Background: an optimization exercise with open tools, aiming at small area. Do not read the settings as production practice.
Where RTL was checked, it was by simulation tests only, not by an equivalence proof against the original.
Not every run is shown, and edits may drop behaviour that the tests do not exercise.
Function not checked in runs 2 to 5, 12 and 13: the RTL went through the layout flow alone.

File: design/flow/constraint.sdc
create_clock -name core_clock -period 10.0 [get_ports {clk}]
set_input_delay 2.0000 -clock core_clock [delete_from_list [all_inputs] [get_ports {clk}]]
set_output_delay 2.0000 -clock core_clock [all_outputs]
set_load 0.01 [all_outputs]
File: design/flow/design.v
module i2c_master(dout,sda,scl,sda_drv,scl_drv,done,ack_err,busy,clk,rst,din,newd,addr,op);
input clk,rst,op,newd;
input [7:0] din;
input [6:0] addr;
output [7:0] dout;
input sda;
input scl;
output sda_drv;
output scl_drv;
output reg done, ack_err, busy;
reg sda_t, scl_t, scl_en;
reg r_scl;
reg [1:0] pulse;
reg [6:0] sub;
wire sub_end = (sub == 7'd99);
wire bit_end = sub_end && (pulse == 2'd3);
always @(posedge clk) begin
	if(rst || busy == 1'b0) begin
		pulse <= 0;
		sub <= 0;
	end
	else if(sub_end) begin
		pulse <= pulse + 1'b1;
		sub <= 0;
	end
	else
		sub <= sub + 1'b1;
end
localparam IDLE = 4'd0, START = 4'd1, WRITE_ADD = 4'd2, ACK_1 = 4'd3, WRITE_DATA = 4'd4,
	ACK_2 = 4'd5, STOP = 4'd6, MASTER_NACK = 4'd7, READ_DATA = 4'd8;
reg [3:0] state;
reg [7:0] tx_data, rx_data;
reg [7:0] add;
reg sda_en, r_ack;
reg [3:0] bit_count;
always@(posedge clk)
	if(state == IDLE && newd) begin
		tx_data <= din;
		add <= {addr,op};
	end
always@(posedge clk) begin
	if(rst) begin
		state <= IDLE;
		bit_count <= 0;
		sda_t <= 0;
		scl_t <= 0;
		scl_en <= 1;
		ack_err <= 0;
		busy <= 0;
		done <= 0;
		sda_en <= 0;
		r_ack <= 0;
		rx_data <= 0;
		r_scl <= 0;
	end
	else
		case(state) 
			IDLE: begin
				done <= 0;
				ack_err <= 0;
				if(newd) begin
					state <= START;
					busy <= 1;
				end
				else
					busy <= 0;
			end
			START: begin
				sda_en <= 1'b1;
				scl_t <= 1;
				sda_t <= ~pulse[1];
				if(bit_end) begin
					state <= WRITE_ADD;
					scl_t <= 0;
				end
			end 
			WRITE_ADD: begin
				if(~bit_count[3]) begin
					scl_t <= pulse[1];
					case(pulse) 
					0: sda_t <= 1'b0;
					1: sda_t <= add[~bit_count[2:0]];
					default: ;
					endcase
					if(bit_end) begin
						bit_count <= bit_count + 1;
						scl_t <= 0;
					end
				end
				else begin
					bit_count <= 0;
					state <= ACK_1;
					scl_t <= 0;
					sda_en <= 0;
				end
			end
			ACK_1: begin
				sda_en <= 0;
				case(pulse) 
					0: begin 
						scl_en <= 0;  
						if(sub == 7'd20)
							r_scl <= scl;
					end
					1: begin 
						scl_en <= 1;
						sda_t<= 1'b0; r_ack <= sda;
						scl_t <= 1'b0;
					end
					default: begin 
						scl_en <= 1;
						scl_t <= r_scl;
					end
				endcase
				if(bit_end) begin
					if(r_scl == 1'b0) 
						state <= ACK_1;
					else if(r_ack == 0 && add[0] == 0) begin
						state <= WRITE_DATA;
						sda_en <= 1;
						scl_t <= 0;
						bit_count <= 0;
					end
					else if(r_ack == 0 && add[0] == 1) begin
						state <= READ_DATA;
						sda_en <= 0;
						scl_t <= 0;
						bit_count <= 0;
					end
					else begin
						state <= STOP;
						sda_en <= 1;
						ack_err <= 1;
					end
				end
			end
			WRITE_DATA: begin
				sda_en <= 1'b1;
				if(~bit_count[3]) begin
					scl_t <= pulse[1];
					case(pulse) 
						0: sda_t <= 1'b0;
						1: sda_t <= tx_data[~bit_count[2:0]];
						default: ;
					endcase
					if(bit_end) begin
						bit_count <= bit_count + 1;
						scl_t <= 0;
					end
				end
				else begin
					state <= ACK_2;
					bit_count <= 0;
					sda_en <= 0;
				end
			end
			READ_DATA: begin
				sda_en <= 0;
				if(~bit_count[3]) begin
					scl_t <= pulse[1];
					if(pulse[1] == 1'b0) sda_t <= 1'b0;
					if(pulse == 2'd2 && sub == 7'd0) rx_data <= {rx_data[6:0],sda};
					if(bit_end) begin
						bit_count <= bit_count + 1;
						scl_t <= 0;
					end
				end
				else begin
					state <= MASTER_NACK;
					bit_count <= 0;
					sda_en <= 1;
				end
			end
			ACK_2: begin
				sda_en <= 0;
				scl_t <= pulse[1];
				if(pulse != 2'd3) sda_t <= 1'b0;
				if(pulse == 2'd2) r_ack <= 0;
				if(bit_end) begin
					scl_t <= 1;
					sda_t <= 0;
					state <= STOP;
					sda_en <= 1;
					if(r_ack) ack_err <= 1;
				end
			end
			MASTER_NACK: begin
				sda_en <= 1;
				scl_t <= pulse[1];
				sda_t <= 1'b1;
				if(bit_end) begin
					scl_t <= 1;
					sda_t <= 0;
					state <= STOP;
				end
			end
			STOP: begin
				scl_t <= 1;
				sda_t <= pulse[1];
				if(bit_end) begin
					state <= IDLE;
					done <= 1;
					busy <= 0;
					sda_en <= 1;
					scl_t <= 0;
				end
			end
			default: ;
		endcase
end
assign sda_drv = ~sda_en | sda_t;
assign scl_drv = ~scl_en | scl_t;
assign dout = rx_data;
endmodule
module i2c_Slave(scl,sda,sda_drv,scl_drv,ack_err,clk,rst,stretch,done);
input scl,clk,rst,stretch;
input sda;
output sda_drv, scl_drv;
output reg done,ack_err;
reg sda_en,sda_t,scl_t,scl_en;
reg busy;
reg [7:0] din;
reg [6:0] addr;
reg [7:0] r_addr;
reg [1:0] pulse;
reg [6:0] sub;
wire sub_end = (sub == 7'd99);
wire bit_end = sub_end && (pulse == 2'd3);
always@(posedge clk) begin
	if(rst) begin
		pulse <= 0;
		sub <= 0;
	end
	else if(busy == 1'b0) begin
		pulse <= 2;
		sub <= 2;
	end
	else if(sub_end) begin
		pulse <= pulse + 1'b1;
		sub <= 0;
	end
	else
		sub <= sub + 1'b1;
end
reg [6:0] pos;
reg scrub;
reg [127:0] ring [0:7];
wire hit = (pos == addr);
localparam idle = 4'd0, read_addr = 4'd1, send_ack1 = 4'd2, send_data = 4'd3, master_ack = 4'd4,
	read_data = 4'd5, send_ack2 = 4'd6, wait_p = 4'd7, detect_stop = 4'd8, wait_stretch = 4'd9;
reg [3:0] state;
wire wr = hit && (state == send_ack2);
wire [7:0] init = {1'b0, pos};
reg [7:0] dout;
integer b;
always@(posedge clk) begin
	if(rst) begin
		pos <= 0;
		scrub <= 1;
	end
	else begin
		pos <= pos + 1'b1;
		if(pos == 7'd127) scrub <= 0;
	end
	for(b = 0; b < 8; b = b + 1)
		ring[b] <= {scrub ? init[b] : wr ? din[b] : ring[b][0], ring[b][127:1]};
end
always@(posedge clk)
	if(hit)
		for(b = 0; b < 8; b = b + 1)
			dout[b] <= ring[b][0];
reg [3:0] bitcnt;
reg r_ack;
always@(posedge clk) begin
	if(rst) begin
		state <= idle;
		bitcnt <= 0;
		busy <= 0;
		din <= 8'd0;
		done <= 0;
		ack_err <= 0;
		sda_en <= 0;
		sda_t <= 0;
		r_addr <= 0;
		addr <= 0;
		scl_t <= 0;
		scl_en <= 0;
		r_ack <= 0;
	end
	else begin
		case(state) 
			idle: begin
				done <= 0;
				sda_en <= 1'b0;
				scl_en <= 0;
				if(sda == 1'b0 && scl == 1'b1) begin
					state <= wait_p;
					busy <= 1;
				end
			end
			wait_p: begin
				if(bit_end)
					state <= read_addr;
			end
			read_addr: begin
				sda_en <= 0;
				if(~bitcnt[3]) begin
					if(pulse == 2'd2 && sub == 7'd0) r_addr <= {r_addr[6:0],sda};
					if(bit_end)
						bitcnt <= bitcnt + 1;
				end
				else begin
					bitcnt <= 0;
					addr <= r_addr[7:1];
					if(stretch == 1'b1) begin
						state <= wait_stretch;
						scl_en <= 1;
					end
					else begin
						state <= send_ack1;
						sda_en <= 1;
						scl_en <= 0;
					end
				end
			end
			wait_stretch: begin
				if(~pulse[1]) begin
					scl_en <= 1;
					scl_t <= 0;
				end
				else if(~pulse[0])
					scl_en <= 0;
				if(bit_end) begin
					if(stretch == 1'b0) begin
						state <= send_ack1;
						scl_en <= 1'b0;
						sda_en <= 1'b1;
					end
				end
			end
			send_ack1: begin
				sda_en <= 1;
				case(pulse)
					0: begin sda_t <= 0; scl_en <= 1; scl_t <= 1; end
					1: begin scl_en <= 0; end
					default: ;
				endcase
				if(bit_end)
					state <= r_addr[0] ? send_data : read_data;
			end
			send_data: begin
				sda_en <= 1;
				if(~bitcnt[3]) begin
					if(pulse == 2'd1 && sub == 7'd0) sda_t <= dout[~bitcnt[2:0]];
					if(bit_end)
						bitcnt<= bitcnt + 1;
				end
				else begin
					state <= master_ack;
					bitcnt <= 0;
					sda_en <= 0;
				end
			end
			read_data: begin
				sda_en <= 0;
				if(~bitcnt[3]) begin
					if(pulse == 2'd2 && sub == 7'd0) din <= {din[6:0],sda};
					if(bit_end)
						bitcnt <= bitcnt + 1;
				end
				else begin
					state <= send_ack2;
					bitcnt <= 0;
					sda_en <= 1;
				end
			end
			send_ack2: begin
				sda_en <= 1;
				if(pulse == 2'd0) sda_t <= 0;
				if(bit_end) begin
					state <= detect_stop;
					sda_en <= 0;
				end
			end
			master_ack: begin
				if(pulse == 2'd2 && sub == 7'd0) r_ack <= sda;
				if(bit_end) begin
					state <= detect_stop;
					sda_en <= 0;
					ack_err <= r_ack;
				end
			end
			detect_stop: begin
				sda_en <= 0;
				if(bit_end) begin
					state <= idle;
					done <= 1;
					busy <= 0;
				end
			end
			default: state <= idle;
		endcase
	end
end
assign sda_drv = ~sda_en | sda_t;
assign scl_drv = ~scl_en | scl_t;
endmodule
`timescale 1ns / 1ps
module i2c_top(
input clk, rst, newd, op, stretch,
input [6:0] addr,
input [7:0] din,
output [7:0] dout,
output busy,ack_err,
output done,
output sda, scl
);
wire ack_errm, ack_errs;
wire sda_m, scl_m, sda_s, scl_s;
i2c_master master (dout,sda,scl,sda_m,scl_m,done,ack_errm,busy,clk,rst,din,newd,addr,op);
i2c_Slave slave (.clk(clk),.rst(rst),.stretch(stretch),.sda(sda),.scl(scl),.sda_drv(sda_s),.scl_drv(scl_s),.ack_err(ack_errs),.done() );
assign sda = sda_m & sda_s;
assign scl = scl_m & scl_s;
assign ack_err = ack_errs | ack_errm;
endmodule
File: design/flow/config.mk
export PLATFORM = sky130hd
export DESIGN_NAME = i2c_top
export DESIGN_NICKNAME = i2c_top
export VERILOG_FILES = /design/flow/design.v
export SDC_FILE = /design/flow/constraint.sdc
export NUM_CORES = 4
export LEC_CHECK = 0
export CAP_MARGIN = 20
export CORE_MARGIN = 2
export CORE_UTILIZATION = 40
export SLEW_MARGIN = 20
File: design/flow/run.sh
#!/bin/bash
# synth_recipe.tcl (not shown) runs the flow's synth.tcl, then flattens the netlist and writes it again
# the make line also repeats each setting of config.mk as NAME=value (left out here)
make -C /OpenROAD-flow-scripts/flow DESIGN_CONFIG=/design/flow/config.mk WORK_HOME=/design/flow/orfs CLKGATE_MAP_FILE= SYNTH_SCRIPT=/design/flow/synth_recipe.tcl finish
Fig. 1: run 1, worst path highlighted
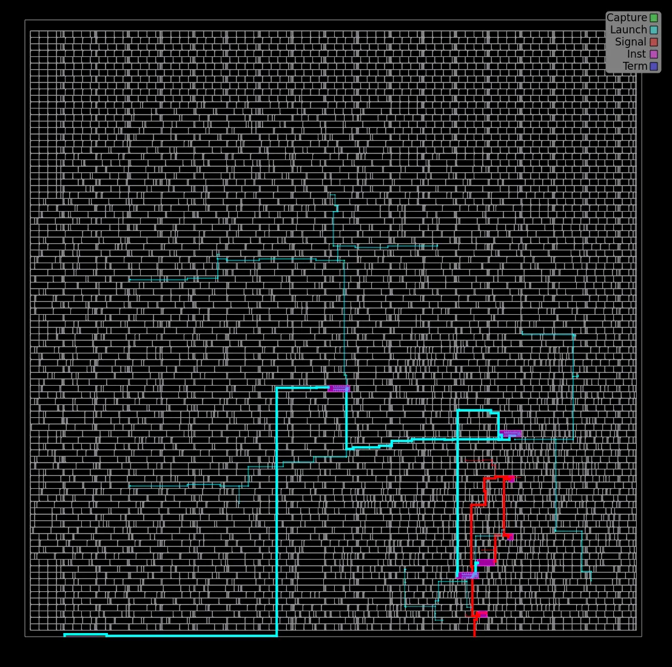
Post-Layout Cell Count: 2698
min Tclk post-route: 4.04 ns

Fig. 2: run 1, gate families picked out
Bar = 100 um.
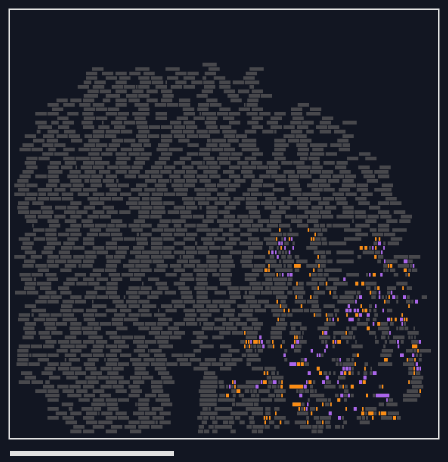
legend:
  orange:
    family: nor cells
    cells: 141
  purple:
    family: nand cells
    cells: 100
    where: south-east
multi-input combinational area share: 9.95%
commonest non-fill, non-tap cell in the layout: dfxtp_1

Fig. 3: run 1, nets reached from selected ports
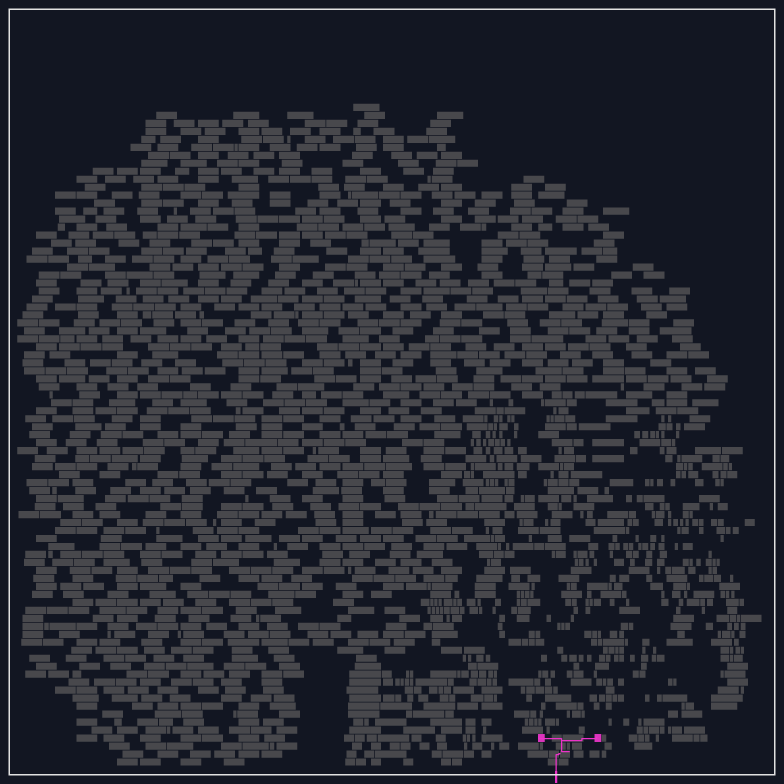
legend:
  magenta:
    port: newd
    bits: 1
    direction: input
    edge: south
    end_cells: 2
    buffers: 1
    wire: 36.7 um

==> results.cfg, run 1 <==
[global_route]
grt-busiest-layer = met1
met1_usage_pct = 14.9
antenna_found_initial = 0
grt_max_degree = 81
grt_pass1_wl_mm = 56.9

[critical_path]
path_cells = nand2b_1, and2_1, clkdlybuf4s50_1
crit_end = sda
path_buf_inv = 1
cp_max_fo = 6
r2r-end = slave.ring[5][127]
cp-end-kind = output port

[worst_hold_path]
hold_path_class = reg -> reg
holdPathEnd = slave.ring[7][20]
holdPathStages = 0

[clocking]
cts.sinks = 1137
clockBufferDepth = 3
cts_buffers = 98
post-cts-setup-buffers = 0
clock_latency_ns = 0.63
cts-hold-fix-buffers = 0
cts_tree = built

[layout]
diodes = 1
multi_input_area_um2 = 3080
largest_reg_flops = 1024
buf_share_pct = 1.07
fillCellCount = 5541
multi_input_gates = 476

[placed_design]
dp_hpwl_mm = 17.5
port_buffers = 32
post_dp_cell_area_um2 = 27500

[timing]
setup_ws_ns = 5.96
drv_slew = 0
skew_ns = 0.0273
hold_viol = 0

[drt]
highest_layer = met4
ant_nets = 0
dr_wl_met2_mm = 13.4
wl_met3_mm = 1.35

[synth]
synthArstFlopShare_pct = 0
synth_mux_area_share_pct = 2.12
synth-adder-area-share_pct = 0.714
yosysMostFrequentCell = dfxtp_1
yosys.area.top_type = dfxtp_1
synthesis.area_um2 = 26300
synth_xor_area_share_pct = 0.767

[outcome]
outcome = no timing/DRC/antenna violations

[die]
rows = 93
tap_cells = 855
die_area_um2 = 67800

[job]
drv_cap = 0
Fig. 4: run 1, placement by cell class
Fill, decap, tap and diode cells in grey.
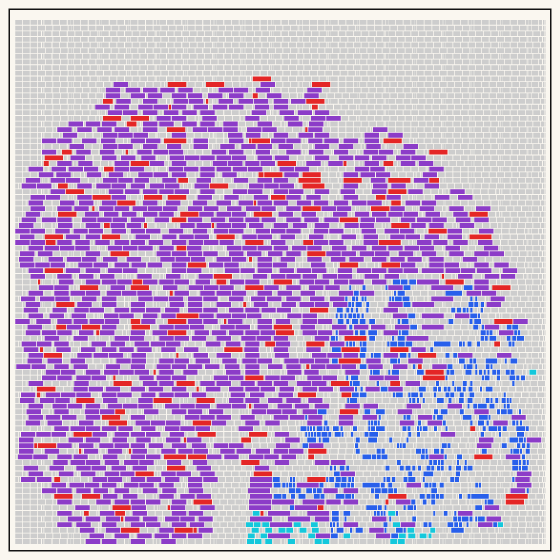

--- run 2 (changed files replaced; the others as in run 1) ---
==> design/flow/design.v <==
module i2c_master(dout,sda,scl,sda_drv,scl_drv,done,ack_err,busy,clk,rst,din,newd,addr,op);
input clk,rst,op,newd;
input [7:0] din;
input [6:0] addr;
output [7:0] dout;
input sda;
input scl;
output sda_drv;
output scl_drv;
output reg done, ack_err, busy;
parameter sys_freq = 40000000; 
parameter i2c_freq = 100000; 
parameter clk_count4 = sys_freq / i2c_freq;
parameter clk_count1 = clk_count4/4;
reg sda_t, scl_t, scl_en;
reg r_scl;
reg [1:0] pulse;
integer count1;
always @(posedge clk) begin
	if(rst) begin
		pulse <= 0;
		count1 <= 0;
	end
	else if(busy == 0) begin
		pulse <= 0;
		count1 <= 0;
	end
	else if(count1 == clk_count1-1) begin
		pulse <= 1;
		count1 <= count1+1;
	end
	else if(count1 == clk_count1*2-1) begin
		pulse <= 2;
		count1 <= count1+1;
	end
	else if(count1 == clk_count1*3-1) begin
		pulse <= 3;
		count1 <= count1+1;
	end
	else if(count1 == clk_count1*4-1) begin
		pulse <= 0;
		count1 <= 0;
	end
	else begin
		count1 <= count1 + 1;
	end
end
typedef enum logic [3:0]
		  {IDLE = 4'd0, 
		  START = 4'd1, 
		  WRITE_ADD = 4'd2, 
		  ACK_1 = 4'd3, 
		  WRITE_DATA = 4'd4, 
		  ACK_2 = 4'd5, 
		  STOP = 4'd6, 
		  MASTER_NACK = 4'd7,
		  READ_DATA = 4'd8} state_type;
state_type state;
reg [7:0] tx_data, rx_data;
reg [7:0] add;
reg sda_en, r_ack;
reg [3:0] bit_count;
always@(posedge clk) begin
	if(rst) begin
		state <= IDLE;
		bit_count <= 0;
		sda_t <= 0;
		scl_t <= 0;
		scl_en <= 1;
		tx_data <= 0;
		add <= 0;
		ack_err <= 0;
		busy <= 0;
		done <= 0;
		sda_en <= 0;
		r_ack <= 0;
		rx_data <= 0;
		r_scl <= 0;
	end
	else
		case(state) 
			IDLE: begin
				done <= 0;
				if(newd) begin
					state <= START;
					tx_data <= din;
					add <= {addr,op};
					busy <= 1;
					ack_err <= 0;
				end
				else begin
					state <= IDLE;
					tx_data <= 0;
					add <= 0;
					busy <= 0;
					ack_err <= 0;
				end
			end
			START: begin
				sda_en <= 1'b1;
				case(pulse)
					0: begin sda_t <= 1'b1; scl_t <= 1; end
					1: begin sda_t <= 1'b1; scl_t <= 1; end
					2: begin sda_t <= 1'b0; scl_t <= 1; end
					3: begin sda_t <= 1'b0; scl_t <= 1; end
				endcase
				if(count1 == clk_count1*4-1) begin
					sda_en <= 1;
					state <= WRITE_ADD;
					scl_t <= 0;
				end
				else begin
					state <= START;
				end
			end 
			WRITE_ADD: begin
				if(bit_count<=7) begin
					case(pulse) 
					0: begin scl_t <= 0; sda_t <= 1'b0; end
					1: begin scl_t <= 0; sda_t <= add[7-bit_count]; end
					2: begin scl_t <= 1;  end
					3: begin scl_t <= 1;  end
					endcase
					if(count1 == clk_count1*4-1) begin
						bit_count <= bit_count + 1;
						scl_t <= 0;
						state <= WRITE_ADD;
					end
					else begin
						state <= WRITE_ADD;
					end
				end
				else begin
					bit_count <= 0;
					state <= ACK_1;
					scl_t <= 0;
					sda_en <= 0;
				end
			end
			ACK_1: begin
				sda_en <= 0;
				case(pulse) 
					0: begin 
						scl_en <= 0;  
						if(count1 == 20)
							r_scl <= scl;
						else 	
							r_scl <= r_scl;
					end
					1: begin 
						scl_en <= 1;
						sda_t<= 1'b0; r_ack <= sda;
						scl_t <= (r_scl == 1'b1) ? 1'b0: 1'b0;
					end
					2: begin 
						scl_en <= 1;
						scl_t <= (r_scl == 1'b1) ? 1'b1: 1'b0;
					end
					3: begin 
						scl_en <= 1;
						scl_t <= (r_scl == 1'b1) ? 1'b1: 1'b0;
					end
				endcase
				if(count1 == clk_count1*4-1) begin
					if(r_scl == 1'b0) 
						state <= ACK_1;
					else if(r_ack == 0 && add[0] == 0) begin
						state <= WRITE_DATA;
						sda_en <= 1;
						scl_t <= 0;
						bit_count <= 0;
					end
					else if(r_ack == 0 && add[0] == 1) begin
						state <= READ_DATA;
						sda_en <= 0;
						scl_t <= 0;
						bit_count <= 0;
					end
					else begin
						state <= STOP;
						sda_en <= 1;
						ack_err <= 1;
					end
				end
				else begin
					state <= ACK_1;
				end
			end
			WRITE_DATA: begin
				sda_en <= 1'b1;
				if(bit_count <= 7) begin
					case(pulse) 
						0: begin scl_t <= 0; sda_t <= 1'b0; end
						1: begin scl_t <= 0; sda_t <= tx_data[7-bit_count]; end
						2: begin scl_t <= 1;  end
						3: begin scl_t <= 1;  end
					endcase
					if(count1 == clk_count1*4-1) begin
						bit_count <= bit_count + 1;
						state <= WRITE_DATA;
						scl_t <= 0;
					end
					else 
						state <= WRITE_DATA;
				end
				else begin
					state <= ACK_2;
					bit_count <= 0;
					sda_en <= 0;
				end
			end
			READ_DATA: begin
				sda_en <= 0;
				if(bit_count <= 7) begin
					case(pulse) 
						0: begin scl_t <= 0; sda_t <= 1'b0; end
						1: begin scl_t <= 0; sda_t <= 1'b0;end
						2: begin scl_t <= 1; rx_data <= (count1 == 200)?{rx_data[6:0],sda}: rx_data; end
						3: begin scl_t <= 1;  end
					endcase
					if(count1 == clk_count1*4-1) begin
						bit_count <= bit_count + 1;
						state <= READ_DATA;
						scl_t <= 0;
					end
					else 
						state <= READ_DATA;
				end
				else begin
					state <= MASTER_NACK;
					bit_count <= 0;
					sda_en <= 1;
				end
			end
			ACK_2: begin
				sda_en <= 0;
				case(pulse) 
					0: begin scl_t <= 0; sda_t <= 1'b0; end
					1: begin scl_t <= 0; sda_t <= 1'b0;end
					2: begin scl_t <= 1; sda_t<= 1'b0; r_ack <= 0; end
					3: begin scl_t <= 1;  end
				endcase
				if(count1 == clk_count1*4-1) begin
					scl_t <= 1;
					sda_t <= 0;
					if(r_ack == 0) begin
						state <= STOP;
						sda_en <= 1;
					end
					else begin
						state <= STOP;
						sda_en <= 1;
						ack_err <= 1;
					end
				end
				else begin
					state <= ACK_2;
				end
			end
			MASTER_NACK: begin
				sda_en <= 1;
				case(pulse) 
					0: begin scl_t <= 0; sda_t <= 1'b1; end
					1: begin scl_t <= 0; sda_t <= 1'b1; end
					2: begin scl_t <= 1; sda_t <= 1'b1; end
					3: begin scl_t <= 1; sda_t <= 1'b1; end
				endcase
				if(count1== clk_count1*4-1) begin
					scl_t <= 1;
					sda_t <= 0;
					state <= STOP;
				end
				else 
					state <= MASTER_NACK;
			end
			STOP: begin
				case(pulse) 
					0: begin scl_t <= 1; sda_t <= 1'b0; end
					1: begin scl_t <= 1; sda_t <= 1'b0; end
					2: begin scl_t <= 1; sda_t <= 1'b1; end
					3: begin scl_t <= 1; sda_t <= 1'b1; end
				endcase
				if(count1== clk_count1*4-1) begin
					state <= IDLE;
					done <= 1;
					busy <= 0;
					sda_en <= 1;
					scl_t <= 0;
				end
				else 
					state <= STOP;
			end
		endcase
end
assign sda_drv = (sda_en)?(sda_t==1'b0)?1'b0:1'b1:1'b1;
assign scl_drv = (scl_en==1'b1) ? scl_t : 1'b1;
assign dout = rx_data;
endmodule
module i2c_Slave(scl,sda,sda_drv,scl_drv,ack_err,clk,rst,stretch,done);
input scl,clk,rst,stretch;
input sda;
output sda_drv, scl_drv;
output reg done,ack_err;
reg sda_en,sda_t,scl_t,scl_en;
parameter sys_freq = 40000000;
parameter i2c_freq = 100000;  
parameter clk_count4 = sys_freq/i2c_freq;
parameter clk_count1 = clk_count4/4;
integer count1,i;
reg [1:0] pulse;
reg [7:0] mem[128];
reg busy;
reg [7:0] din,dout;
reg r_mem,w_mem;
reg [6:0] addr;
reg [7:0] r_addr;
always@(posedge clk) begin
	if(rst) begin
		for(i = 0;i<128;i=i+1) 
			mem[i] <= i;
		dout <= 8'b0;
	end
	else if(r_mem == 1'b1)
		dout <= mem[addr];
	else if(w_mem == 1'b1)
		mem[addr] <= din;
end
always@(posedge clk) begin
	if(rst) begin
		pulse <= 0;
		count1 <= 0;
	end
	else if(busy == 1'b0) begin
		pulse <= 2;
		count1 <= 202;
	end
	else if(count1 == clk_count1-1)begin
		pulse <= 1;
		count1 <= count1 + 1;
    end
	else if(count1 == clk_count1*2-1)begin
		pulse <= 2;
		count1 <= count1 + 1;
    end
	else if(count1 == clk_count1*3-1)begin
		pulse <= 3;
		count1 <= count1 + 1;
    end
	else if(count1 == clk_count1*4-1) begin
		pulse <= 0;
		count1 <= 0;
	end
	else begin
		count1 <= count1 + 1;
	end
end
typedef enum logic [3:0] {idle = 0, read_addr = 1, send_ack1 = 2, send_data = 3, master_ack = 4, read_data = 5, send_ack2 = 6, wait_p = 7, detect_stop = 8,wait_stretch = 9} state_type;
state_type state;
reg [3:0] bitcnt;
reg r_ack;
always@(posedge clk) begin
	if(rst) begin
		state <= idle;
		bitcnt <= 0;
		busy <= 0;
		din <= 8'd0;
		done <= 0;
		ack_err <= 0;
		sda_en <= 0;
		sda_t <= 0;
		r_mem <= 0;
		r_addr <= 0;
		addr <= 0;
		scl_t <= 0;
		scl_en <= 0;
		w_mem <= 0;
		r_ack <= 0;
	end
	else begin
		case(state) 
			idle: begin
				done <= 0;
				sda_en <= 1'b0;
				scl_en <= 0;
				if(sda == 1'b0 && scl == 1'b1) begin
					state <= wait_p;
					busy <= 1;
				end
				else 
					state <= idle;
			end
			wait_p: begin
				if(pulse == 2'b11 && count1 == 399) begin
					state <= read_addr;
				end
				else 
					state <= wait_p;
			end
			read_addr: begin
				sda_en <= 0;
				if(bitcnt <= 7) begin
					case(pulse)
						0: begin end
						1: begin end
						2: begin r_addr <= (count1==200)?{r_addr[6:0],sda}:r_addr; end
						3: begin end
					endcase
					if(count1 == clk_count1*4-1) begin
						bitcnt <= bitcnt + 1;
						state <= read_addr;
					end
					else 
						state <= read_addr;
			     end
					else begin
						if(stretch == 1'b1) begin
							state <= wait_stretch;
							bitcnt <= 0;
							scl_en <= 1;
							addr <= r_addr[7:1];
						end
						else begin
							state <= send_ack1;
							bitcnt <= 0;
							sda_en <= 1;
							scl_en <= 0;
							addr <= r_addr[7:1];
						end
					end
			end
			wait_stretch: begin
				case(pulse) 
					0: begin 
						scl_en <= 1;
						scl_t <= 0;
					end
					1: begin 
					   scl_en <= 1;
					   scl_t <= 0;
					 end
					2: begin scl_en <= 0;end
					3: begin end
				endcase
				if(count1 == clk_count1*4-1) begin
						if(stretch == 1'b1)
							state <= wait_stretch;
						else begin
							state <= send_ack1;
							scl_en <= 1'b0;
							sda_en <= 1'b1;
						end
					end
					else 
					   state <= wait_stretch;
			end
			send_ack1: begin
				sda_en <= 1;
				case(pulse)
					0: begin sda_t <= 0; scl_en <= 1; scl_t <= 1; end
					1: begin scl_en <= 0; end
					2: begin end
					3: begin end
				endcase
				if(count1 == clk_count1*4-1) begin
					if(r_addr[0] == 1'b0) begin
						state <= read_data;
						r_mem <= 1'b0;
					end
					else begin
						state <= send_data;
						r_mem <= 1'b1;
					end
				end
				else 
					state <= send_ack1;
			end
			send_data: begin
				sda_en <= 1;
				if(bitcnt <= 7) begin
					r_mem <= 0;
					case(pulse)
					0: begin end
					1: begin sda_t <= (count1==100)?dout[7-bitcnt] : sda_t; end
					2: begin end
					3: begin end
					endcase
					if(count1 == clk_count1*4-1) begin
						bitcnt<= bitcnt + 1;
						state <= send_data;
					end
					else begin
						state <= send_data;
					end
				end
				else begin
					state <= master_ack;
					bitcnt <= 0;
					sda_en <= 0;
				end
			end
			read_data: begin
				sda_en <= 0;
				if(bitcnt<= 7) begin
					case(pulse)
					0: begin end
					1: begin end
					2: begin din <=(count1==200)?{din[6:0],sda}:din; end
					3: begin end
					endcase
					if(count1 == clk_count1*4-1) begin
						state<= read_data;
						bitcnt <= bitcnt + 1;
					end
					else	
						state <= read_data;
				end
				else begin
					state <= send_ack2;
					bitcnt <= 0;
					sda_en <= 1;
					w_mem <= 1;
				end
			end
			send_ack2: begin
			sda_en <= 1;
				case(pulse)
					0: begin sda_t <= 0; end
					1: begin w_mem <= 0; end
					2: begin end
					3: begin end
				endcase
				if(count1 == clk_count1*4-1) begin
					state <= detect_stop;
					sda_en <= 0;
				end
				else 
					state <= send_ack2;
			end
			master_ack: begin
				case(pulse)
					0: begin end
					1: begin end
					2: begin r_ack <=(count1==200)?sda:r_ack; end
					3: begin end
				endcase
				if(count1 == clk_count1*4-1) begin
					if(r_ack == 1'b1) begin
						state <= detect_stop;
						sda_en <= 0;
						ack_err <= 1;
					end
					else begin
						state <= detect_stop;
						sda_en <= 0;
						ack_err <= 0;
					end
				end
				else 
					state <= master_ack;
			end
			detect_stop: begin
				sda_en <= 0;
				if(count1 == 399 && pulse == 2'b11) begin
					state <= idle;
					done <= 1;
					busy <= 0;
				end
				else 
					state <= detect_stop;
			end
			default: state <= idle;
		endcase
	end
end
assign sda_drv = (sda_en==1'b1)?sda_t:1'b1;
assign scl_drv = (scl_en == 1'b1) ? scl_t: 1'b1;
endmodule
`timescale 1ns / 1ps
module i2c_top(
input clk, rst, newd, op, stretch,
input [6:0] addr,
input [7:0] din,
output [7:0] dout,
output busy,ack_err,
output done,
output sda, scl
);
wire ack_errm, ack_errs;
wire sda_m, scl_m, sda_s, scl_s;
i2c_master master (dout,sda,scl,sda_m,scl_m,done,ack_errm,busy,clk,rst,din,newd,addr,op);
i2c_Slave slave (.clk(clk),.rst(rst),.stretch(stretch),.sda(sda),.scl(scl),.sda_drv(sda_s),.scl_drv(scl_s),.ack_err(ack_errs),.done() );
assign sda = sda_m & sda_s;
assign scl = scl_m & scl_s;
assign ack_err = ack_errs | ack_errm;
endmodule
Fig. 5: run 2, placement by cell class
Fill, decap, tap and diode cells in grey.
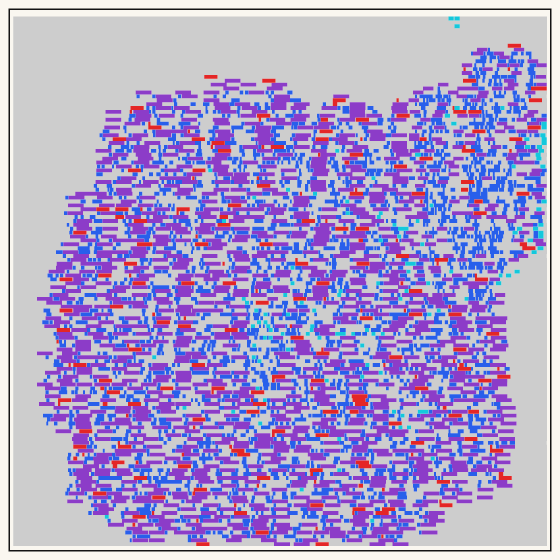
legend:
  cyan:
    class: remaining buffers and delay cells
    cells: 119
    share_of_their_area: 1.7%
  red:
    class: clock drivers and dummy loads
    cells: 232
    share_of_their_area: 6.7%
  blue:
    class: combinational and other logic
    cells: 2998
    share_of_their_area: 34%
  purple:
    class: sequential cells
    cells: 1181
    share_of_their_area: 57%
Core Rows: 136
fin util: 44.5%
register share of the cell area: 55.4%

==> run 2 against run 1 <==
Net effect:
- largest cell class unchanged
- final area is 98% higher
- final cell count is 130% higher
- area after synthesis is 110% higher
- clock skew is 0.0073 ns higher
==> results.cfg, run 2 <==
[placed_design]
port_buffers = 32
placed_cells = 6091
post_dp_cell_area_um2 = 57300
dp_hpwl_mm = 106

[die]
dieWidth_um = 377
die_area_um2 = 142000
tap_cells = 1794

[timing]
skew_ns = 0.0346
fin_crit_ns = 4.73
drv_slew = 0
setup_ws_ns = 5.27
hold_viol = 0

[layout]
largest_reg_flops = 1024
multi_input_gates = 2972
fillCellCount = 12543
layout_common_cells = edfxtp_1 (1024), or3_1 (455), and2_1 (439), nor2_1 (340), nor3_1 (168)
instances_no_fill = 6328
layout_commonest_cell = edfxtp_1
multi_input_area_um2 = 20000
diodes = 4

[clocking]
post-cts-setup-buffers = 0
cts_tree = built
clock_latency_ns = 0.78
clockBufferDepth = 3
cts_buffers = 131
cts.sinks = 1181

[job]
drv_cap = 0

[critical_path]
cp_max_fo = 43
path_buf_inv = 3
r2r-end = slave.dout[2]
path_cells = buf_4, buf_4, or2_2, nor2_1, buf_4, a22o_1, nor3_1, o21ai_0, nor4_1, a311oi_1
crit_end = slave.dout[2]

[global_route]
met1_usage_pct = 34.6
antenna_found_initial = 7
grt_pass1_wl_mm = 260
grt_max_degree = 132

[synth]
synth-adder-area-share_pct = 0.135
synthesis.area_um2 = 55700
synth_mux_area_share_pct = 7.21
synth_xor_area_share_pct = 0.770
yosys.area.top_type = edfxtp_1
yosysMostFrequentCell = edfxtp_1
synthArstFlopShare_pct = 0

[worst_hold_path]
holdPathEnd = master.ack_err
hold_path_class = reg -> reg
holdPathStages = 2

[drt]
ant_nets = 0
wl_met3_mm = 19.0
highest_layer = met5
dr_wl_met2_mm = 81.6

[outcome]
outcome = no timing/DRC/antenna violations
Fig. 6: run 2, signal metal coverage by tile
38 x 38 tiles, from dark purple (low) to yellow (high), scaled to the fullest tile. Values are wire area over tile area, all layers added.
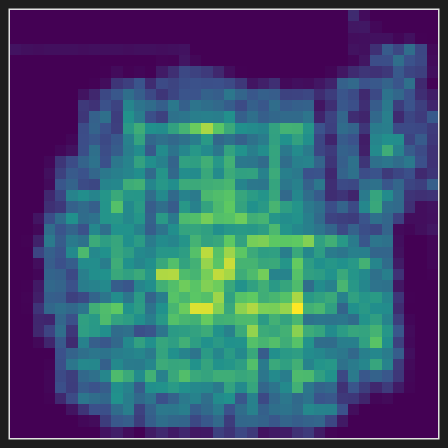
emptiest ninth of the die: north-west
densest ninth of the die: centre
tiles over half the peak: 22%
mean over tiles: 0.21
nearly empty tiles: 25%
fullest tile: 0.73

Fig. 7: run 2, nets reached from selected ports
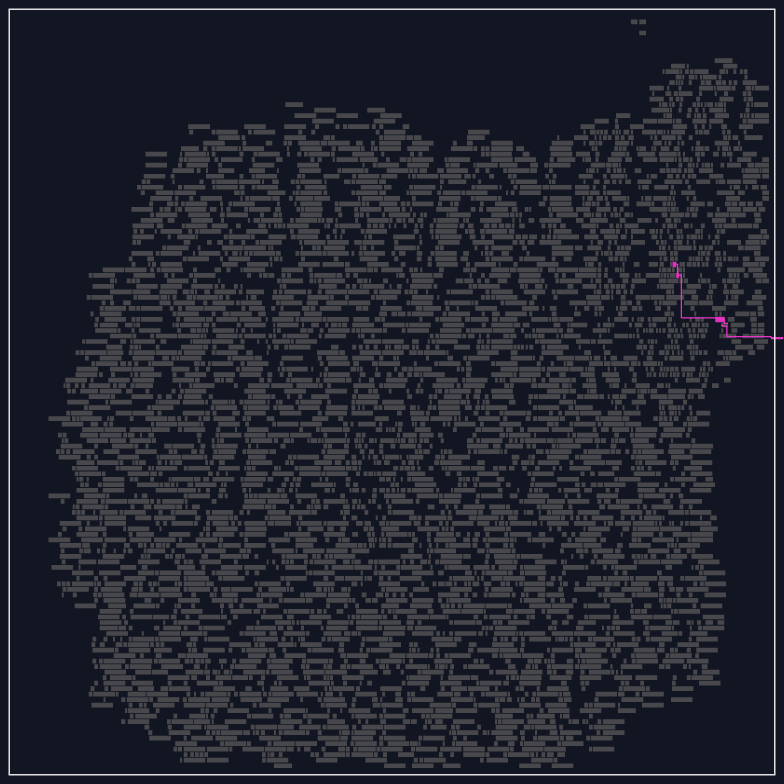

--- run 3 (changed files replaced; the others as in run 2) ---
==> design/flow/design.v <==
module i2c_master(clk, rst, newd, op, addr, dout, busy, done, sda, stretching, data_bit,
	sda_drv, scl_drv, pulse_o, sub_o, state_o, bit_count_o, add_o);
input clk,rst,op,newd;
input [6:0] addr;
output [7:0] dout;
input sda;
input stretching;
input data_bit;
output sda_drv;
output scl_drv;
output reg done, busy;
output [1:0] pulse_o;
output [6:0] sub_o;
output [3:0] state_o;
output [3:0] bit_count_o;
output [7:0] add_o;
reg sda_t, scl_t, scl_en;
reg [1:0] pulse;
reg [6:0] sub;
wire sub_end = (sub == 7'd99);
wire bit_end = sub_end && (pulse == 2'd3);
always @(posedge clk) begin
	if(rst || busy == 1'b0) begin
		pulse <= 0;
		sub <= 0;
	end
	else if(sub_end) begin
		pulse <= pulse + 1'b1;
		sub <= 0;
	end
	else
		sub <= sub + 1'b1;
end
localparam IDLE = 4'd0, START = 4'd1, WRITE_ADD = 4'd2, ACK_1 = 4'd3, WRITE_DATA = 4'd4,
	ACK_2 = 4'd5, STOP = 4'd6, MASTER_NACK = 4'd7, READ_DATA = 4'd8;
reg [3:0] state;
reg [7:0] rx_data;
reg [7:0] add;
reg sda_en;
reg [3:0] bit_count;
always@(posedge clk)
	if(state == IDLE && newd) begin
		add <= {addr,op};
	end
always@(posedge clk) begin
	if(rst) begin
		state <= IDLE;
		bit_count <= 0;
		sda_t <= 0;
		scl_t <= 0;
		scl_en <= 1;
		busy <= 0;
		done <= 0;
		sda_en <= 0;
		rx_data <= 0;
	end
	else
		case(state) 
			IDLE: begin
				done <= 0;
				if(newd) begin
					state <= START;
					busy <= 1;
				end
				else
					busy <= 0;
			end
			START: begin
				sda_en <= 1'b1;
				scl_t <= 1;
				sda_t <= ~pulse[1];
				if(bit_end) begin
					state <= WRITE_ADD;
					scl_t <= 0;
				end
			end 
			WRITE_ADD: begin
				if(~bit_count[3]) begin
					scl_t <= pulse[1];
					case(pulse) 
					0: sda_t <= 1'b0;
					1: sda_t <= add[~bit_count[2:0]];
					default: ;
					endcase
					if(bit_end) begin
						bit_count <= bit_count + 1;
						scl_t <= 0;
					end
				end
				else begin
					bit_count <= 0;
					state <= ACK_1;
					scl_t <= 0;
					sda_en <= 0;
				end
			end
			ACK_1: begin
				sda_en <= 0;
				case(pulse) 
					0: scl_en <= 0;
					1: begin 
						scl_en <= 1;
						sda_t<= 1'b0;
						scl_t <= 1'b0;
					end
					default: begin 
						scl_en <= 1;
						scl_t <= ~stretching;
					end
				endcase
				if(bit_end && !stretching) begin
					state <= add[0] ? READ_DATA : WRITE_DATA;
					sda_en <= ~add[0];
					scl_t <= 0;
					bit_count <= 0;
				end
			end
			WRITE_DATA: begin
				sda_en <= 1'b1;
				if(~bit_count[3]) begin
					scl_t <= pulse[1];
					case(pulse) 
						0: sda_t <= 1'b0;
						1: sda_t <= data_bit;
						default: ;
					endcase
					if(bit_end) begin
						bit_count <= bit_count + 1;
						scl_t <= 0;
					end
				end
				else begin
					state <= ACK_2;
					bit_count <= 0;
					sda_en <= 0;
				end
			end
			READ_DATA: begin
				sda_en <= 0;
				if(~bit_count[3]) begin
					scl_t <= pulse[1];
					if(pulse[1] == 1'b0) sda_t <= 1'b0;
					if(pulse == 2'd2 && sub == 7'd0) rx_data <= {rx_data[6:0],sda};
					if(bit_end) begin
						bit_count <= bit_count + 1;
						scl_t <= 0;
					end
				end
				else begin
					state <= MASTER_NACK;
					bit_count <= 0;
					sda_en <= 1;
				end
			end
			ACK_2: begin
				sda_en <= 0;
				scl_t <= pulse[1];
				if(pulse != 2'd3) sda_t <= 1'b0;
				if(bit_end) begin
					scl_t <= 1;
					sda_t <= 0;
					state <= STOP;
					sda_en <= 1;
				end
			end
			MASTER_NACK: begin
				sda_en <= 1;
				scl_t <= pulse[1];
				sda_t <= 1'b1;
				if(bit_end) begin
					scl_t <= 1;
					sda_t <= 0;
					state <= STOP;
				end
			end
			STOP: begin
				scl_t <= 1;
				sda_t <= pulse[1];
				if(bit_end) begin
					state <= IDLE;
					done <= 1;
					busy <= 0;
					sda_en <= 1;
					scl_t <= 0;
				end
			end
			default: ;
		endcase
end
assign sda_drv = ~sda_en | sda_t;
assign scl_drv = ~scl_en | scl_t;
assign dout = rx_data;
assign pulse_o = pulse;
assign sub_o = sub;
assign state_o = state;
assign bit_count_o = bit_count;
assign add_o = add;
endmodule
module i2c_Slave(clk, rst, stretch, newd, din, pulse, sub, mstate, bit_count, add,
	stretching, data_bit, sda_drv, scl_drv, ack_err);
input clk, rst, stretch, newd;
input [7:0] din;
output data_bit;
input [1:0] pulse;
input [6:0] sub;
input [3:0] mstate;
input [3:0] bit_count;
input [7:0] add;
output reg stretching;
output sda_drv, scl_drv;
output reg ack_err;
localparam IDLE = 4'd0, START = 4'd1, WRITE_ADD = 4'd2, ACK_1 = 4'd3, WRITE_DATA = 4'd4,
	ACK_2 = 4'd5, STOP = 4'd6, MASTER_NACK = 4'd7, READ_DATA = 4'd8;
wire bit_end = (pulse == 2'd3) && (sub == 7'd99);
wire bit8 = bit_count[3];
wire s_read_addr   = (mstate == WRITE_ADD);
wire s_wait_p      = (mstate == START) && pulse[1] && !(pulse == 2'd2 && sub < 7'd2);
wire s_wait_str    = (mstate == ACK_1) && stretching;
wire s_send_ack1   = (mstate == ACK_1) && !stretching;
wire s_send_data   = (mstate == READ_DATA);
wire s_read_data   = (mstate == WRITE_DATA);
wire s_send_ack2   = (mstate == ACK_2);
wire s_master_ack  = (mstate == MASTER_NACK);
wire s_detect_stop = (mstate == STOP);
wire s_idle = !(s_wait_p | s_read_addr | (mstate == ACK_1) | s_send_data | s_read_data |
	s_send_ack2 | s_master_ack | s_detect_stop);
reg [6:0] pos;
reg scrub;
reg [127:0] ring [0:7];
wire hit = (pos == add[7:1]);
wire wr = hit && s_send_ack2;
wire [7:0] init = {1'b0, pos};
integer b;
always@(posedge clk) begin
	if(rst) begin
		pos <= 0;
		scrub <= 1;
	end
	else begin
		pos <= pos + 1'b1;
		if(pos == 7'd127) scrub <= 0;
	end
	for(b = 0; b < 8; b = b + 1)
		ring[b] <= {scrub ? init[b] : wr ? data[b] : ring[b][0], ring[b][127:1]};
end
reg [7:0] data;
always@(posedge clk)
	if(mstate == IDLE) begin
		if(newd)
			data <= din;
	end
	else if(hit && add[0])
		for(b = 0; b < 8; b = b + 1)
			data[b] <= ring[b][0];
assign data_bit = data[~bit_count[2:0]];
always@(posedge clk)
	if((s_read_addr && bit8) || (s_wait_str && bit_end))
		stretching <= stretch;
reg sda_en, sda_t, scl_en, scl_t;
always@(posedge clk) begin
	if(rst) begin
		ack_err <= 0;
		sda_en <= 0;
		sda_t <= 0;
		scl_t <= 0;
		scl_en <= 0;
	end
	else begin
		if(s_idle) begin
			sda_en <= 0;
			scl_en <= 0;
		end
		if(s_read_addr) begin
			sda_en <= 0;
			if(bit8) begin
				if(stretch)
					scl_en <= 1;
				else begin
					sda_en <= 1;
					scl_en <= 0;
				end
			end
		end
		if(s_wait_str) begin
			if(~pulse[1]) begin
				scl_en <= 1;
				scl_t <= 0;
			end
			else if(~pulse[0])
				scl_en <= 0;
			if(bit_end && !stretch) begin
				scl_en <= 0;
				sda_en <= 1;
			end
		end
		if(s_send_ack1) begin
			sda_en <= 1;
			if(pulse == 2'd0) begin
				sda_t <= 0; scl_en <= 1; scl_t <= 1;
			end
			if(pulse == 2'd1)
				scl_en <= 0;
		end
		if(s_send_data) begin
			sda_en <= ~bit8;
			if(~bit8 && pulse == 2'd1 && sub == 7'd0) sda_t <= data_bit;
		end
		if(s_read_data)
			sda_en <= bit8;
		if(s_send_ack2) begin
			sda_en <= ~bit_end;
			if(pulse == 2'd0) sda_t <= 0;
		end
		if(s_master_ack) begin
			if(bit_end) begin
				sda_en <= 0;
				ack_err <= 1;
			end
		end
		if(s_detect_stop)
			sda_en <= 0;
	end
end
assign sda_drv = ~sda_en | sda_t;
assign scl_drv = ~scl_en | scl_t;
endmodule
`timescale 1ns / 1ps
module i2c_top(
input clk, rst, newd, op, stretch,
input [6:0] addr,
input [7:0] din,
output [7:0] dout,
output busy,ack_err,
output done,
output sda, scl
);
wire [1:0] pulse;
wire [6:0] sub;
wire [3:0] state;
wire [3:0] bit_count;
wire [7:0] add;
wire data_bit;
wire stretching;
wire sda_m, scl_m, sda_s, scl_s;
i2c_master master (.clk(clk), .rst(rst), .newd(newd), .op(op), .addr(addr), .data_bit(data_bit),
	.dout(dout), .busy(busy), .done(done), .sda(sda), .stretching(stretching),
	.sda_drv(sda_m), .scl_drv(scl_m), .pulse_o(pulse), .sub_o(sub), .state_o(state),
	.bit_count_o(bit_count), .add_o(add));
i2c_Slave slave (.clk(clk), .rst(rst), .stretch(stretch), .newd(newd), .din(din), .pulse(pulse), .sub(sub),
	.mstate(state), .bit_count(bit_count), .add(add), .data_bit(data_bit),
	.stretching(stretching), .sda_drv(sda_s), .scl_drv(scl_s), .ack_err(ack_err));
assign sda = sda_m & sda_s;
assign scl = scl_m & scl_s;
endmodule
==> design/flow/config.mk <==
export PLATFORM = sky130hd
export DESIGN_NAME = i2c_top
export DESIGN_NICKNAME = i2c_top
export VERILOG_FILES = /design/flow/design.v
export SDC_FILE = /design/flow/constraint.sdc
export NUM_CORES = 4
export LEC_CHECK = 0
export CAP_MARGIN = 20
export CORE_MARGIN = 2
export CORE_UTILIZATION = 40
export CTS_BUF_LIST = sky130_fd_sc_hd__clkbuf_2
export SLEW_MARGIN = 20
Fig. 8: run 3, nets reached from selected ports
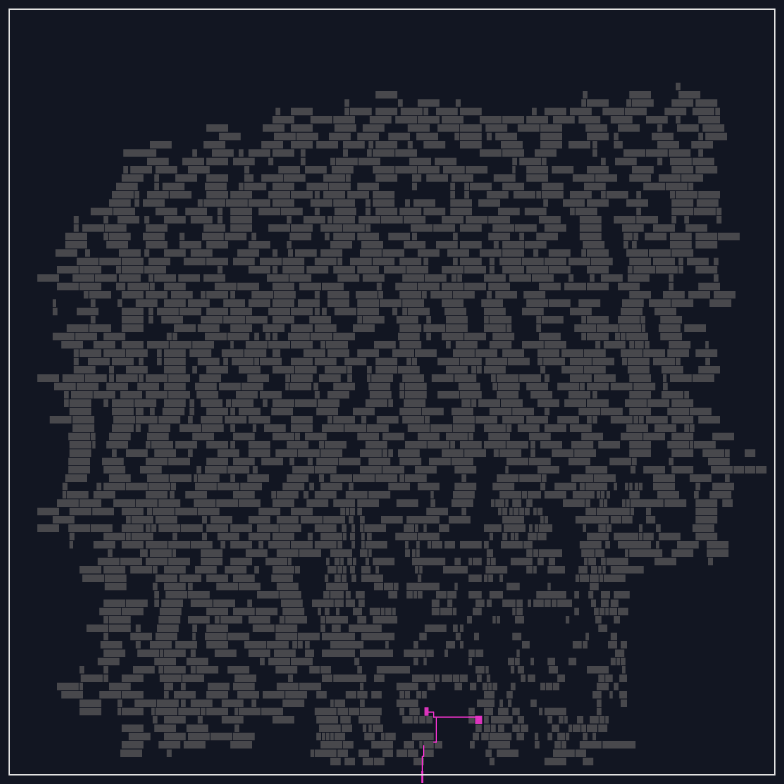
legend:
  magenta:
    port: newd
    bits: 1
    direction: input
    edge: south
    end_cells: 2
    buffers: 1
    wire: 38.8 um
PortBufs: 32
I/O pins: 33

==> run 3 against run 2 <==
Net effect:
- still clean on timing, DRC and antenna
- die area is 56% lower
- flip-flop and latch count is 96 lower
- via count is 73% lower
- wire length is 83% lower
==> results.cfg, run 3 <==
[placed_design]
post_dp_cell_area_um2 = 25300
placed_cells = 2218

[die]
dieWidth_um = 249

[timing]
skew_ns = 0.0767
setup_ws_ns = 5.49

[synth]
synth_xor_area_share_pct = 0.691
synthesis.area_um2 = 24100
yosys.area.top_type = dfxtp_1

[layout]
largest_reg_flops = 1024
layout_common_cells = dfxtp_1 (1068), clkbuf_2 (331), nand2_1 (47), nor2_1 (46), clkdlybuf4s50_1 (32)
instances_no_fill = 2601
layout_commonest_cell = dfxtp_1
fillCellCount = 5273
seq_share_pct = 80.2
diodes = 1
multi_input_area_um2 = 2020

[worst_hold_path]
holdPathEnd = slave.ring[4][4]
hold_path_class = reg -> reg

[critical_path]
path_cells = a22oi_1, clkdlybuf4s50_1
crit_end = sda
cp_max_fo = 2

[global_route]
antenna_found_initial = 1
grt_max_degree = 42

[clocking]
post-cts-setup-buffers = 0
clock_latency_ns = 1.30
cts_tree = built

[outcome]
outcome = no timing/DRC/antenna violations

[drt]
wl_met3_mm = 1.65
ant_nets = 0
Fig. 9: run 3, signal metal coverage by tile
25 x 25 tiles, from dark purple (low) to yellow (high), scaled to the fullest tile. Values are wire area over tile area, all layers added.
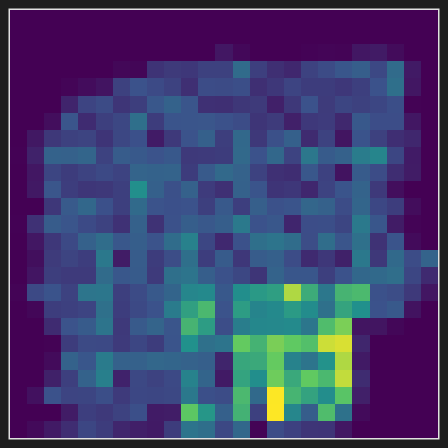
via count: 10394
Tot GR Track Use: 10.6%
Routed WL: 31.3 mm
mean routed wirelength per cell: 12.0 um

Fig. 10: run 3, placement by cell class
Fill, decap, tap and diode cells in grey.
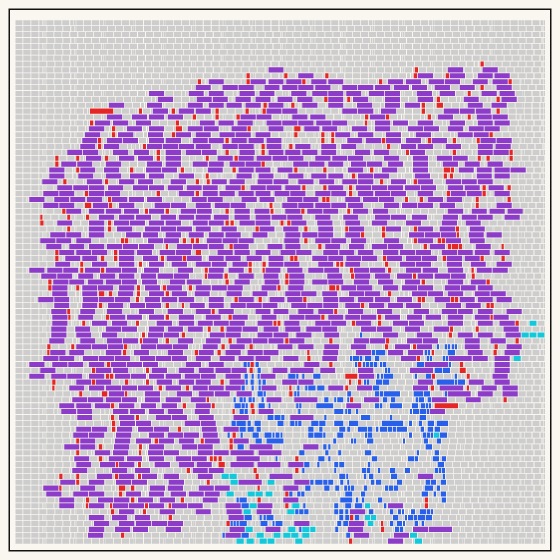

==> run 3 -> run 4 <==
--- a/design/flow/config.mk
+++ b/design/flow/config.mk
@@ -8,5 +8,5 @@
 export CAP_MARGIN = 20
 export CORE_MARGIN = 2
 export CORE_UTILIZATION = 40
-export CTS_BUF_LIST = sky130_fd_sc_hd__clkbuf_2
+export CTS_BUF_LIST = sky130_fd_sc_hd__clkbuf_4
 export SLEW_MARGIN = 20
Fig. 11: run 4, placement by cell class
Fill, decap, tap and diode cells in grey.
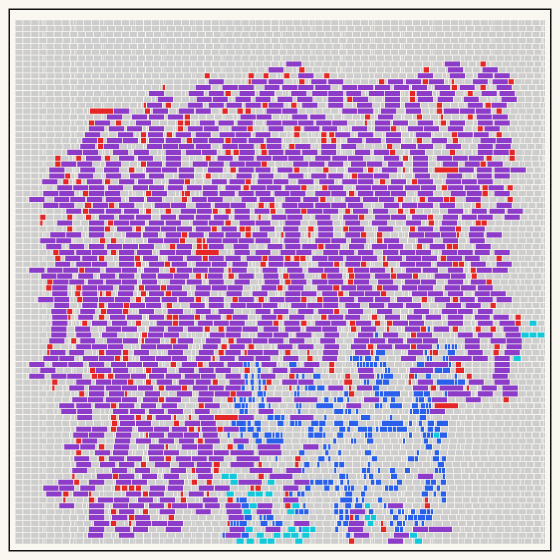
legend:
  cyan:
    class: remaining buffers and delay cells
    cells: 38
    share_of_their_area: 1.3%
  purple:
    class: sequential cells
    cells: 1085
    share_of_their_area: 80%
  blue:
    class: combinational and other logic
    cells: 322
    share_of_their_area: 7.6%
  red:
    class: clock drivers and dummy loads
    cells: 412
    share_of_their_area: 11%

Fig. 12: run 4, gate families picked out
Bar = 50 um.
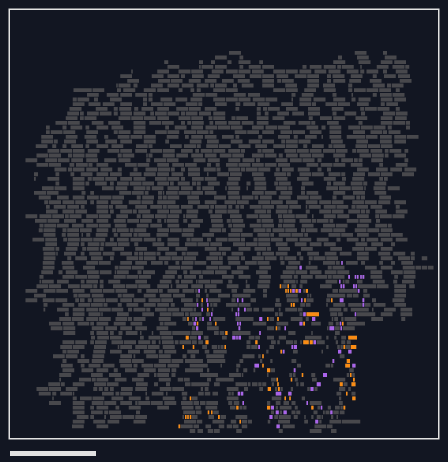
multi-input combinational area share: 7.12%
Post-Layout Cell Count: 2632

==> run 4 against run 3 <==
Net effect:
- still clean
- core utilization rose by 1.8 points
- die area stayed put
- area after synthesis unchanged
- non-clock buffer count stayed put
- flip-flop and latch count is the same
- critical path depth up 1
- critical endpoint unchanged
==> results.cfg, run 4 <==
[layout]
layout_common_cells = dfxtp_1 (1068), clkbuf_4 (339), clkinv_1 (48), nand2_1 (47), nor2_1 (46)
fillCellCount = 5151
layout_commonest_cell = dfxtp_1
diodes = 2
largest_reg_flops = 1024
regMostFlops = slave.ring
seq_share_pct = 77.3
multi_input_area_um2 = 2020

[worst_hold_path]
hold_path_class = reg -> reg
holdPathEnd = slave.ring[4][121]

[global_route]
grt_max_degree = 42
grt_usage_pct = 10.8
antenna_found_initial = 2

[synth]
synth_seq_cells = 1085
synth-adder-area-share_pct = 0.416
synth_compound_area_share_pct = 2.69
yosys.area.top_type = dfxtp_1
synth_xor_area_share_pct = 0.691
synthSimpleGateAreaFrac_pct = 3.46
synth_fp_nets = 1461
synth_cells = 1433
synthesis.area_um2 = 24100

[outcome]
outcome = no timing/DRC/antenna violations

[drt]
vias = 10507
wire_per_inst_um = 12.0
wl_met3_mm = 1.80

[clocking]
clock_latency_ns = 0.98
cts_tree = built
root_buffer = clkbuf_4
post-cts-setup-buffers = 0

[timing]
skew_ns = 0.0521
setup_ws_ns = 5.82

[critical_path]
path_cells = inv_1, a22oi_1, clkdlybuf4s50_1
path_delay_family = buffers and inverters
cp_max_fo = 2

[placed_design]
placed_cells = 2218
port_buffers = 32
post_dp_cell_area_um2 = 25300

[die]
io_pins = 33
core_um2 = 59200
dieWidth_um = 249

[power_and_ir_drop]
Fig. 13: run 4, worst path highlighted
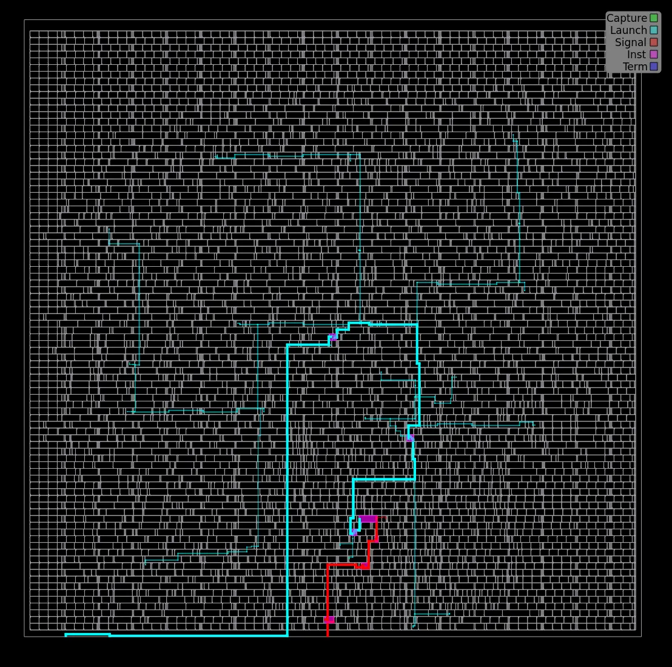

==> run 4 -> run 5 <==
--- a/design/flow/design.v
+++ b/design/flow/design.v
@@ -8,19 +8,23 @@
 input data_bit;
 output sda_drv;
 output scl_drv;
-output reg done, busy;
+output reg done;
+output busy;
 output [1:0] pulse_o;
 output [6:0] sub_o;
 output [3:0] state_o;
 output [3:0] bit_count_o;
 output [7:0] add_o;
+localparam IDLE = 4'd0, START = 4'd1, WRITE_ADD = 4'd2, ACK_1 = 4'd3, WRITE_DATA = 4'd4,
+	ACK_2 = 4'd5, STOP = 4'd6, MASTER_NACK = 4'd7, READ_DATA = 4'd8;
+reg [3:0] state;
 reg sda_t, scl_t, scl_en;
 reg [1:0] pulse;
 reg [6:0] sub;
 wire sub_end = (sub == 7'd99);
 wire bit_end = sub_end && (pulse == 2'd3);
 always @(posedge clk) begin
-	if(rst || busy == 1'b0) begin
+	if(rst || state == IDLE) begin
 		pulse <= 0;
 		sub <= 0;
 	end
@@ -31,9 +35,6 @@
 	else
 		sub <= sub + 1'b1;
 end
-localparam IDLE = 4'd0, START = 4'd1, WRITE_ADD = 4'd2, ACK_1 = 4'd3, WRITE_DATA = 4'd4,
-	ACK_2 = 4'd5, STOP = 4'd6, MASTER_NACK = 4'd7, READ_DATA = 4'd8;
-reg [3:0] state;
 reg [7:0] rx_data;
 reg [7:0] add;
 reg sda_en;
@@ -49,7 +50,6 @@
 		sda_t <= 0;
 		scl_t <= 0;
 		scl_en <= 1;
-		busy <= 0;
 		done <= 0;
 		sda_en <= 0;
 		rx_data <= 0;
@@ -58,12 +58,8 @@
 		case(state) 
 			IDLE: begin
 				done <= 0;
-				if(newd) begin
+				if(newd)
 					state <= START;
-					busy <= 1;
-				end
-				else
-					busy <= 0;
 			end
 			START: begin
 				sda_en <= 1'b1;
@@ -179,7 +175,6 @@
 				if(bit_end) begin
 					state <= IDLE;
 					done <= 1;
-					busy <= 0;
 					sda_en <= 1;
 					scl_t <= 0;
 				end
@@ -190,6 +185,7 @@
 assign sda_drv = ~sda_en | sda_t;
 assign scl_drv = ~scl_en | scl_t;
 assign dout = rx_data;
+assign busy = (state != IDLE);
 assign pulse_o = pulse;
 assign sub_o = sub;
 assign state_o = state;
@@ -256,50 +252,29 @@
 always@(posedge clk)
 	if((s_read_addr && bit8) || (s_wait_str && bit_end))
 		stretching <= stretch;
-reg sda_en, sda_t, scl_en, scl_t;
+reg sda_en, sda_t;
 always@(posedge clk) begin
 	if(rst) begin
 		ack_err <= 0;
 		sda_en <= 0;
 		sda_t <= 0;
-		scl_t <= 0;
-		scl_en <= 0;
 	end
 	else begin
-		if(s_idle) begin
+		if(s_idle)
 			sda_en <= 0;
-			scl_en <= 0;
-		end
 		if(s_read_addr) begin
 			sda_en <= 0;
-			if(bit8) begin
-				if(stretch)
-					scl_en <= 1;
-				else begin
-					sda_en <= 1;
-					scl_en <= 0;
-				end
-			end
+			if(bit8 && !stretch)
+				sda_en <= 1;
 		end
 		if(s_wait_str) begin
-			if(~pulse[1]) begin
-				scl_en <= 1;
-				scl_t <= 0;
-			end
-			else if(~pulse[0])
-				scl_en <= 0;
-			if(bit_end && !stretch) begin
-				scl_en <= 0;
+			if(bit_end && !stretch)
 				sda_en <= 1;
-			end
 		end
 		if(s_send_ack1) begin
 			sda_en <= 1;
-			if(pulse == 2'd0) begin
-				sda_t <= 0; scl_en <= 1; scl_t <= 1;
-			end
-			if(pulse == 2'd1)
-				scl_en <= 0;
+			if(pulse == 2'd0)
+				sda_t <= 0;
 		end
 		if(s_send_data) begin
 			sda_en <= ~bit8;
@@ -322,7 +297,7 @@
 	end
 end
 assign sda_drv = ~sda_en | sda_t;
-assign scl_drv = ~scl_en | scl_t;
+assign scl_drv = ~s_wait_str;
 endmodule
 `timescale 1ns / 1ps
 module i2c_top(
==> design/flow/flow/run.sh (new file) <==
#!/bin/bash
# Standard ORFS layout, with a lighter clock tree (small buffers, no dummy
# loads) and the smallest buffer on the ports.
set -uo pipefail
export CTS_ARGS="-sink_clustering_enable -repair_clock_nets -dont_use_dummy_load -buf_list sky130_fd_sc_hd__clkbuf_2"
export BUFFER_PORTS_ARGS="-buffer_cell sky130_fd_sc_hd__buf_1"
bash standard.sh > standard.log 2>&1
==> design/flow/standard.sh (new file) <==
#!/bin/bash
# synth_recipe.tcl (not shown) runs the flow's synth.tcl, then flattens the netlist and writes it again
# the make line also repeats each setting of config.mk as NAME=value (left out here)
make -C /OpenROAD-flow-scripts/flow DESIGN_CONFIG=/design/flow/config.mk WORK_HOME=/design/flow/orfs CLKGATE_MAP_FILE= SYNTH_SCRIPT=/design/flow/synth_recipe.tcl "${@:-finish}"
--- a/design/flow/config.mk
+++ b/design/flow/config.mk
@@ -8,5 +8,4 @@
 export CAP_MARGIN = 20
 export CORE_MARGIN = 2
 export CORE_UTILIZATION = 40
-export CTS_BUF_LIST = sky130_fd_sc_hd__clkbuf_4
 export SLEW_MARGIN = 20
removed: design/flow/run.sh
Fig. 14: run 5, worst path highlighted
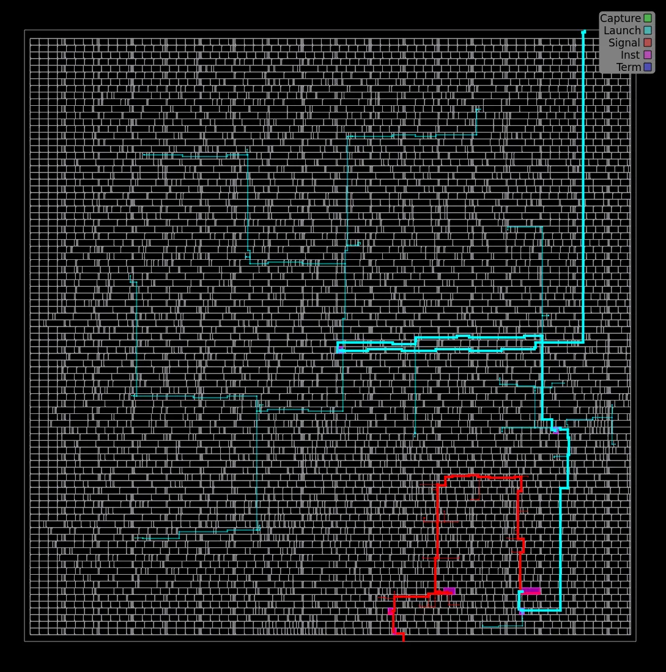
Post-Layout Cell Count: 2436
fin util: 44.2%
min Tclk post-route: 4.90 ns
Fin Setup TNS: 0 ns
final worst slack: 5.10 ns

Fig. 15: run 5, gate families picked out
Bar = 50 um.
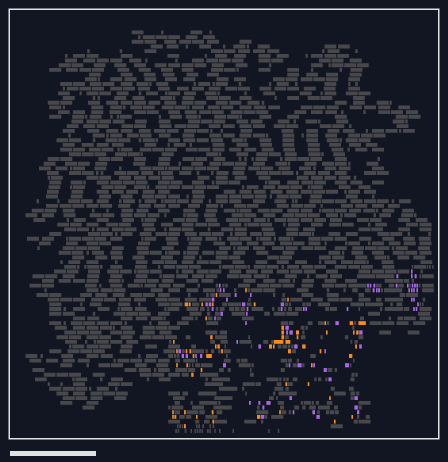
legend:
  purple:
    family: nand cells
    cells: 79
  orange:
    family: nor cells
    cells: 59
multi-input combinational area share: 7.18%

==> run 5 against run 4 <==
Net effect:
- core utilization is 3.6 points lower
- final cell count is 7.4% lower
- sequential share of layout area is 6.4 points higher
- via count is 5.3% lower
- highest routed layer unchanged
- clock skew is 0.056 ns higher
- flip-flop and latch count is 3 lower
- critical path depth stayed put
- register-to-register slack hardly changed
- area after synthesis is 0.87% lower
==> results.cfg, run 5 <==
[critical_path]
cp.required_ns = 8.00
arrival_ns = 2.90
path_delay_family = flip-flops
cp_max_fo = 27

[global_route]
antenna_found_initial = 2
grt_max_degree = 38

[synth]
yosys.area.top_type = dfxtp_1
synthSimpleGateAreaFrac_pct = 3.11
synth_compound_area_share_pct = 2.32
synth_fp_nets = 1439
synth_cells = 1411
synth-adder-area-share_pct = 0.419
synthesis.area_um2 = 23900
synth.avg_cell_area_um2 = 16.9

[worst_hold_path]
holdPathEnd = slave.ring[3][44]
hold_path_class = reg -> reg

[drt]
dr.pass1.iters = 4
vias = 9947
wire_per_inst_um = 12.7

[die]
core_um2 = 59000
dieWidth_um = 248

[placed_design]
post_dp_cell_area_um2 = 24900
port_buffers = 32

[layout]
diodes = 4
fillCellCount = 5245
layout_commonest_cell = dfxtp_1
seq_share_pct = 83.7
multi_input_area_um2 = 1870
nNetsFinal = 1689
regMostFlops = slave.ring
largest_reg_flops = 1024
layout_common_cells = dfxtp_1 (1065), clkbuf_2 (237), nand2_1 (49), nor2_1 (40), buf_1 (32)

[clocking]
root_buffer = clkbuf_2
clock_latency_ns = 1.27
post-cts-setup-buffers = 0

[outcome]
outcome = no timing/DRC/antenna violations

[timing]
skew_ns = 0.108
Fig. 16: run 5, signal metal coverage by tile
25 x 25 tiles, from dark purple (low) to yellow (high), scaled to the fullest tile. Values are wire area over tile area, all layers added.
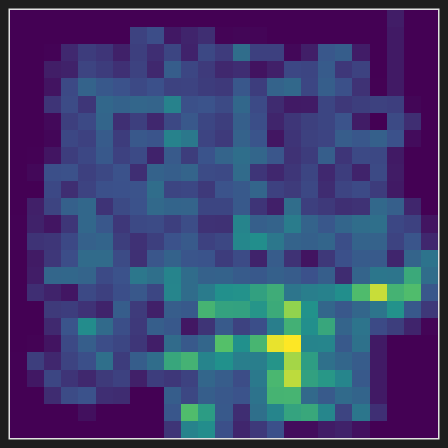

==> run 5 -> run 6 <==
--- a/design/flow/design.v
+++ b/design/flow/design.v
@@ -1,5 +1,5 @@
 module i2c_master(clk, rst, newd, op, addr, dout, busy, done, sda, stretching, data_bit,
-	sda_drv, scl_drv, pulse_o, sub_o, state_o, bit_count_o, add_o);
+	sda_drv, scl_drv, pulse_o, sub0_o, sub1_o, bit_end_o, state_o, bit_count_o, add_o);
 input clk,rst,op,newd;
 input [6:0] addr;
 output [7:0] dout;
@@ -11,29 +11,30 @@
 output reg done;
 output busy;
 output [1:0] pulse_o;
-output [6:0] sub_o;
+output sub0_o, sub1_o, bit_end_o;
 output [3:0] state_o;
 output [3:0] bit_count_o;
 output [7:0] add_o;
 localparam IDLE = 4'd0, START = 4'd1, WRITE_ADD = 4'd2, ACK_1 = 4'd3, WRITE_DATA = 4'd4,
 	ACK_2 = 4'd5, STOP = 4'd6, MASTER_NACK = 4'd7, READ_DATA = 4'd8;
 reg [3:0] state;
+localparam [6:0] SUB0 = 7'd1, SUB1 = 7'd2, SUB_END = 7'd93;
 reg sda_t, scl_t, scl_en;
 reg [1:0] pulse;
 reg [6:0] sub;
-wire sub_end = (sub == 7'd99);
+wire sub_end = (sub == SUB_END);
 wire bit_end = sub_end && (pulse == 2'd3);
 always @(posedge clk) begin
 	if(rst || state == IDLE) begin
 		pulse <= 0;
-		sub <= 0;
+		sub <= SUB0;
 	end
 	else if(sub_end) begin
 		pulse <= pulse + 1'b1;
-		sub <= 0;
+		sub <= SUB0;
 	end
 	else
-		sub <= sub + 1'b1;
+		sub <= {sub[5:0], sub[6] ^ sub[5]};
 end
 reg [7:0] rx_data;
 reg [7:0] add;
@@ -136,7 +137,7 @@
 				if(~bit_count[3]) begin
 					scl_t <= pulse[1];
 					if(pulse[1] == 1'b0) sda_t <= 1'b0;
-					if(pulse == 2'd2 && sub == 7'd0) rx_data <= {rx_data[6:0],sda};
+					if(pulse == 2'd2 && sub == SUB0) rx_data <= {rx_data[6:0],sda};
 					if(bit_end) begin
 						bit_count <= bit_count + 1;
 						scl_t <= 0;
@@ -187,18 +188,20 @@
 assign dout = rx_data;
 assign busy = (state != IDLE);
 assign pulse_o = pulse;
-assign sub_o = sub;
+assign sub0_o = (sub == SUB0);
+assign sub1_o = (sub == SUB1);
+assign bit_end_o = bit_end;
 assign state_o = state;
 assign bit_count_o = bit_count;
 assign add_o = add;
 endmodule
-module i2c_Slave(clk, rst, stretch, newd, din, pulse, sub, mstate, bit_count, add,
+module i2c_Slave(clk, rst, stretch, newd, din, pulse, sub0, sub1, bit_end, mstate, bit_count, add,
 	stretching, data_bit, sda_drv, scl_drv, ack_err);
 input clk, rst, stretch, newd;
 input [7:0] din;
 output data_bit;
 input [1:0] pulse;
-input [6:0] sub;
+input sub0, sub1, bit_end;
 input [3:0] mstate;
 input [3:0] bit_count;
 input [7:0] add;
@@ -207,10 +210,9 @@
 output reg ack_err;
 localparam IDLE = 4'd0, START = 4'd1, WRITE_ADD = 4'd2, ACK_1 = 4'd3, WRITE_DATA = 4'd4,
 	ACK_2 = 4'd5, STOP = 4'd6, MASTER_NACK = 4'd7, READ_DATA = 4'd8;
-wire bit_end = (pulse == 2'd3) && (sub == 7'd99);
 wire bit8 = bit_count[3];
 wire s_read_addr   = (mstate == WRITE_ADD);
-wire s_wait_p      = (mstate == START) && pulse[1] && !(pulse == 2'd2 && sub < 7'd2);
+wire s_wait_p      = (mstate == START) && pulse[1] && !(pulse == 2'd2 && (sub0 || sub1));
 wire s_wait_str    = (mstate == ACK_1) && stretching;
 wire s_send_ack1   = (mstate == ACK_1) && !stretching;
 wire s_send_data   = (mstate == READ_DATA);
@@ -233,8 +235,8 @@
 		scrub <= 1;
 	end
 	else begin
-		pos <= pos + 1'b1;
-		if(pos == 7'd127) scrub <= 0;
+		pos <= {pos[5:0], pos[6] ^ pos[5] ^ (pos[5:0] == 6'd0)};
+		if(pos == 7'd64) scrub <= 0;
 	end
 	for(b = 0; b < 8; b = b + 1)
 		ring[b] <= {scrub ? init[b] : wr ? data[b] : ring[b][0], ring[b][127:1]};
@@ -278,7 +280,7 @@
 		end
 		if(s_send_data) begin
 			sda_en <= ~bit8;
-			if(~bit8 && pulse == 2'd1 && sub == 7'd0) sda_t <= data_bit;
+			if(~bit8 && pulse == 2'd1 && sub0) sda_t <= data_bit;
 		end
 		if(s_read_data)
 			sda_en <= bit8;
@@ -310,7 +312,7 @@
 output sda, scl
 );
 wire [1:0] pulse;
-wire [6:0] sub;
+wire sub0, sub1, bit_end;
 wire [3:0] state;
 wire [3:0] bit_count;
 wire [7:0] add;
@@ -319,9 +321,9 @@
 wire sda_m, scl_m, sda_s, scl_s;
 i2c_master master (.clk(clk), .rst(rst), .newd(newd), .op(op), .addr(addr), .data_bit(data_bit),
 	.dout(dout), .busy(busy), .done(done), .sda(sda), .stretching(stretching),
-	.sda_drv(sda_m), .scl_drv(scl_m), .pulse_o(pulse), .sub_o(sub), .state_o(state),
+	.sda_drv(sda_m), .scl_drv(scl_m), .pulse_o(pulse), .sub0_o(sub0), .sub1_o(sub1), .bit_end_o(bit_end), .state_o(state),
 	.bit_count_o(bit_count), .add_o(add));
-i2c_Slave slave (.clk(clk), .rst(rst), .stretch(stretch), .newd(newd), .din(din), .pulse(pulse), .sub(sub),
+i2c_Slave slave (.clk(clk), .rst(rst), .stretch(stretch), .newd(newd), .din(din), .pulse(pulse), .sub0(sub0), .sub1(sub1), .bit_end(bit_end),
 	.mstate(state), .bit_count(bit_count), .add(add), .data_bit(data_bit),
 	.stretching(stretching), .sda_drv(sda_s), .scl_drv(scl_s), .ack_err(ack_err));
 assign sda = sda_m & sda_s;
==> design/flow/flow/run.sh (replaced) <==
#!/bin/bash
# Standard ORFS layout, with a lighter clock tree (no dummy loads, chosen
# buffer and cluster size) and the smallest buffer on the ports.
set -uo pipefail
export CTS_ARGS="-sink_clustering_enable -repair_clock_nets -dont_use_dummy_load -buf_list sky130_fd_sc_hd__clkbuf_8 -sink_clustering_size 22 -sink_clustering_max_diameter 45"
export BUFFER_PORTS_ARGS="-buffer_cell sky130_fd_sc_hd__buf_1"
bash standard.sh > standard.log 2>&1
Fig. 17: run 6, signal metal coverage by tile
25 x 25 tiles, from dark purple (low) to yellow (high), scaled to the fullest tile. Values are wire area over tile area, all layers added.
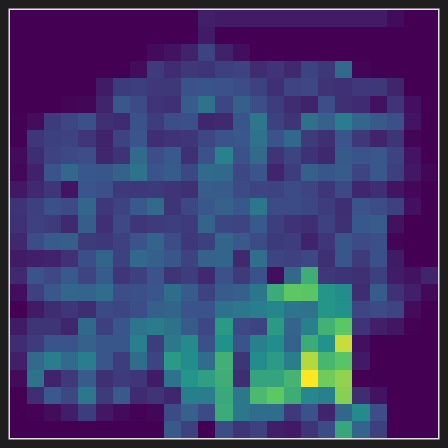
Routed WL: 28.3 mm
mean routed wirelength per cell: 12.6 um

Fig. 18: run 6, worst path highlighted
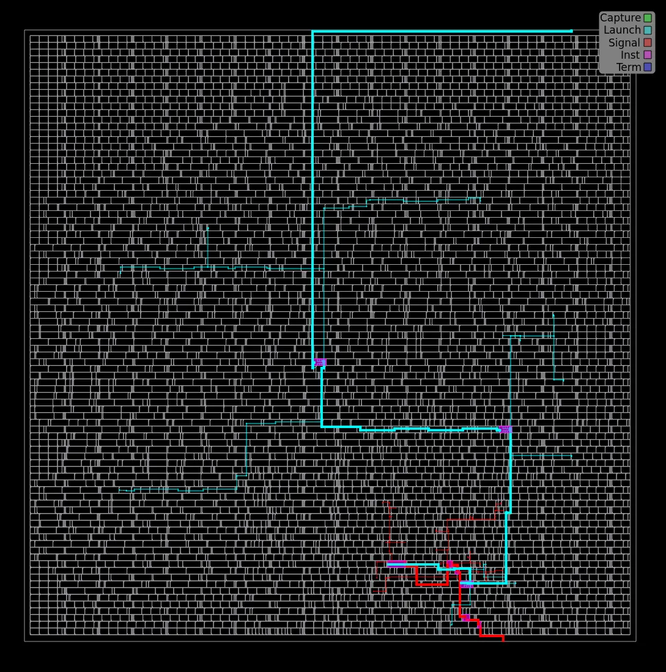
min Tclk post-route: 4.37 ns
Post-Layout Cell Count: 2241
fin util: 43.9%
final worst slack: 5.63 ns

==> run 6 against run 5 <==
Net effect:
- worst setup slack gained 0.53 ns
- wire length fell by 8.4%
- first-iteration DRC count rose by 10%
- global-route usage shrank 1.2 points
- critical path depth rose by 1
- final area fell by 1.2%
- via count fell by 9.5%
- worst hold slack gained 0.010 ns
- critical path type unchanged
- still clean
==> results.cfg, run 6 <==
[outcome]
outcome = no timing/DRC/antenna violations

[worst_hold_path]
hold_path_class = reg -> reg
hold_start = slave.ring[5][94]
holdPathEnd = slave.ring[5][93]
holdPathStages = 0

[clocking]
cts-hold-fix-buffers = 0
root_buffer = clkbuf_8
cts_tree = built
post-cts-setup-buffers = 0
cts-resized-gates = 0
clock_latency_ns = 0.65

[job]
drv_cap = 0

[synth]
yosys.area.top_type = dfxtp_1
yosys-top-cells-area = dfxtp_1 (90%), edfxtp_1 (2.2%), mux2i_1 (0.93%)
yosysMostFrequentCell = dfxtp_1
synth-seq-area-share_pct = 92.4
synth_cells = 1371
ys.flop_type = dfxtp_1
synthesis.area_um2 = 23600
synth_fp_nets = 1396
synth.avg_cell_area_um2 = 17.2
synth_compound_area_share_pct = 2.13
synth-adder-area-share_pct = 0.265
synthSimpleGateAreaFrac_pct = 2.91

[critical_path]
path_delay_family = flip-flops
cp.required_ns = 8.00
cp_max_fo = 22
r2r_cells = 5
arrival_ns = 2.37

[placed_design]
port_buffers = 32
post_dp_cell_area_um2 = 24700

[timing]
skew_ns = 0.0855
timing.final.crit_share_pct = 43.7
setup_tns_ns = 0

[drt]
dr.pass1.iters = 4
dr_wl_met2_mm = 10.7
vias = 9006

[layout]
layout_common_cells = dfxtp_1 (1065), clkbuf_8 (79), nand2_1 (40), nor2_1 (34), buf_1 (32)
largest_reg_flops = 1024
fillCellCount = 5077
multi_input_area_share_pct = 6.54
seq_cell_count = 1082
seq_share_pct = 84.7
multi_input_area_um2 = 1690
diodes = 1
nNetsFinal = 1494
layout_commonest_cell = dfxtp_1
regMostFlops = slave.ring

[die]
dieWidth_um = 247
core_um2 = 58700

[global_route]
grt_max_degree = 36
antenna_found_initial = 1
Fig. 19: run 6, placement by cell class
Fill, decap, tap and diode cells in grey.
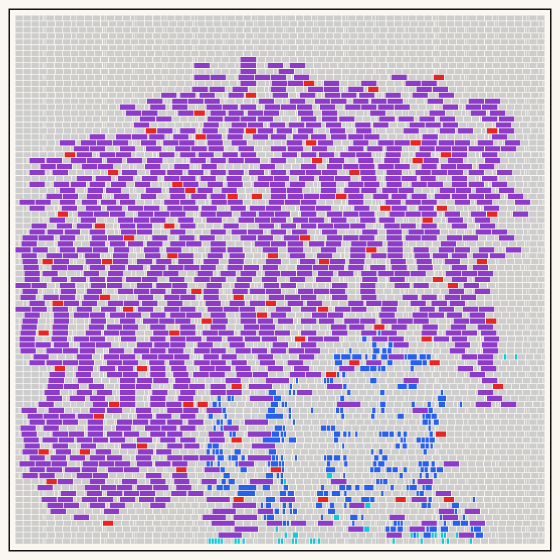

==> run 6 -> run 7 <==
==> design/flow/flow/run.sh (replaced) <==
#!/bin/bash
# Standard ORFS layout, with a lighter clock tree (no dummy loads, chosen
# buffer and cluster size) and the smallest buffer on the ports.
set -uo pipefail
export CTS_ARGS="-sink_clustering_enable -repair_clock_nets -dont_use_dummy_load -buf_list sky130_fd_sc_hd__clkbuf_4 -sink_clustering_size 12 -sink_clustering_max_diameter 40"
export BUFFER_PORTS_ARGS="-buffer_cell sky130_fd_sc_hd__buf_1"
bash standard.sh > standard.log 2>&1
Fig. 20: run 7, placement by cell class
Fill, decap, tap and diode cells in grey.
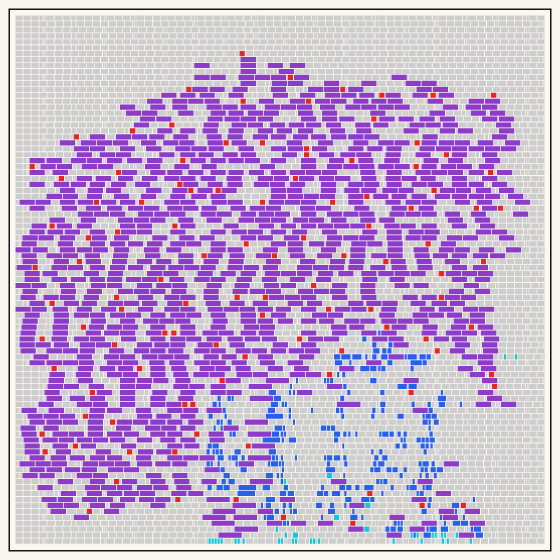
legend:
  purple:
    class: sequential cells
    cells: 1082
    share_of_their_area: 89%
  red:
    class: clock drivers
    cells: 108
    share_of_their_area: 3.3%
  cyan:
    class: remaining buffers and delay cells
    cells: 37
    share_of_their_area: 0.64%
  blue:
    class: combinational and other logic
    cells: 269
    share_of_their_area: 7.1%
fin util: 43.5%
register share of the cell area: 85.6%
Core Rows: 89
cell area after layout: 25500 um2

Fig. 21: run 7, signal metal coverage by tile
25 x 25 tiles, from dark purple (low) to yellow (high), scaled to the fullest tile. Values are wire area over tile area, all layers added.
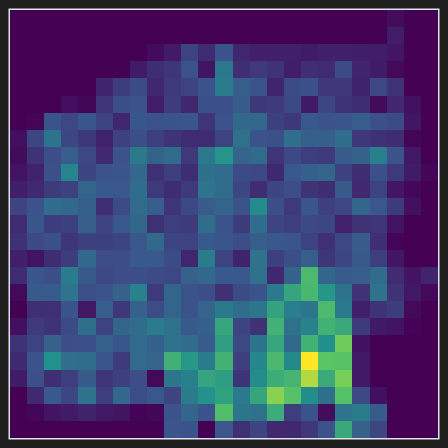
emptiest ninth of the die: north-west
tiles over half the peak: 6.2%
nearly empty tiles: 22%
Tot GR Track Use: 9.82%
via count: 9174
Routed WL: 28.5 mm
mean routed wirelength per cell: 12.5 um

==> run 7 against run 6 <==
Net effect:
- die area is the same
- critical path depth increased by 1
- worst hold slack improved by 0.0093 ns
- area after synthesis did not move
==> results.cfg, run 7 <==
[clocking]
clock_latency_ns = 0.81
cts-hold-fix-buffers = 0
root_buffer = clkbuf_4
post-cts-setup-buffers = 0
cts-resized-gates = 0

[job]
drv_cap = 0

[synth]
ys.flop_type = dfxtp_1
synth_cells = 1371
synth-adder-area-share_pct = 0.265
synth_compound_area_share_pct = 2.13
synth-seq-area-share_pct = 92.4
synth_fp_nets = 1396

[layout]
multi_input_area_um2 = 1690
instances_no_fill = 2274
multi_input_area_share_pct = 6.61
layout_common_cells = dfxtp_1 (1065), clkbuf_4 (108), nand2_1 (40), nor2_1 (34), buf_1 (32)

[critical_path]
arrival_ns = 2.59
path_delay_family = simple AND/OR/NAND/NOR gates
cp_max_fo = 25

[timing]
fin_crit_ns = 4.59
skew_ns = 0.0631

[worst_hold_path]
holdPathStages = 0

[outcome]
outcome = no timing/DRC/antenna violations

[drt]
dr_wl_met2_mm = 11.1

[global_route]
antenna_found_initial = 2

[die]
core_um2 = 58700
Fig. 22: run 7, gate families picked out
Bar = 50 um.
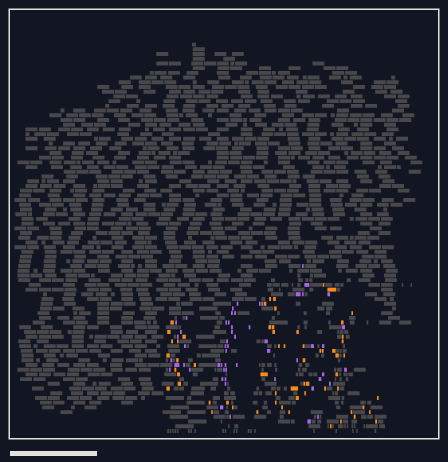

==> run 7 -> run 8 <==
--- a/design/flow/config.mk
+++ b/design/flow/config.mk
@@ -5,6 +5,7 @@
 export SDC_FILE = /design/flow/constraint.sdc
 export NUM_CORES = 4
 export LEC_CHECK = 0
+export ABC_AREA = 1
 export CAP_MARGIN = 20
 export CORE_MARGIN = 2
 export CORE_UTILIZATION = 40
Fig. 23: run 8, gate families picked out
Bar = 50 um.
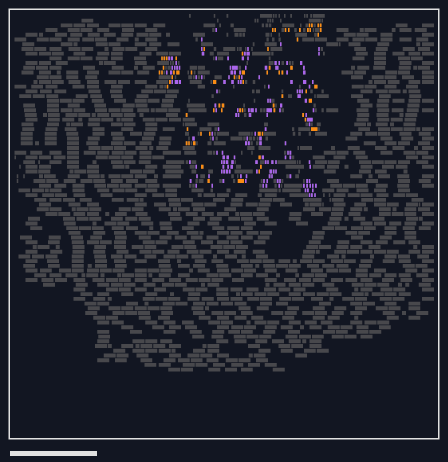
legend:
  orange:
    family: nor cells
    cells: 70
    where: north
  purple:
    family: nand cells
    cells: 158
    where: north

Fig. 24: run 8, nets reached from selected ports
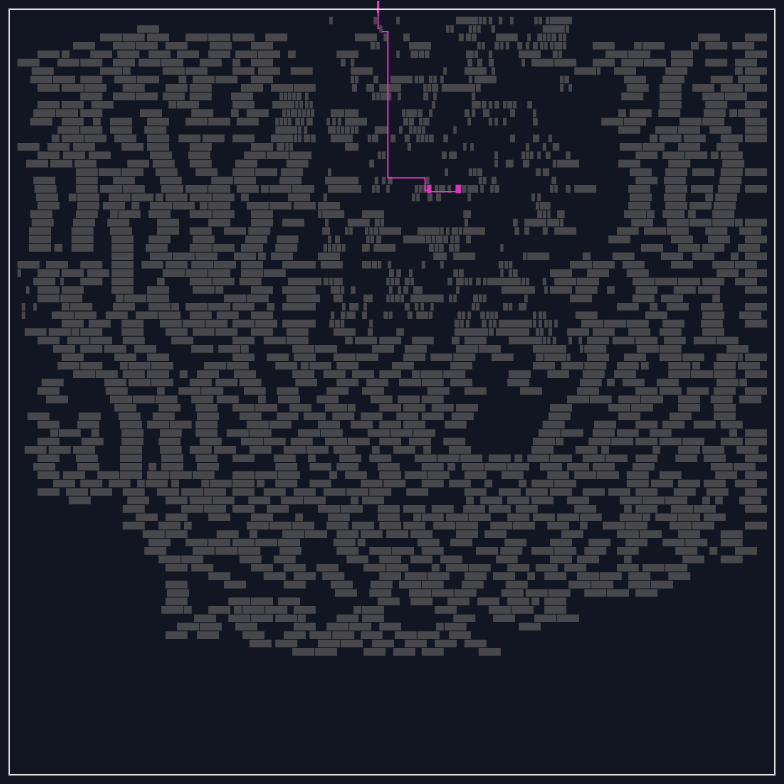
legend:
  magenta:
    port: newd
    bits: 1
    direction: input
    edge: north
    end_cells: 2
    buffers: 1
    wire: 82.9 um

==> run 8 against run 7 <==
Net effect:
- still clean on timing, DRC and antenna
- area after synthesis down 0.20%
- flip-flop and latch count unchanged
- first-iteration DRC count down 4.7%
- global-route usage down 0.10 points
- die area down 0.19%
- clock-buffer cell count down 1
- non-clock buffer count down 5
- critical path depth down 2
- sequential share of layout area up 0.16 points
- worst setup slack better by 0.32 ns
- highest routed layer unchanged
==> results.cfg, run 8 <==
[drt]
wirelength_mm = 28.4
vias = 9429
wire_per_inst_um = 12.0
dr_wl_met2_mm = 10.2

[die]
core_um2 = 58700
rows = 89

[layout]
layout_common_cells = dfxtp_1 (1065), nand2_1 (118), clkbuf_4 (107), nor2_1 (56), inv_1 (51)
instances_no_fill = 2376
utilization_pct = 43.4
seq_share_pct = 85.7
final_area_um2 = 25500

[synth]
synth_compound_area_share_pct = 1.73
synth_fp_nets = 1491
ys.flop_type = dfxtp_1
synth_cells = 1466

[worst_hold_path]
holdPathStages = 0

[clocking]
root_buffer = clkbuf_4
clock_latency_ns = 0.83
post-cts-setup-buffers = 0
cts-hold-fix-buffers = 0
cts-resized-gates = 0

[job]
drv_cap = 0

[critical_path]
cp_max_fo = 16
arrival_ns = 2.27
path_delay_family = simple AND/OR/NAND/NOR gates

[outcome]
outcome = no timing/DRC/antenna violations

[global_route]
grt_usage_pct = 9.72
antenna_found_initial = 5

[timing]
skew_ns = 0.0836
fin_crit_ns = 4.27
Fig. 25: run 8, signal metal coverage by tile
25 x 25 tiles, from dark purple (low) to yellow (high), scaled to the fullest tile. Values are wire area over tile area, all layers added.
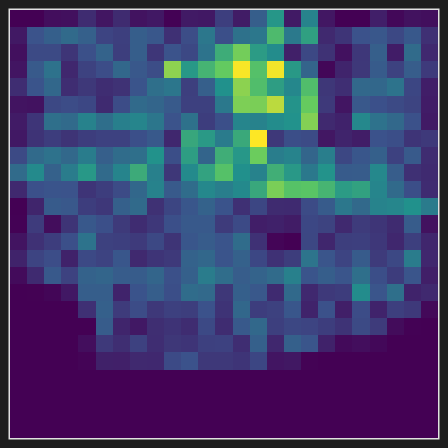

==> run 8 -> run 9 <==
==> design/flow/flow/run.sh (replaced) <==
#!/bin/bash
# Standard ORFS layout, with a lighter clock tree (no dummy loads, chosen
# buffer and cluster size) and the smallest buffer on the ports.
set -uo pipefail
export CTS_ARGS="-sink_clustering_enable -repair_clock_nets -dont_use_dummy_load -buf_list sky130_fd_sc_hd__clkbuf_16 -sink_clustering_size 40 -sink_clustering_max_diameter 40"
export BUFFER_PORTS_ARGS="-buffer_cell sky130_fd_sc_hd__buf_1"
bash standard.sh > standard.log 2>&1
--- a/design/flow/config.mk
+++ b/design/flow/config.mk
@@ -9,4 +9,5 @@
 export CAP_MARGIN = 20
 export CORE_MARGIN = 2
 export CORE_UTILIZATION = 40
+export PLACE_DENSITY = 0.8
 export SLEW_MARGIN = 20
Fig. 26: run 9, signal metal coverage by tile
25 x 25 tiles, from dark purple (low) to yellow (high), scaled to the fullest tile. Values are wire area over tile area, all layers added.
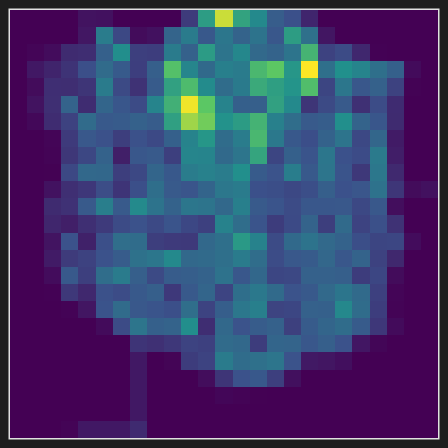
mean over tiles: 0.083
nearly empty tiles: 34%
fullest tile: 0.43
tiles over half the peak: 5.0%
emptiest ninth of the die: south-west
via count: 9427
Routed WL: 32.1 mm
Tot GR Track Use: 11.1%

==> run 9 against run 8 <==
Net effect:
- first-iteration DRC count is 60% higher
- core utilization is 2.3 points higher
- flip-flop and latch count stayed put
- area after synthesis stayed put
==> results.cfg, run 9 <==
[drt]
dr.pass1.iters = 5
ant_nets = 0
highest_layer = met4
dr_wl_met2_mm = 14.6
wl_met3_mm = 1.21
wire_per_inst_um = 13.7

[synth]
synth_cells = 1466
ys.flop_type = dfxtp_1
yosys.area.top_type = dfxtp_1
synth.avg_cell_area_um2 = 16.1
synth_fp_nets = 1491
synth_compound_area_share_pct = 1.73

[global_route]
grt_pass1_vias = 9791
grt_max_degree = 27
grt_use_met3_pct = 2.77
antenna_found_initial = 2
met1_usage_pct = 14.7

[layout]
instances_no_fill = 2352
seq_share_pct = 81.4
n_all_inverters = 61
layout_common_cells = dfxtp_1 (1065), nand2_1 (118), clkbuf_16 (86), nor2_1 (56), inv_1 (51)
seq_area_um2 = 21800
final_area_um2 = 26800
multi_input_gates = 317
nNetsFinal = 1605
utilization_pct = 45.7
multi_input_area_um2 = 1500

[die]
rows = 89
die_h_um = 247
io_pins = 33
die_area_um2 = 60900
core_um2 = 58700

[critical_path]
slowest_stage = dfxtp_1
arrival_ns = 2.04
crit_end = scl
path_delay_family = simple AND/OR/NAND/NOR gates
worst-setup-path-type = reg -> out
timing.rr.start = master.state[3]
cp-end-kind = output port
cp_max_fo = 10

[job]
drv_cap = 0

[worst_hold_path]
holdPathStages = 0

[clocking]
post-cts-setup-buffers = 0
cts-hold-fix-buffers = 0
cts-resized-gates = 0
clock_latency_ns = 0.60
cts_buffers = 86
path_clk_slew_ns = 0.09
root_buffer = clkbuf_16

[outcome]
outcome = no timing/DRC/antenna violations

[timing]
skew_ns = 0.0956
worst_slew_pin_slew_ns = 0.678
Fig. 27: run 9, worst path highlighted
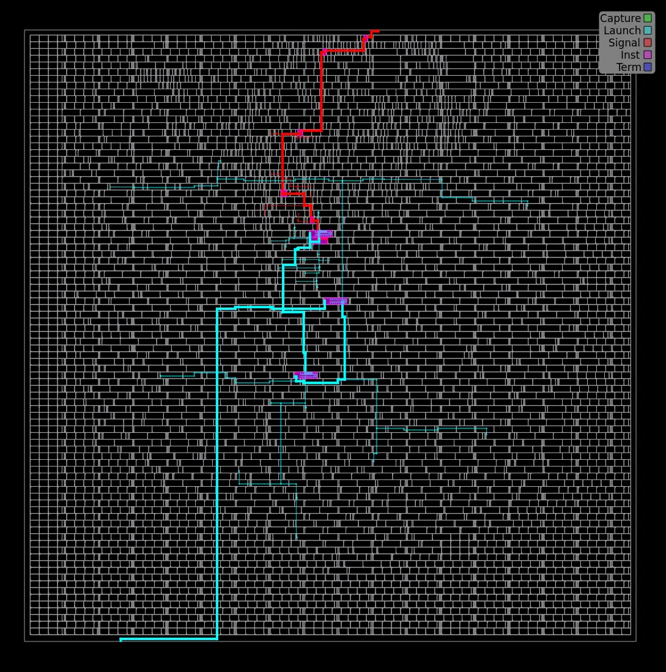
min Tclk post-route: 4.04 ns
final worst slack: 5.96 ns

Fig. 28: run 9, gate families picked out
Bar = 50 um.
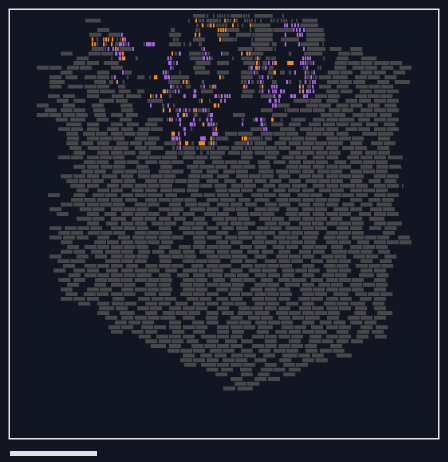

==> run 9 -> run 10 <==
==> design/flow/flow/run.sh (replaced) <==
#!/bin/bash
# The standard ORFS layout with three changes:
#  - synthesis maps logic with an area-oriented ABC script (flow/area.abc);
#  - a lighter clock tree: small buffers, no dummy loads;
#  - the smallest buffer on the ports.
set -uo pipefail
HERE=$(pwd)
export AREA_ABC_SCRIPT=$HERE/flow/area.abc
export CTS_ARGS="-sink_clustering_enable -repair_clock_nets -dont_use_dummy_load -buf_list sky130_fd_sc_hd__clkbuf_4 -sink_clustering_size 12 -sink_clustering_max_diameter 40"
export BUFFER_PORTS_ARGS="-buffer_cell sky130_fd_sc_hd__buf_1"
cat flow/synth_abc.tcl synth_recipe.tcl > area_synth.tcl
sed "s#SYNTH_SCRIPT=[^ ]*#SYNTH_SCRIPT=$HERE/area_synth.tcl#" standard.sh > area_standard.sh
bash area_standard.sh > standard.log 2>&1
==> design/flow/flow/area.abc (new file) <==
strash
&get -n
&deepsyn -T 60
&put
dch -f
amap
topo
==> design/flow/flow/synth_abc.tcl (new file) <==
# Run ORFS's abc step with an area-oriented script (flow/area.abc) in place
# of ORFS's own; everything else in the standard flow's synthesis stays as it is.
proc abc {args} {
  set i [lsearch -exact $args -script]
  if { $i >= 0 } { set args [lreplace $args $i [expr {$i + 1}] -script $::env(AREA_ABC_SCRIPT)] }
  yosys abc {*}$args
}
--- a/design/flow/config.mk
+++ b/design/flow/config.mk
@@ -9,5 +9,4 @@
 export CAP_MARGIN = 20
 export CORE_MARGIN = 2
 export CORE_UTILIZATION = 40
-export PLACE_DENSITY = 0.8
 export SLEW_MARGIN = 20
Fig. 29: run 10, gate families picked out
Bar = 50 um.
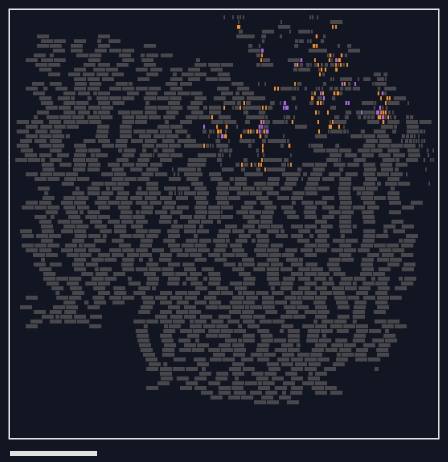
legend:
  orange:
    family: nor cells
    cells: 81
  purple:
    family: nand cells
    cells: 25

==> run 10 against run 9 <==
Net effect:
- sequential share of layout area rose by 5.4 points
- final area fell by 6.3%
- critical path depth rose by 3
- via count fell by 3.8%
- register-to-register slack got worse by 0.58 ns
- clock-buffer cell count rose by 21
- highest routed layer is now met5
- area after synthesis fell by 1.6%
- wire length fell by 12%
- final cell count fell by 3.7%
- flip-flop and latch count did not move
- global-route usage fell by 1.2 points
==> results.cfg, run 10 <==
[die]
rows = 88
die_h_um = 245
die_area_um2 = 60000
core_um2 = 57600

[critical_path]
slowest_stage = dfxtp_1
worst-setup-path-type = reg -> out
path_delay_family = buffers and inverters
cp-end-kind = output port
cp_max_fo = 7

[layout]
final_area_um2 = 25100
n_all_inverters = 62
multi_input_gates = 210

[drt]
highest_layer = met5
vias = 9067
dr.pass1.iters = 4
dr_wl_met2_mm = 10.3
wl_met3_mm = 1.93
ant_nets = 0
wire_per_inst_um = 12.5

[synth]
synth_compound_area_share_pct = 2.53
ys.flop_type = dfxtp_1
yosys.area.top_type = dfxtp_1
synth_cells = 1354

[global_route]
met1_usage_pct = 14.2
grt_pass1_vias = 9268
grt_max_degree = 17
antenna_found_initial = 8

[worst_hold_path]
holdPathStages = 0

[timing]
skew_ns = 0.0627

[clocking]
post-cts-setup-buffers = 0
cts-hold-fix-buffers = 0
path_clk_slew_ns = 0.11

[outcome]
outcome = no timing/DRC/antenna violations
Fig. 30: run 10, worst path highlighted
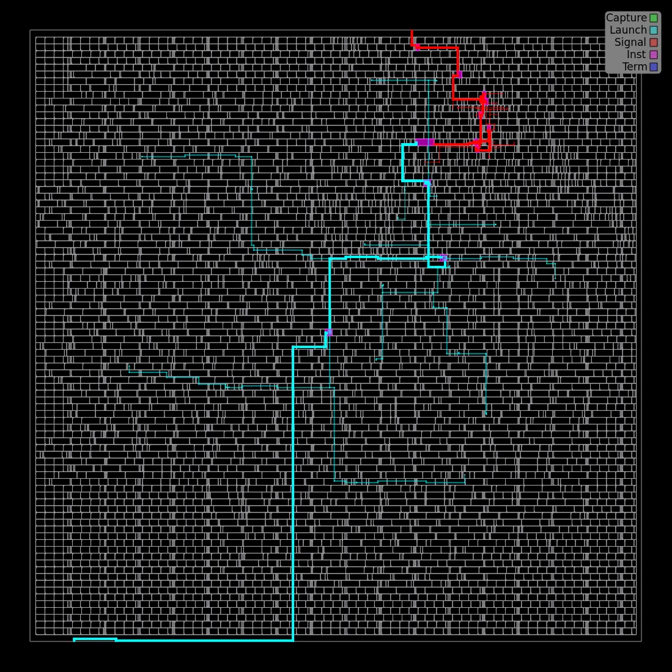
Post-Layout Cell Count: 2265
fin util: 43.6%
min Tclk post-route: 4.86 ns
final worst slack: 5.14 ns

Fig. 31: run 10, signal metal coverage by tile
24 x 24 tiles, from dark purple (low) to yellow (high), scaled to the fullest tile. Values are wire area over tile area, all layers added.
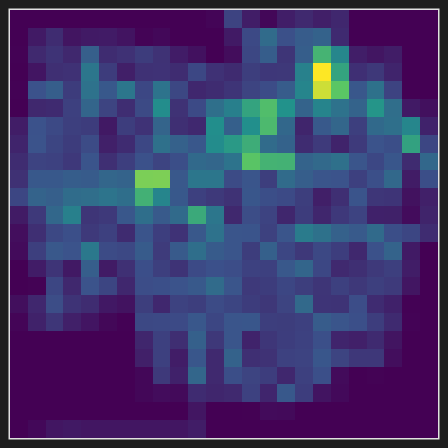

==> run 10 -> run 11 <==
==> design/flow/flow/area.abc (replaced) <==
strash
dch -f
amap
topo
Fig. 32: run 11, signal metal coverage by tile
25 x 25 tiles, from dark purple (low) to yellow (high), scaled to the fullest tile. Values are wire area over tile area, all layers added.
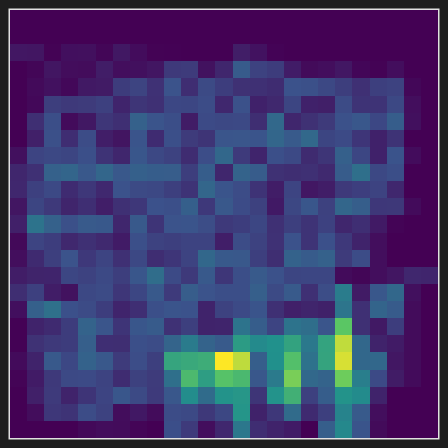
tiles over half the peak: 4.0%
densest ninth of the die: south
mean over tiles: 0.074
via count: 9222
Tot GR Track Use: 9.84%
Routed WL: 28.0 mm
mean routed wirelength per cell: 12.3 um

Fig. 33: run 11, placement by cell class
Fill, decap, tap and diode cells in grey.
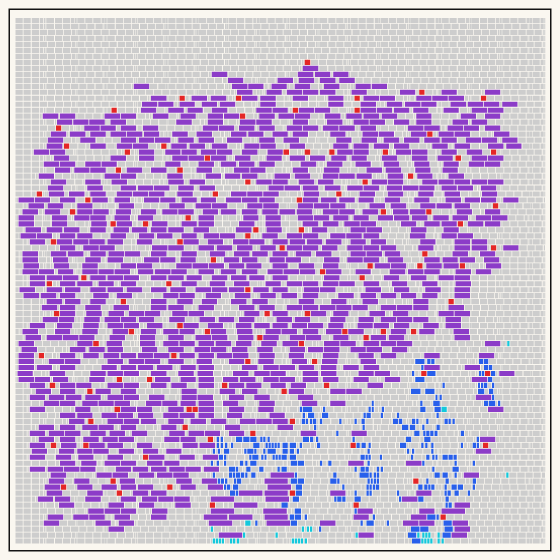
fin util: 43.8%
cell area after layout: 25200 um2
register share of the cell area: 86.5%
core area: 57700 um2

==> run 11 against run 10 <==
Net effect:
- final area rose by 0.47%
- critical path depth fell by 1
- worst setup slack improved by 0.017 ns
- die area rose by 0.46%
- critical path type unchanged
- core utilization rose by 0.12 points
- register-to-register slack got worse by 0.51 ns
- sequential share of layout area fell by 0.41 points
- still clean on timing, DRC and antenna
- worst hold slack improved by 0.013 ns
- maximum frequency rose by 0.34%
- area after synthesis rose by 0.46%
==> results.cfg, run 11 <==
[timing]
skew_ns = 0.0775
setup_ws_ns = 5.16
setup_viol_count_final = 0
rsz0062_at_grt = no
fin_crit_ns = 4.84

[layout]
multi_input_area_share_pct = 5.28
multi_input_gates = 228
instances_no_fill = 2266
seq_area_um2 = 21800
buf_share_pct = 0.535
n_all_inverters = 45

[drt]
dr_wl_met2_mm = 10.8
wl_met3_mm = 1.35
dr.pass1.iters = 4
ant_nets = 0
highest_layer = met4

[worst_hold_path]
holdPathEnd = slave.ring[6][53]
holdPathStages = 0
hold_path_class = reg -> reg

[clocking]
root_buffer = clkbuf_4
path_clk_slew_ns = 0.11
cts_buffers = 108
cts_tree = built
post-cts-setup-buffers = 0
cts-hold-fix-buffers = 0

[global_route]
grt_pass1_wl_mm = 47.8
grt_max_degree = 23
grt_pass1_vias = 9423
met1_usage_pct = 14.1
antenna_found_initial = 2

[synth]
yosys-top-cells-area = dfxtp_1 (91%), edfxtp_1 (2.2%), nor2_1 (1.2%)
synth_top_family_by_area = compound AO/OA/AOI/OAI gates
synth_cells = 1355
ys.flop_type = dfxtp_1
synth_compound_area_share_pct = 3.13
synth_cell_types = 36

[die]
rows = 88
die_h_um = 245

[critical_path]
path_delay_family = buffers and inverters
cp-end-kind = output port
worst-setup-path-type = reg -> out
slowest_stage = nor2_1
r2r_cells = 14
crit_top_cell = clkinv_1

[outcome]
outcome = no timing/DRC/antenna violations

[placed_design]
dp_hpwl_mm = 15.3
Fig. 34: run 11, gate families picked out
Bar = 50 um.
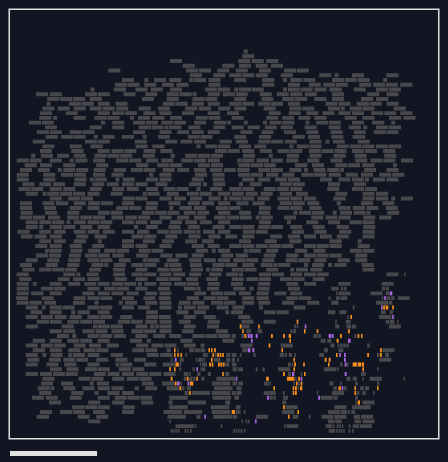

--- run 12 (changed files replaced; the others as in run 11) ---
==> design/flow/design.v <==
module i2c_master(clk, rst, newd, op, addr, stretch, stretching, data_bit, dout, busy, done,
	ack_err, sda, scl, state_o, bit_count_o, add_o, bit_end_o);
input clk, rst, op, newd, stretch;
input [6:0] addr;
input stretching;	 
input data_bit;		 
output [7:0] dout;
output busy;
output reg done, ack_err;
output reg sda, scl;	 
output [3:0] state_o, bit_count_o;
output [7:0] add_o;
output bit_end_o;
localparam IDLE = 4'd0, START = 4'd1, WRITE_ADD = 4'd2, ACK_1 = 4'd3, WRITE_DATA = 4'd4,
	ACK_2 = 4'd5, STOP = 4'd6, MASTER_NACK = 4'd7, READ_DATA = 4'd8;
reg [3:0] state;
localparam [6:0] SUB0 = 7'd1, SUB_END = 7'd93;
reg [1:0] pulse;
reg [6:0] sub;
wire sub_end = (sub == SUB_END);
wire bit_end = sub_end && (pulse == 2'd3);
wire at_phase_start = (sub == SUB0);
always @(posedge clk) begin
	if(rst || state == IDLE) begin
		pulse <= 0;
		sub <= SUB0;
	end
	else if(sub_end) begin
		pulse <= pulse + 1'b1;
		sub <= SUB0;
	end
	else
		sub <= {sub[5:0], sub[6] ^ sub[5]};
end
reg [7:0] rx_data;
reg [7:0] add;
reg [3:0] bit_count;
wire bit8 = bit_count[3];
wire add_bit = add[~bit_count[2:0]];
reg last_bit;
always @(posedge clk)
	if(state == IDLE && newd)
		add <= {addr,op};
always @(posedge clk) begin
	if(rst) begin
		state <= IDLE;
		bit_count <= 0;
		done <= 0;
		ack_err <= 0;
		rx_data <= 0;
		last_bit <= 0;
		sda <= 1;
		scl <= 0;
	end
	else begin
		done <= (state == STOP) && bit_end;
		case(state)
			IDLE: begin
				sda <= 1;
				scl <= 0;
				if(newd)
					state <= START;
			end
			START: begin
				sda <= ~pulse[1];
				scl <= ~bit_end;
				if(bit_end)
					state <= WRITE_ADD;
			end
			WRITE_ADD: begin
				if(~bit8) begin
					sda <= (pulse != 2'd0) && add_bit;
					scl <= pulse[1] && !bit_end;
					if(bit_end)
						bit_count <= bit_count + 1'b1;
				end
				else begin
					sda <= stretch | last_bit;
					scl <= 0;
					bit_count <= 0;
					state <= ACK_1;
				end
			end
			ACK_1: begin
				if(stretching) begin
					sda <= !(bit_end && !stretch) | last_bit;
					scl <= 0;
				end
				else begin
					sda <= 0;
					scl <= (pulse == 2'd0) || (pulse[1] && !bit_end);
					if(bit_end)
						state <= add[0] ? READ_DATA : WRITE_DATA;
				end
			end
			WRITE_DATA: begin
				if(~bit8) begin
					sda <= (pulse != 2'd0) && data_bit;
					scl <= pulse[1] && !bit_end;
					if(bit_end)
						bit_count <= bit_count + 1'b1;
				end
				else begin
					sda <= 0;
					scl <= 0;
					bit_count <= 0;
					state <= ACK_2;
				end
			end
			READ_DATA: begin
				if(~bit8) begin
					if(pulse != 2'd0)
						sda <= data_bit;
					if(pulse == 2'd1 && at_phase_start)
						last_bit <= data_bit;
					if(pulse == 2'd2 && at_phase_start)
						rx_data <= {rx_data[6:0], sda};
					scl <= pulse[1] && !bit_end;
					if(bit_end)
						bit_count <= bit_count + 1'b1;
				end
				else begin
					sda <= 0;
					scl <= 0;
					bit_count <= 0;
					state <= MASTER_NACK;
				end
			end
			ACK_2: begin
				sda <= 0;
				scl <= pulse[1];
				last_bit <= 0;
				if(bit_end)
					state <= STOP;
			end
			MASTER_NACK: begin
				sda <= ~bit_end;
				scl <= pulse[1];
				if(bit_end) begin
					state <= STOP;
					ack_err <= 1;
				end
			end
			STOP: begin
				sda <= pulse[1];
				scl <= ~bit_end;
				if(bit_end)
					state <= IDLE;
			end
			default: ;
		endcase
	end
end
assign dout = rx_data;
assign busy = (state != IDLE);
assign state_o = state;
assign bit_count_o = bit_count;
assign add_o = add;
assign bit_end_o = bit_end;
endmodule
module i2c_Slave(clk, rst, stretch, newd, din, mstate, bit_count, add, bit_end,
	stretching, data_bit);
input clk, rst, stretch, newd;
input [7:0] din;
input [3:0] mstate;
input [3:0] bit_count;
input [7:0] add;
input bit_end;
output reg stretching;
output data_bit;
localparam IDLE = 4'd0, START = 4'd1, WRITE_ADD = 4'd2, ACK_1 = 4'd3, WRITE_DATA = 4'd4,
	ACK_2 = 4'd5, STOP = 4'd6, MASTER_NACK = 4'd7, READ_DATA = 4'd8;
always@(posedge clk)
	if((mstate == WRITE_ADD && bit_count[3]) || (mstate == ACK_1 && bit_end))
		stretching <= stretch;
reg [6:0] pos;
reg scrub;
reg [127:0] ring [0:7];
wire hit = (pos == add[7:1]);
wire wr = hit && (mstate == ACK_2);
wire [7:0] init = {1'b0, pos};
reg [7:0] data;
integer b;
always@(posedge clk) begin
	if(rst) begin
		pos <= 0;
		scrub <= 1;
	end
	else begin
		pos <= {pos[5:0], pos[6] ^ pos[5] ^ (pos[5:0] == 6'd0)};
		if(pos == 7'd64) scrub <= 0;
	end
	for(b = 0; b < 8; b = b + 1)
		ring[b] <= {scrub ? init[b] : wr ? data[b] : ring[b][0], ring[b][127:1]};
end
always@(posedge clk)
	if(mstate == IDLE) begin
		if(newd)
			data <= din;
	end
	else if(hit && add[0])
		for(b = 0; b < 8; b = b + 1)
			data[b] <= ring[b][0];
assign data_bit = data[~bit_count[2:0]];
endmodule
`timescale 1ns / 1ps
module i2c_top(
input clk, rst, newd, op, stretch,
input [6:0] addr,
input [7:0] din,
output [7:0] dout,
output busy,ack_err,
output done,
output sda, scl
);
wire [3:0] state;
wire [3:0] bit_count;
wire [7:0] add;
wire bit_end, stretching, data_bit;
i2c_master master (.clk(clk), .rst(rst), .newd(newd), .op(op), .addr(addr), .stretch(stretch),
	.stretching(stretching), .data_bit(data_bit), .dout(dout), .busy(busy), .done(done),
	.ack_err(ack_err), .sda(sda), .scl(scl), .state_o(state), .bit_count_o(bit_count),
	.add_o(add), .bit_end_o(bit_end));
i2c_Slave slave (.clk(clk), .rst(rst), .stretch(stretch), .newd(newd), .din(din),
	.mstate(state), .bit_count(bit_count), .add(add), .bit_end(bit_end),
	.stretching(stretching), .data_bit(data_bit));
endmodule
Fig. 35: run 12, gate families picked out
Bar = 50 um.
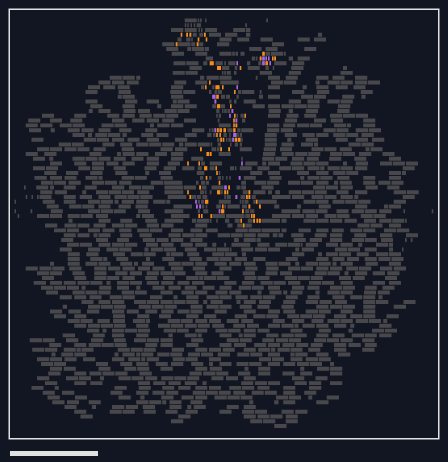
multi-input combinational area share: 4.52%
Post-Layout Cell Count: 2214

Fig. 36: run 12, nets reached from selected ports
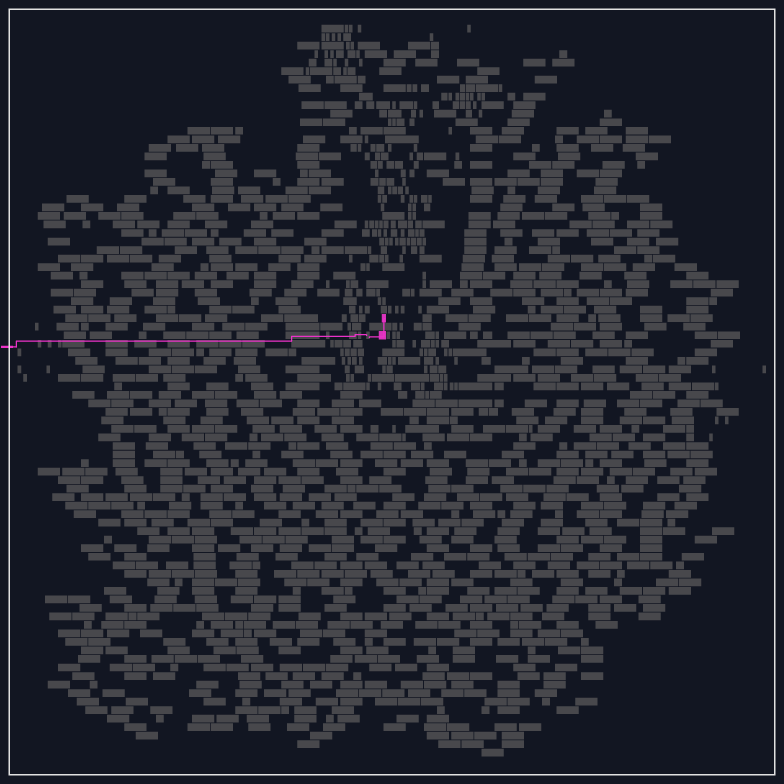
legend:
  magenta:
    port: newd
    bits: 1
    direction: input
    edge: west
    end_cells: 2
    buffers: 1
    wire: 129 um

==> run 12 against run 11 <==
Net effect:
- still clean
- worst hold slack worse by 0.013 ns
- die area down 1.3%
- core utilization up 0.32 points
- via count down 4.7%
- worst setup slack better by 0.27 ns
- clock-buffer cell count up 4
- first-iteration DRC count up 18%
- maximum frequency up 5.9%
- wire length down 3.6%
==> results.cfg, run 12 <==
[drt]
dr_wl_met2_mm = 9.91
highest_layer = met4
wl_met3_mm = 1.38
dr.pass1.iters = 4

[global_route]
grt_pass1_vias = 9117
grt_pass1_wl_mm = 45.5
grt_max_degree = 29

[clocking]
cts_buffers = 112
cts-hold-fix-buffers = 0
post-cts-setup-buffers = 0
path_clk_slew_ns = 0.11

[layout]
seq_area_um2 = 21800
final_area_um2 = 25000
n_all_inverters = 33
seq_share_pct = 87.3

[timing]
setup_viol_count_final = 0
fin_crit_ns = 4.57

[critical_path]
slowest_stage = dfxtp_1
crit_top_cell = clkinv_1

[worst_hold_path]
hold_path_class = reg -> reg
holdPathStages = 0

[synth]
synth_cells = 1310
yosys-top-cells-area = dfxtp_1 (92%), edfxtp_1 (2.2%), nor2_1 (0.99%)
ys.flop_type = dfxtp_1

[outcome]
outcome = no timing/DRC/antenna violations

[die]
die_h_um = 244
Fig. 37: run 12, signal metal coverage by tile
24 x 24 tiles, from dark purple (low) to yellow (high), scaled to the fullest tile. Values are wire area over tile area, all layers added.
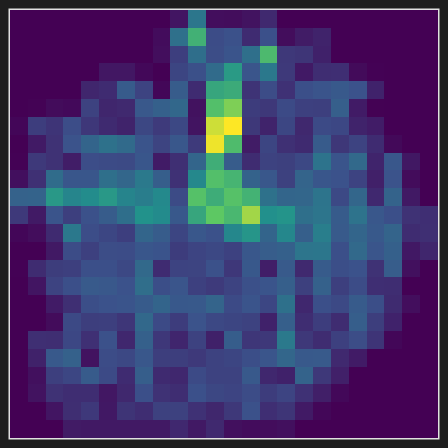

==> run 12 -> run 13 <==
==> design/flow/flow/area.abc (replaced) <==
strash
&get -n
&deepsyn -T 60
&put
dch -f
amap
topo
Fig. 38: run 13, signal metal coverage by tile
24 x 24 tiles, from dark purple (low) to yellow (high), scaled to the fullest tile. Values are wire area over tile area, all layers added.
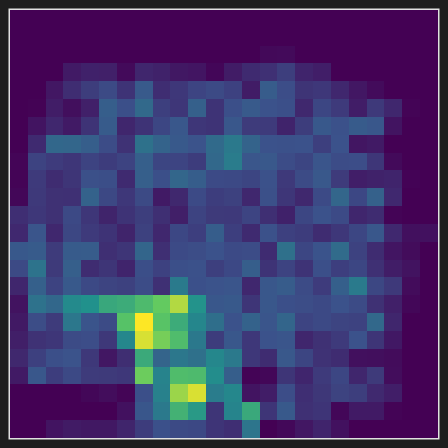
tiles over half the peak: 4.0%
mean over tiles: 0.071
fullest tile: 0.42
mean routed wirelength per cell: 11.8 um
Routed WL: 26.1 mm
Tot GR Track Use: 9.12%
via count: 8639

Fig. 39: run 13, gate families picked out
Bar = 50 um.
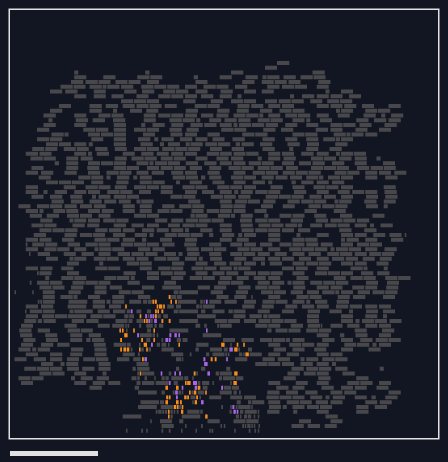
legend:
  purple:
    family: nand cells
    cells: 35
    where: south
  orange:
    family: nor cells
    cells: 69
multi-input combinational area share: 4.09%
Post-Layout Cell Count: 2208

==> run 13 against run 12 <==
Net effect:
- die area fell by 0.23%
- critical path depth did not move
- still clean on timing, DRC and antenna
- global-route usage fell by 0.44 points
==> results.cfg, run 13 <==
[global_route]
met2_usage_pct = 11.6
grt_max_degree = 16
grt_pass1_wl_mm = 43.5
grt_pass1_vias = 8759

[clocking]
path_clk_slew_ns = 0.11
post-cts-setup-buffers = 0
cts-hold-fix-buffers = 0
cts-resized-gates = 0

[synth]
yosysTopAreaCellShare_pct = 92.6
synth_cells = 1309
yosys-top-cells-area = dfxtp_1 (93%), edfxtp_1 (2.2%), clkinv_1 (0.80%)

[drt]
dr.pass1.iters = 4
wl_met3_mm = 1.35
highest_layer = met4
dr_wl_met2_mm = 9.72

[timing]
drv_slew = 0
setup_viol_count_final = 0
fin_crit_ns = 5.23
skew_ns = 0.0558

[die]
die_h_um = 244

[layout]
n_all_inverters = 49
seq_area_um2 = 21800
seq_share_pct = 87.6
num-nonclk-buffers = 32
final_area_um2 = 24900

[placed_design]
placed_cells = 2097

[critical_path]
cp.depth = 5
slowest_stage = nor2_1
crit_top_cell = clkinv_1

[outcome]
outcome = no timing/DRC/antenna violations

[worst_hold_path]
hold_path_class = reg -> reg

[re-timing with driven ports]
No port has a modelled driver above. Below, the same layouts with a new extraction and two added sets of constraints. Step 1 assumes that a clkbuf_16 drives the clock port and a buf_2 every other input. Step 2 also shifts input and output timing later by t, the mid clock arrival at the registers, as if the neighbouring blocks saw the same clock. Slacks: no drivers / after step 1 / after step 2; pairs: no drivers / after step 1.
| run | t, ns | slack for setup (ns) | worst setup path at the end | worst register clock-pin slew, ns |
|---|---|---|---|---|
| run 1 | 0.673 | 5.957 / 5.908 / 6.338 | input to register | 0.07 / 0.07 |
| run 2 | 0.852 | 5.265 / 5.265 / 4.914 | input to register | 0.07 / 0.07 |
| run 3 | 1.304 | 5.493 / 5.444 / 6.550 | input to register | 0.11 / 0.11 |
| run 4 | 0.998 | 5.819 / 5.768 / 6.567 | input to register | 0.07 / 0.07 |
| run 5 | 1.286 | 5.105 / 5.056 / 6.343 | register to output | 0.12 / 0.12 |
| run 6 | 0.672 | 5.631 / 5.580 / 6.252 | register to output | 0.12 / 0.12 |
| run 7 | 0.849 | 5.409 / 5.359 / 6.207 | register to output | 0.12 / 0.12 |
| run 8 | 0.836 | 5.733 / 5.683 / 6.355 | input to register | 0.11 / 0.11 |
| run 9 | 0.619 | 5.958 / 5.905 / 6.431 | input to register | 0.09 / 0.09 |
| run 10 | 0.848 | 5.139 / 5.092 / 5.939 | register to output | 0.12 / 0.12 |
| run 11 | 0.850 | 5.156 / 5.105 / 5.955 | register to output | 0.12 / 0.12 |
| run 12 | 0.841 | 5.425 / 5.383 / 6.223 | register to output | 0.12 / 0.12 |
| run 13 | 0.847 | 4.769 / 4.721 / 5.567 | register to output | 0.12 / 0.12 |
After both steps every run listed still meets setup and hold. For run 2, which loses most, drivers alone change the setup slack by 0.000 ns; drivers and shift together by -0.351 ns.
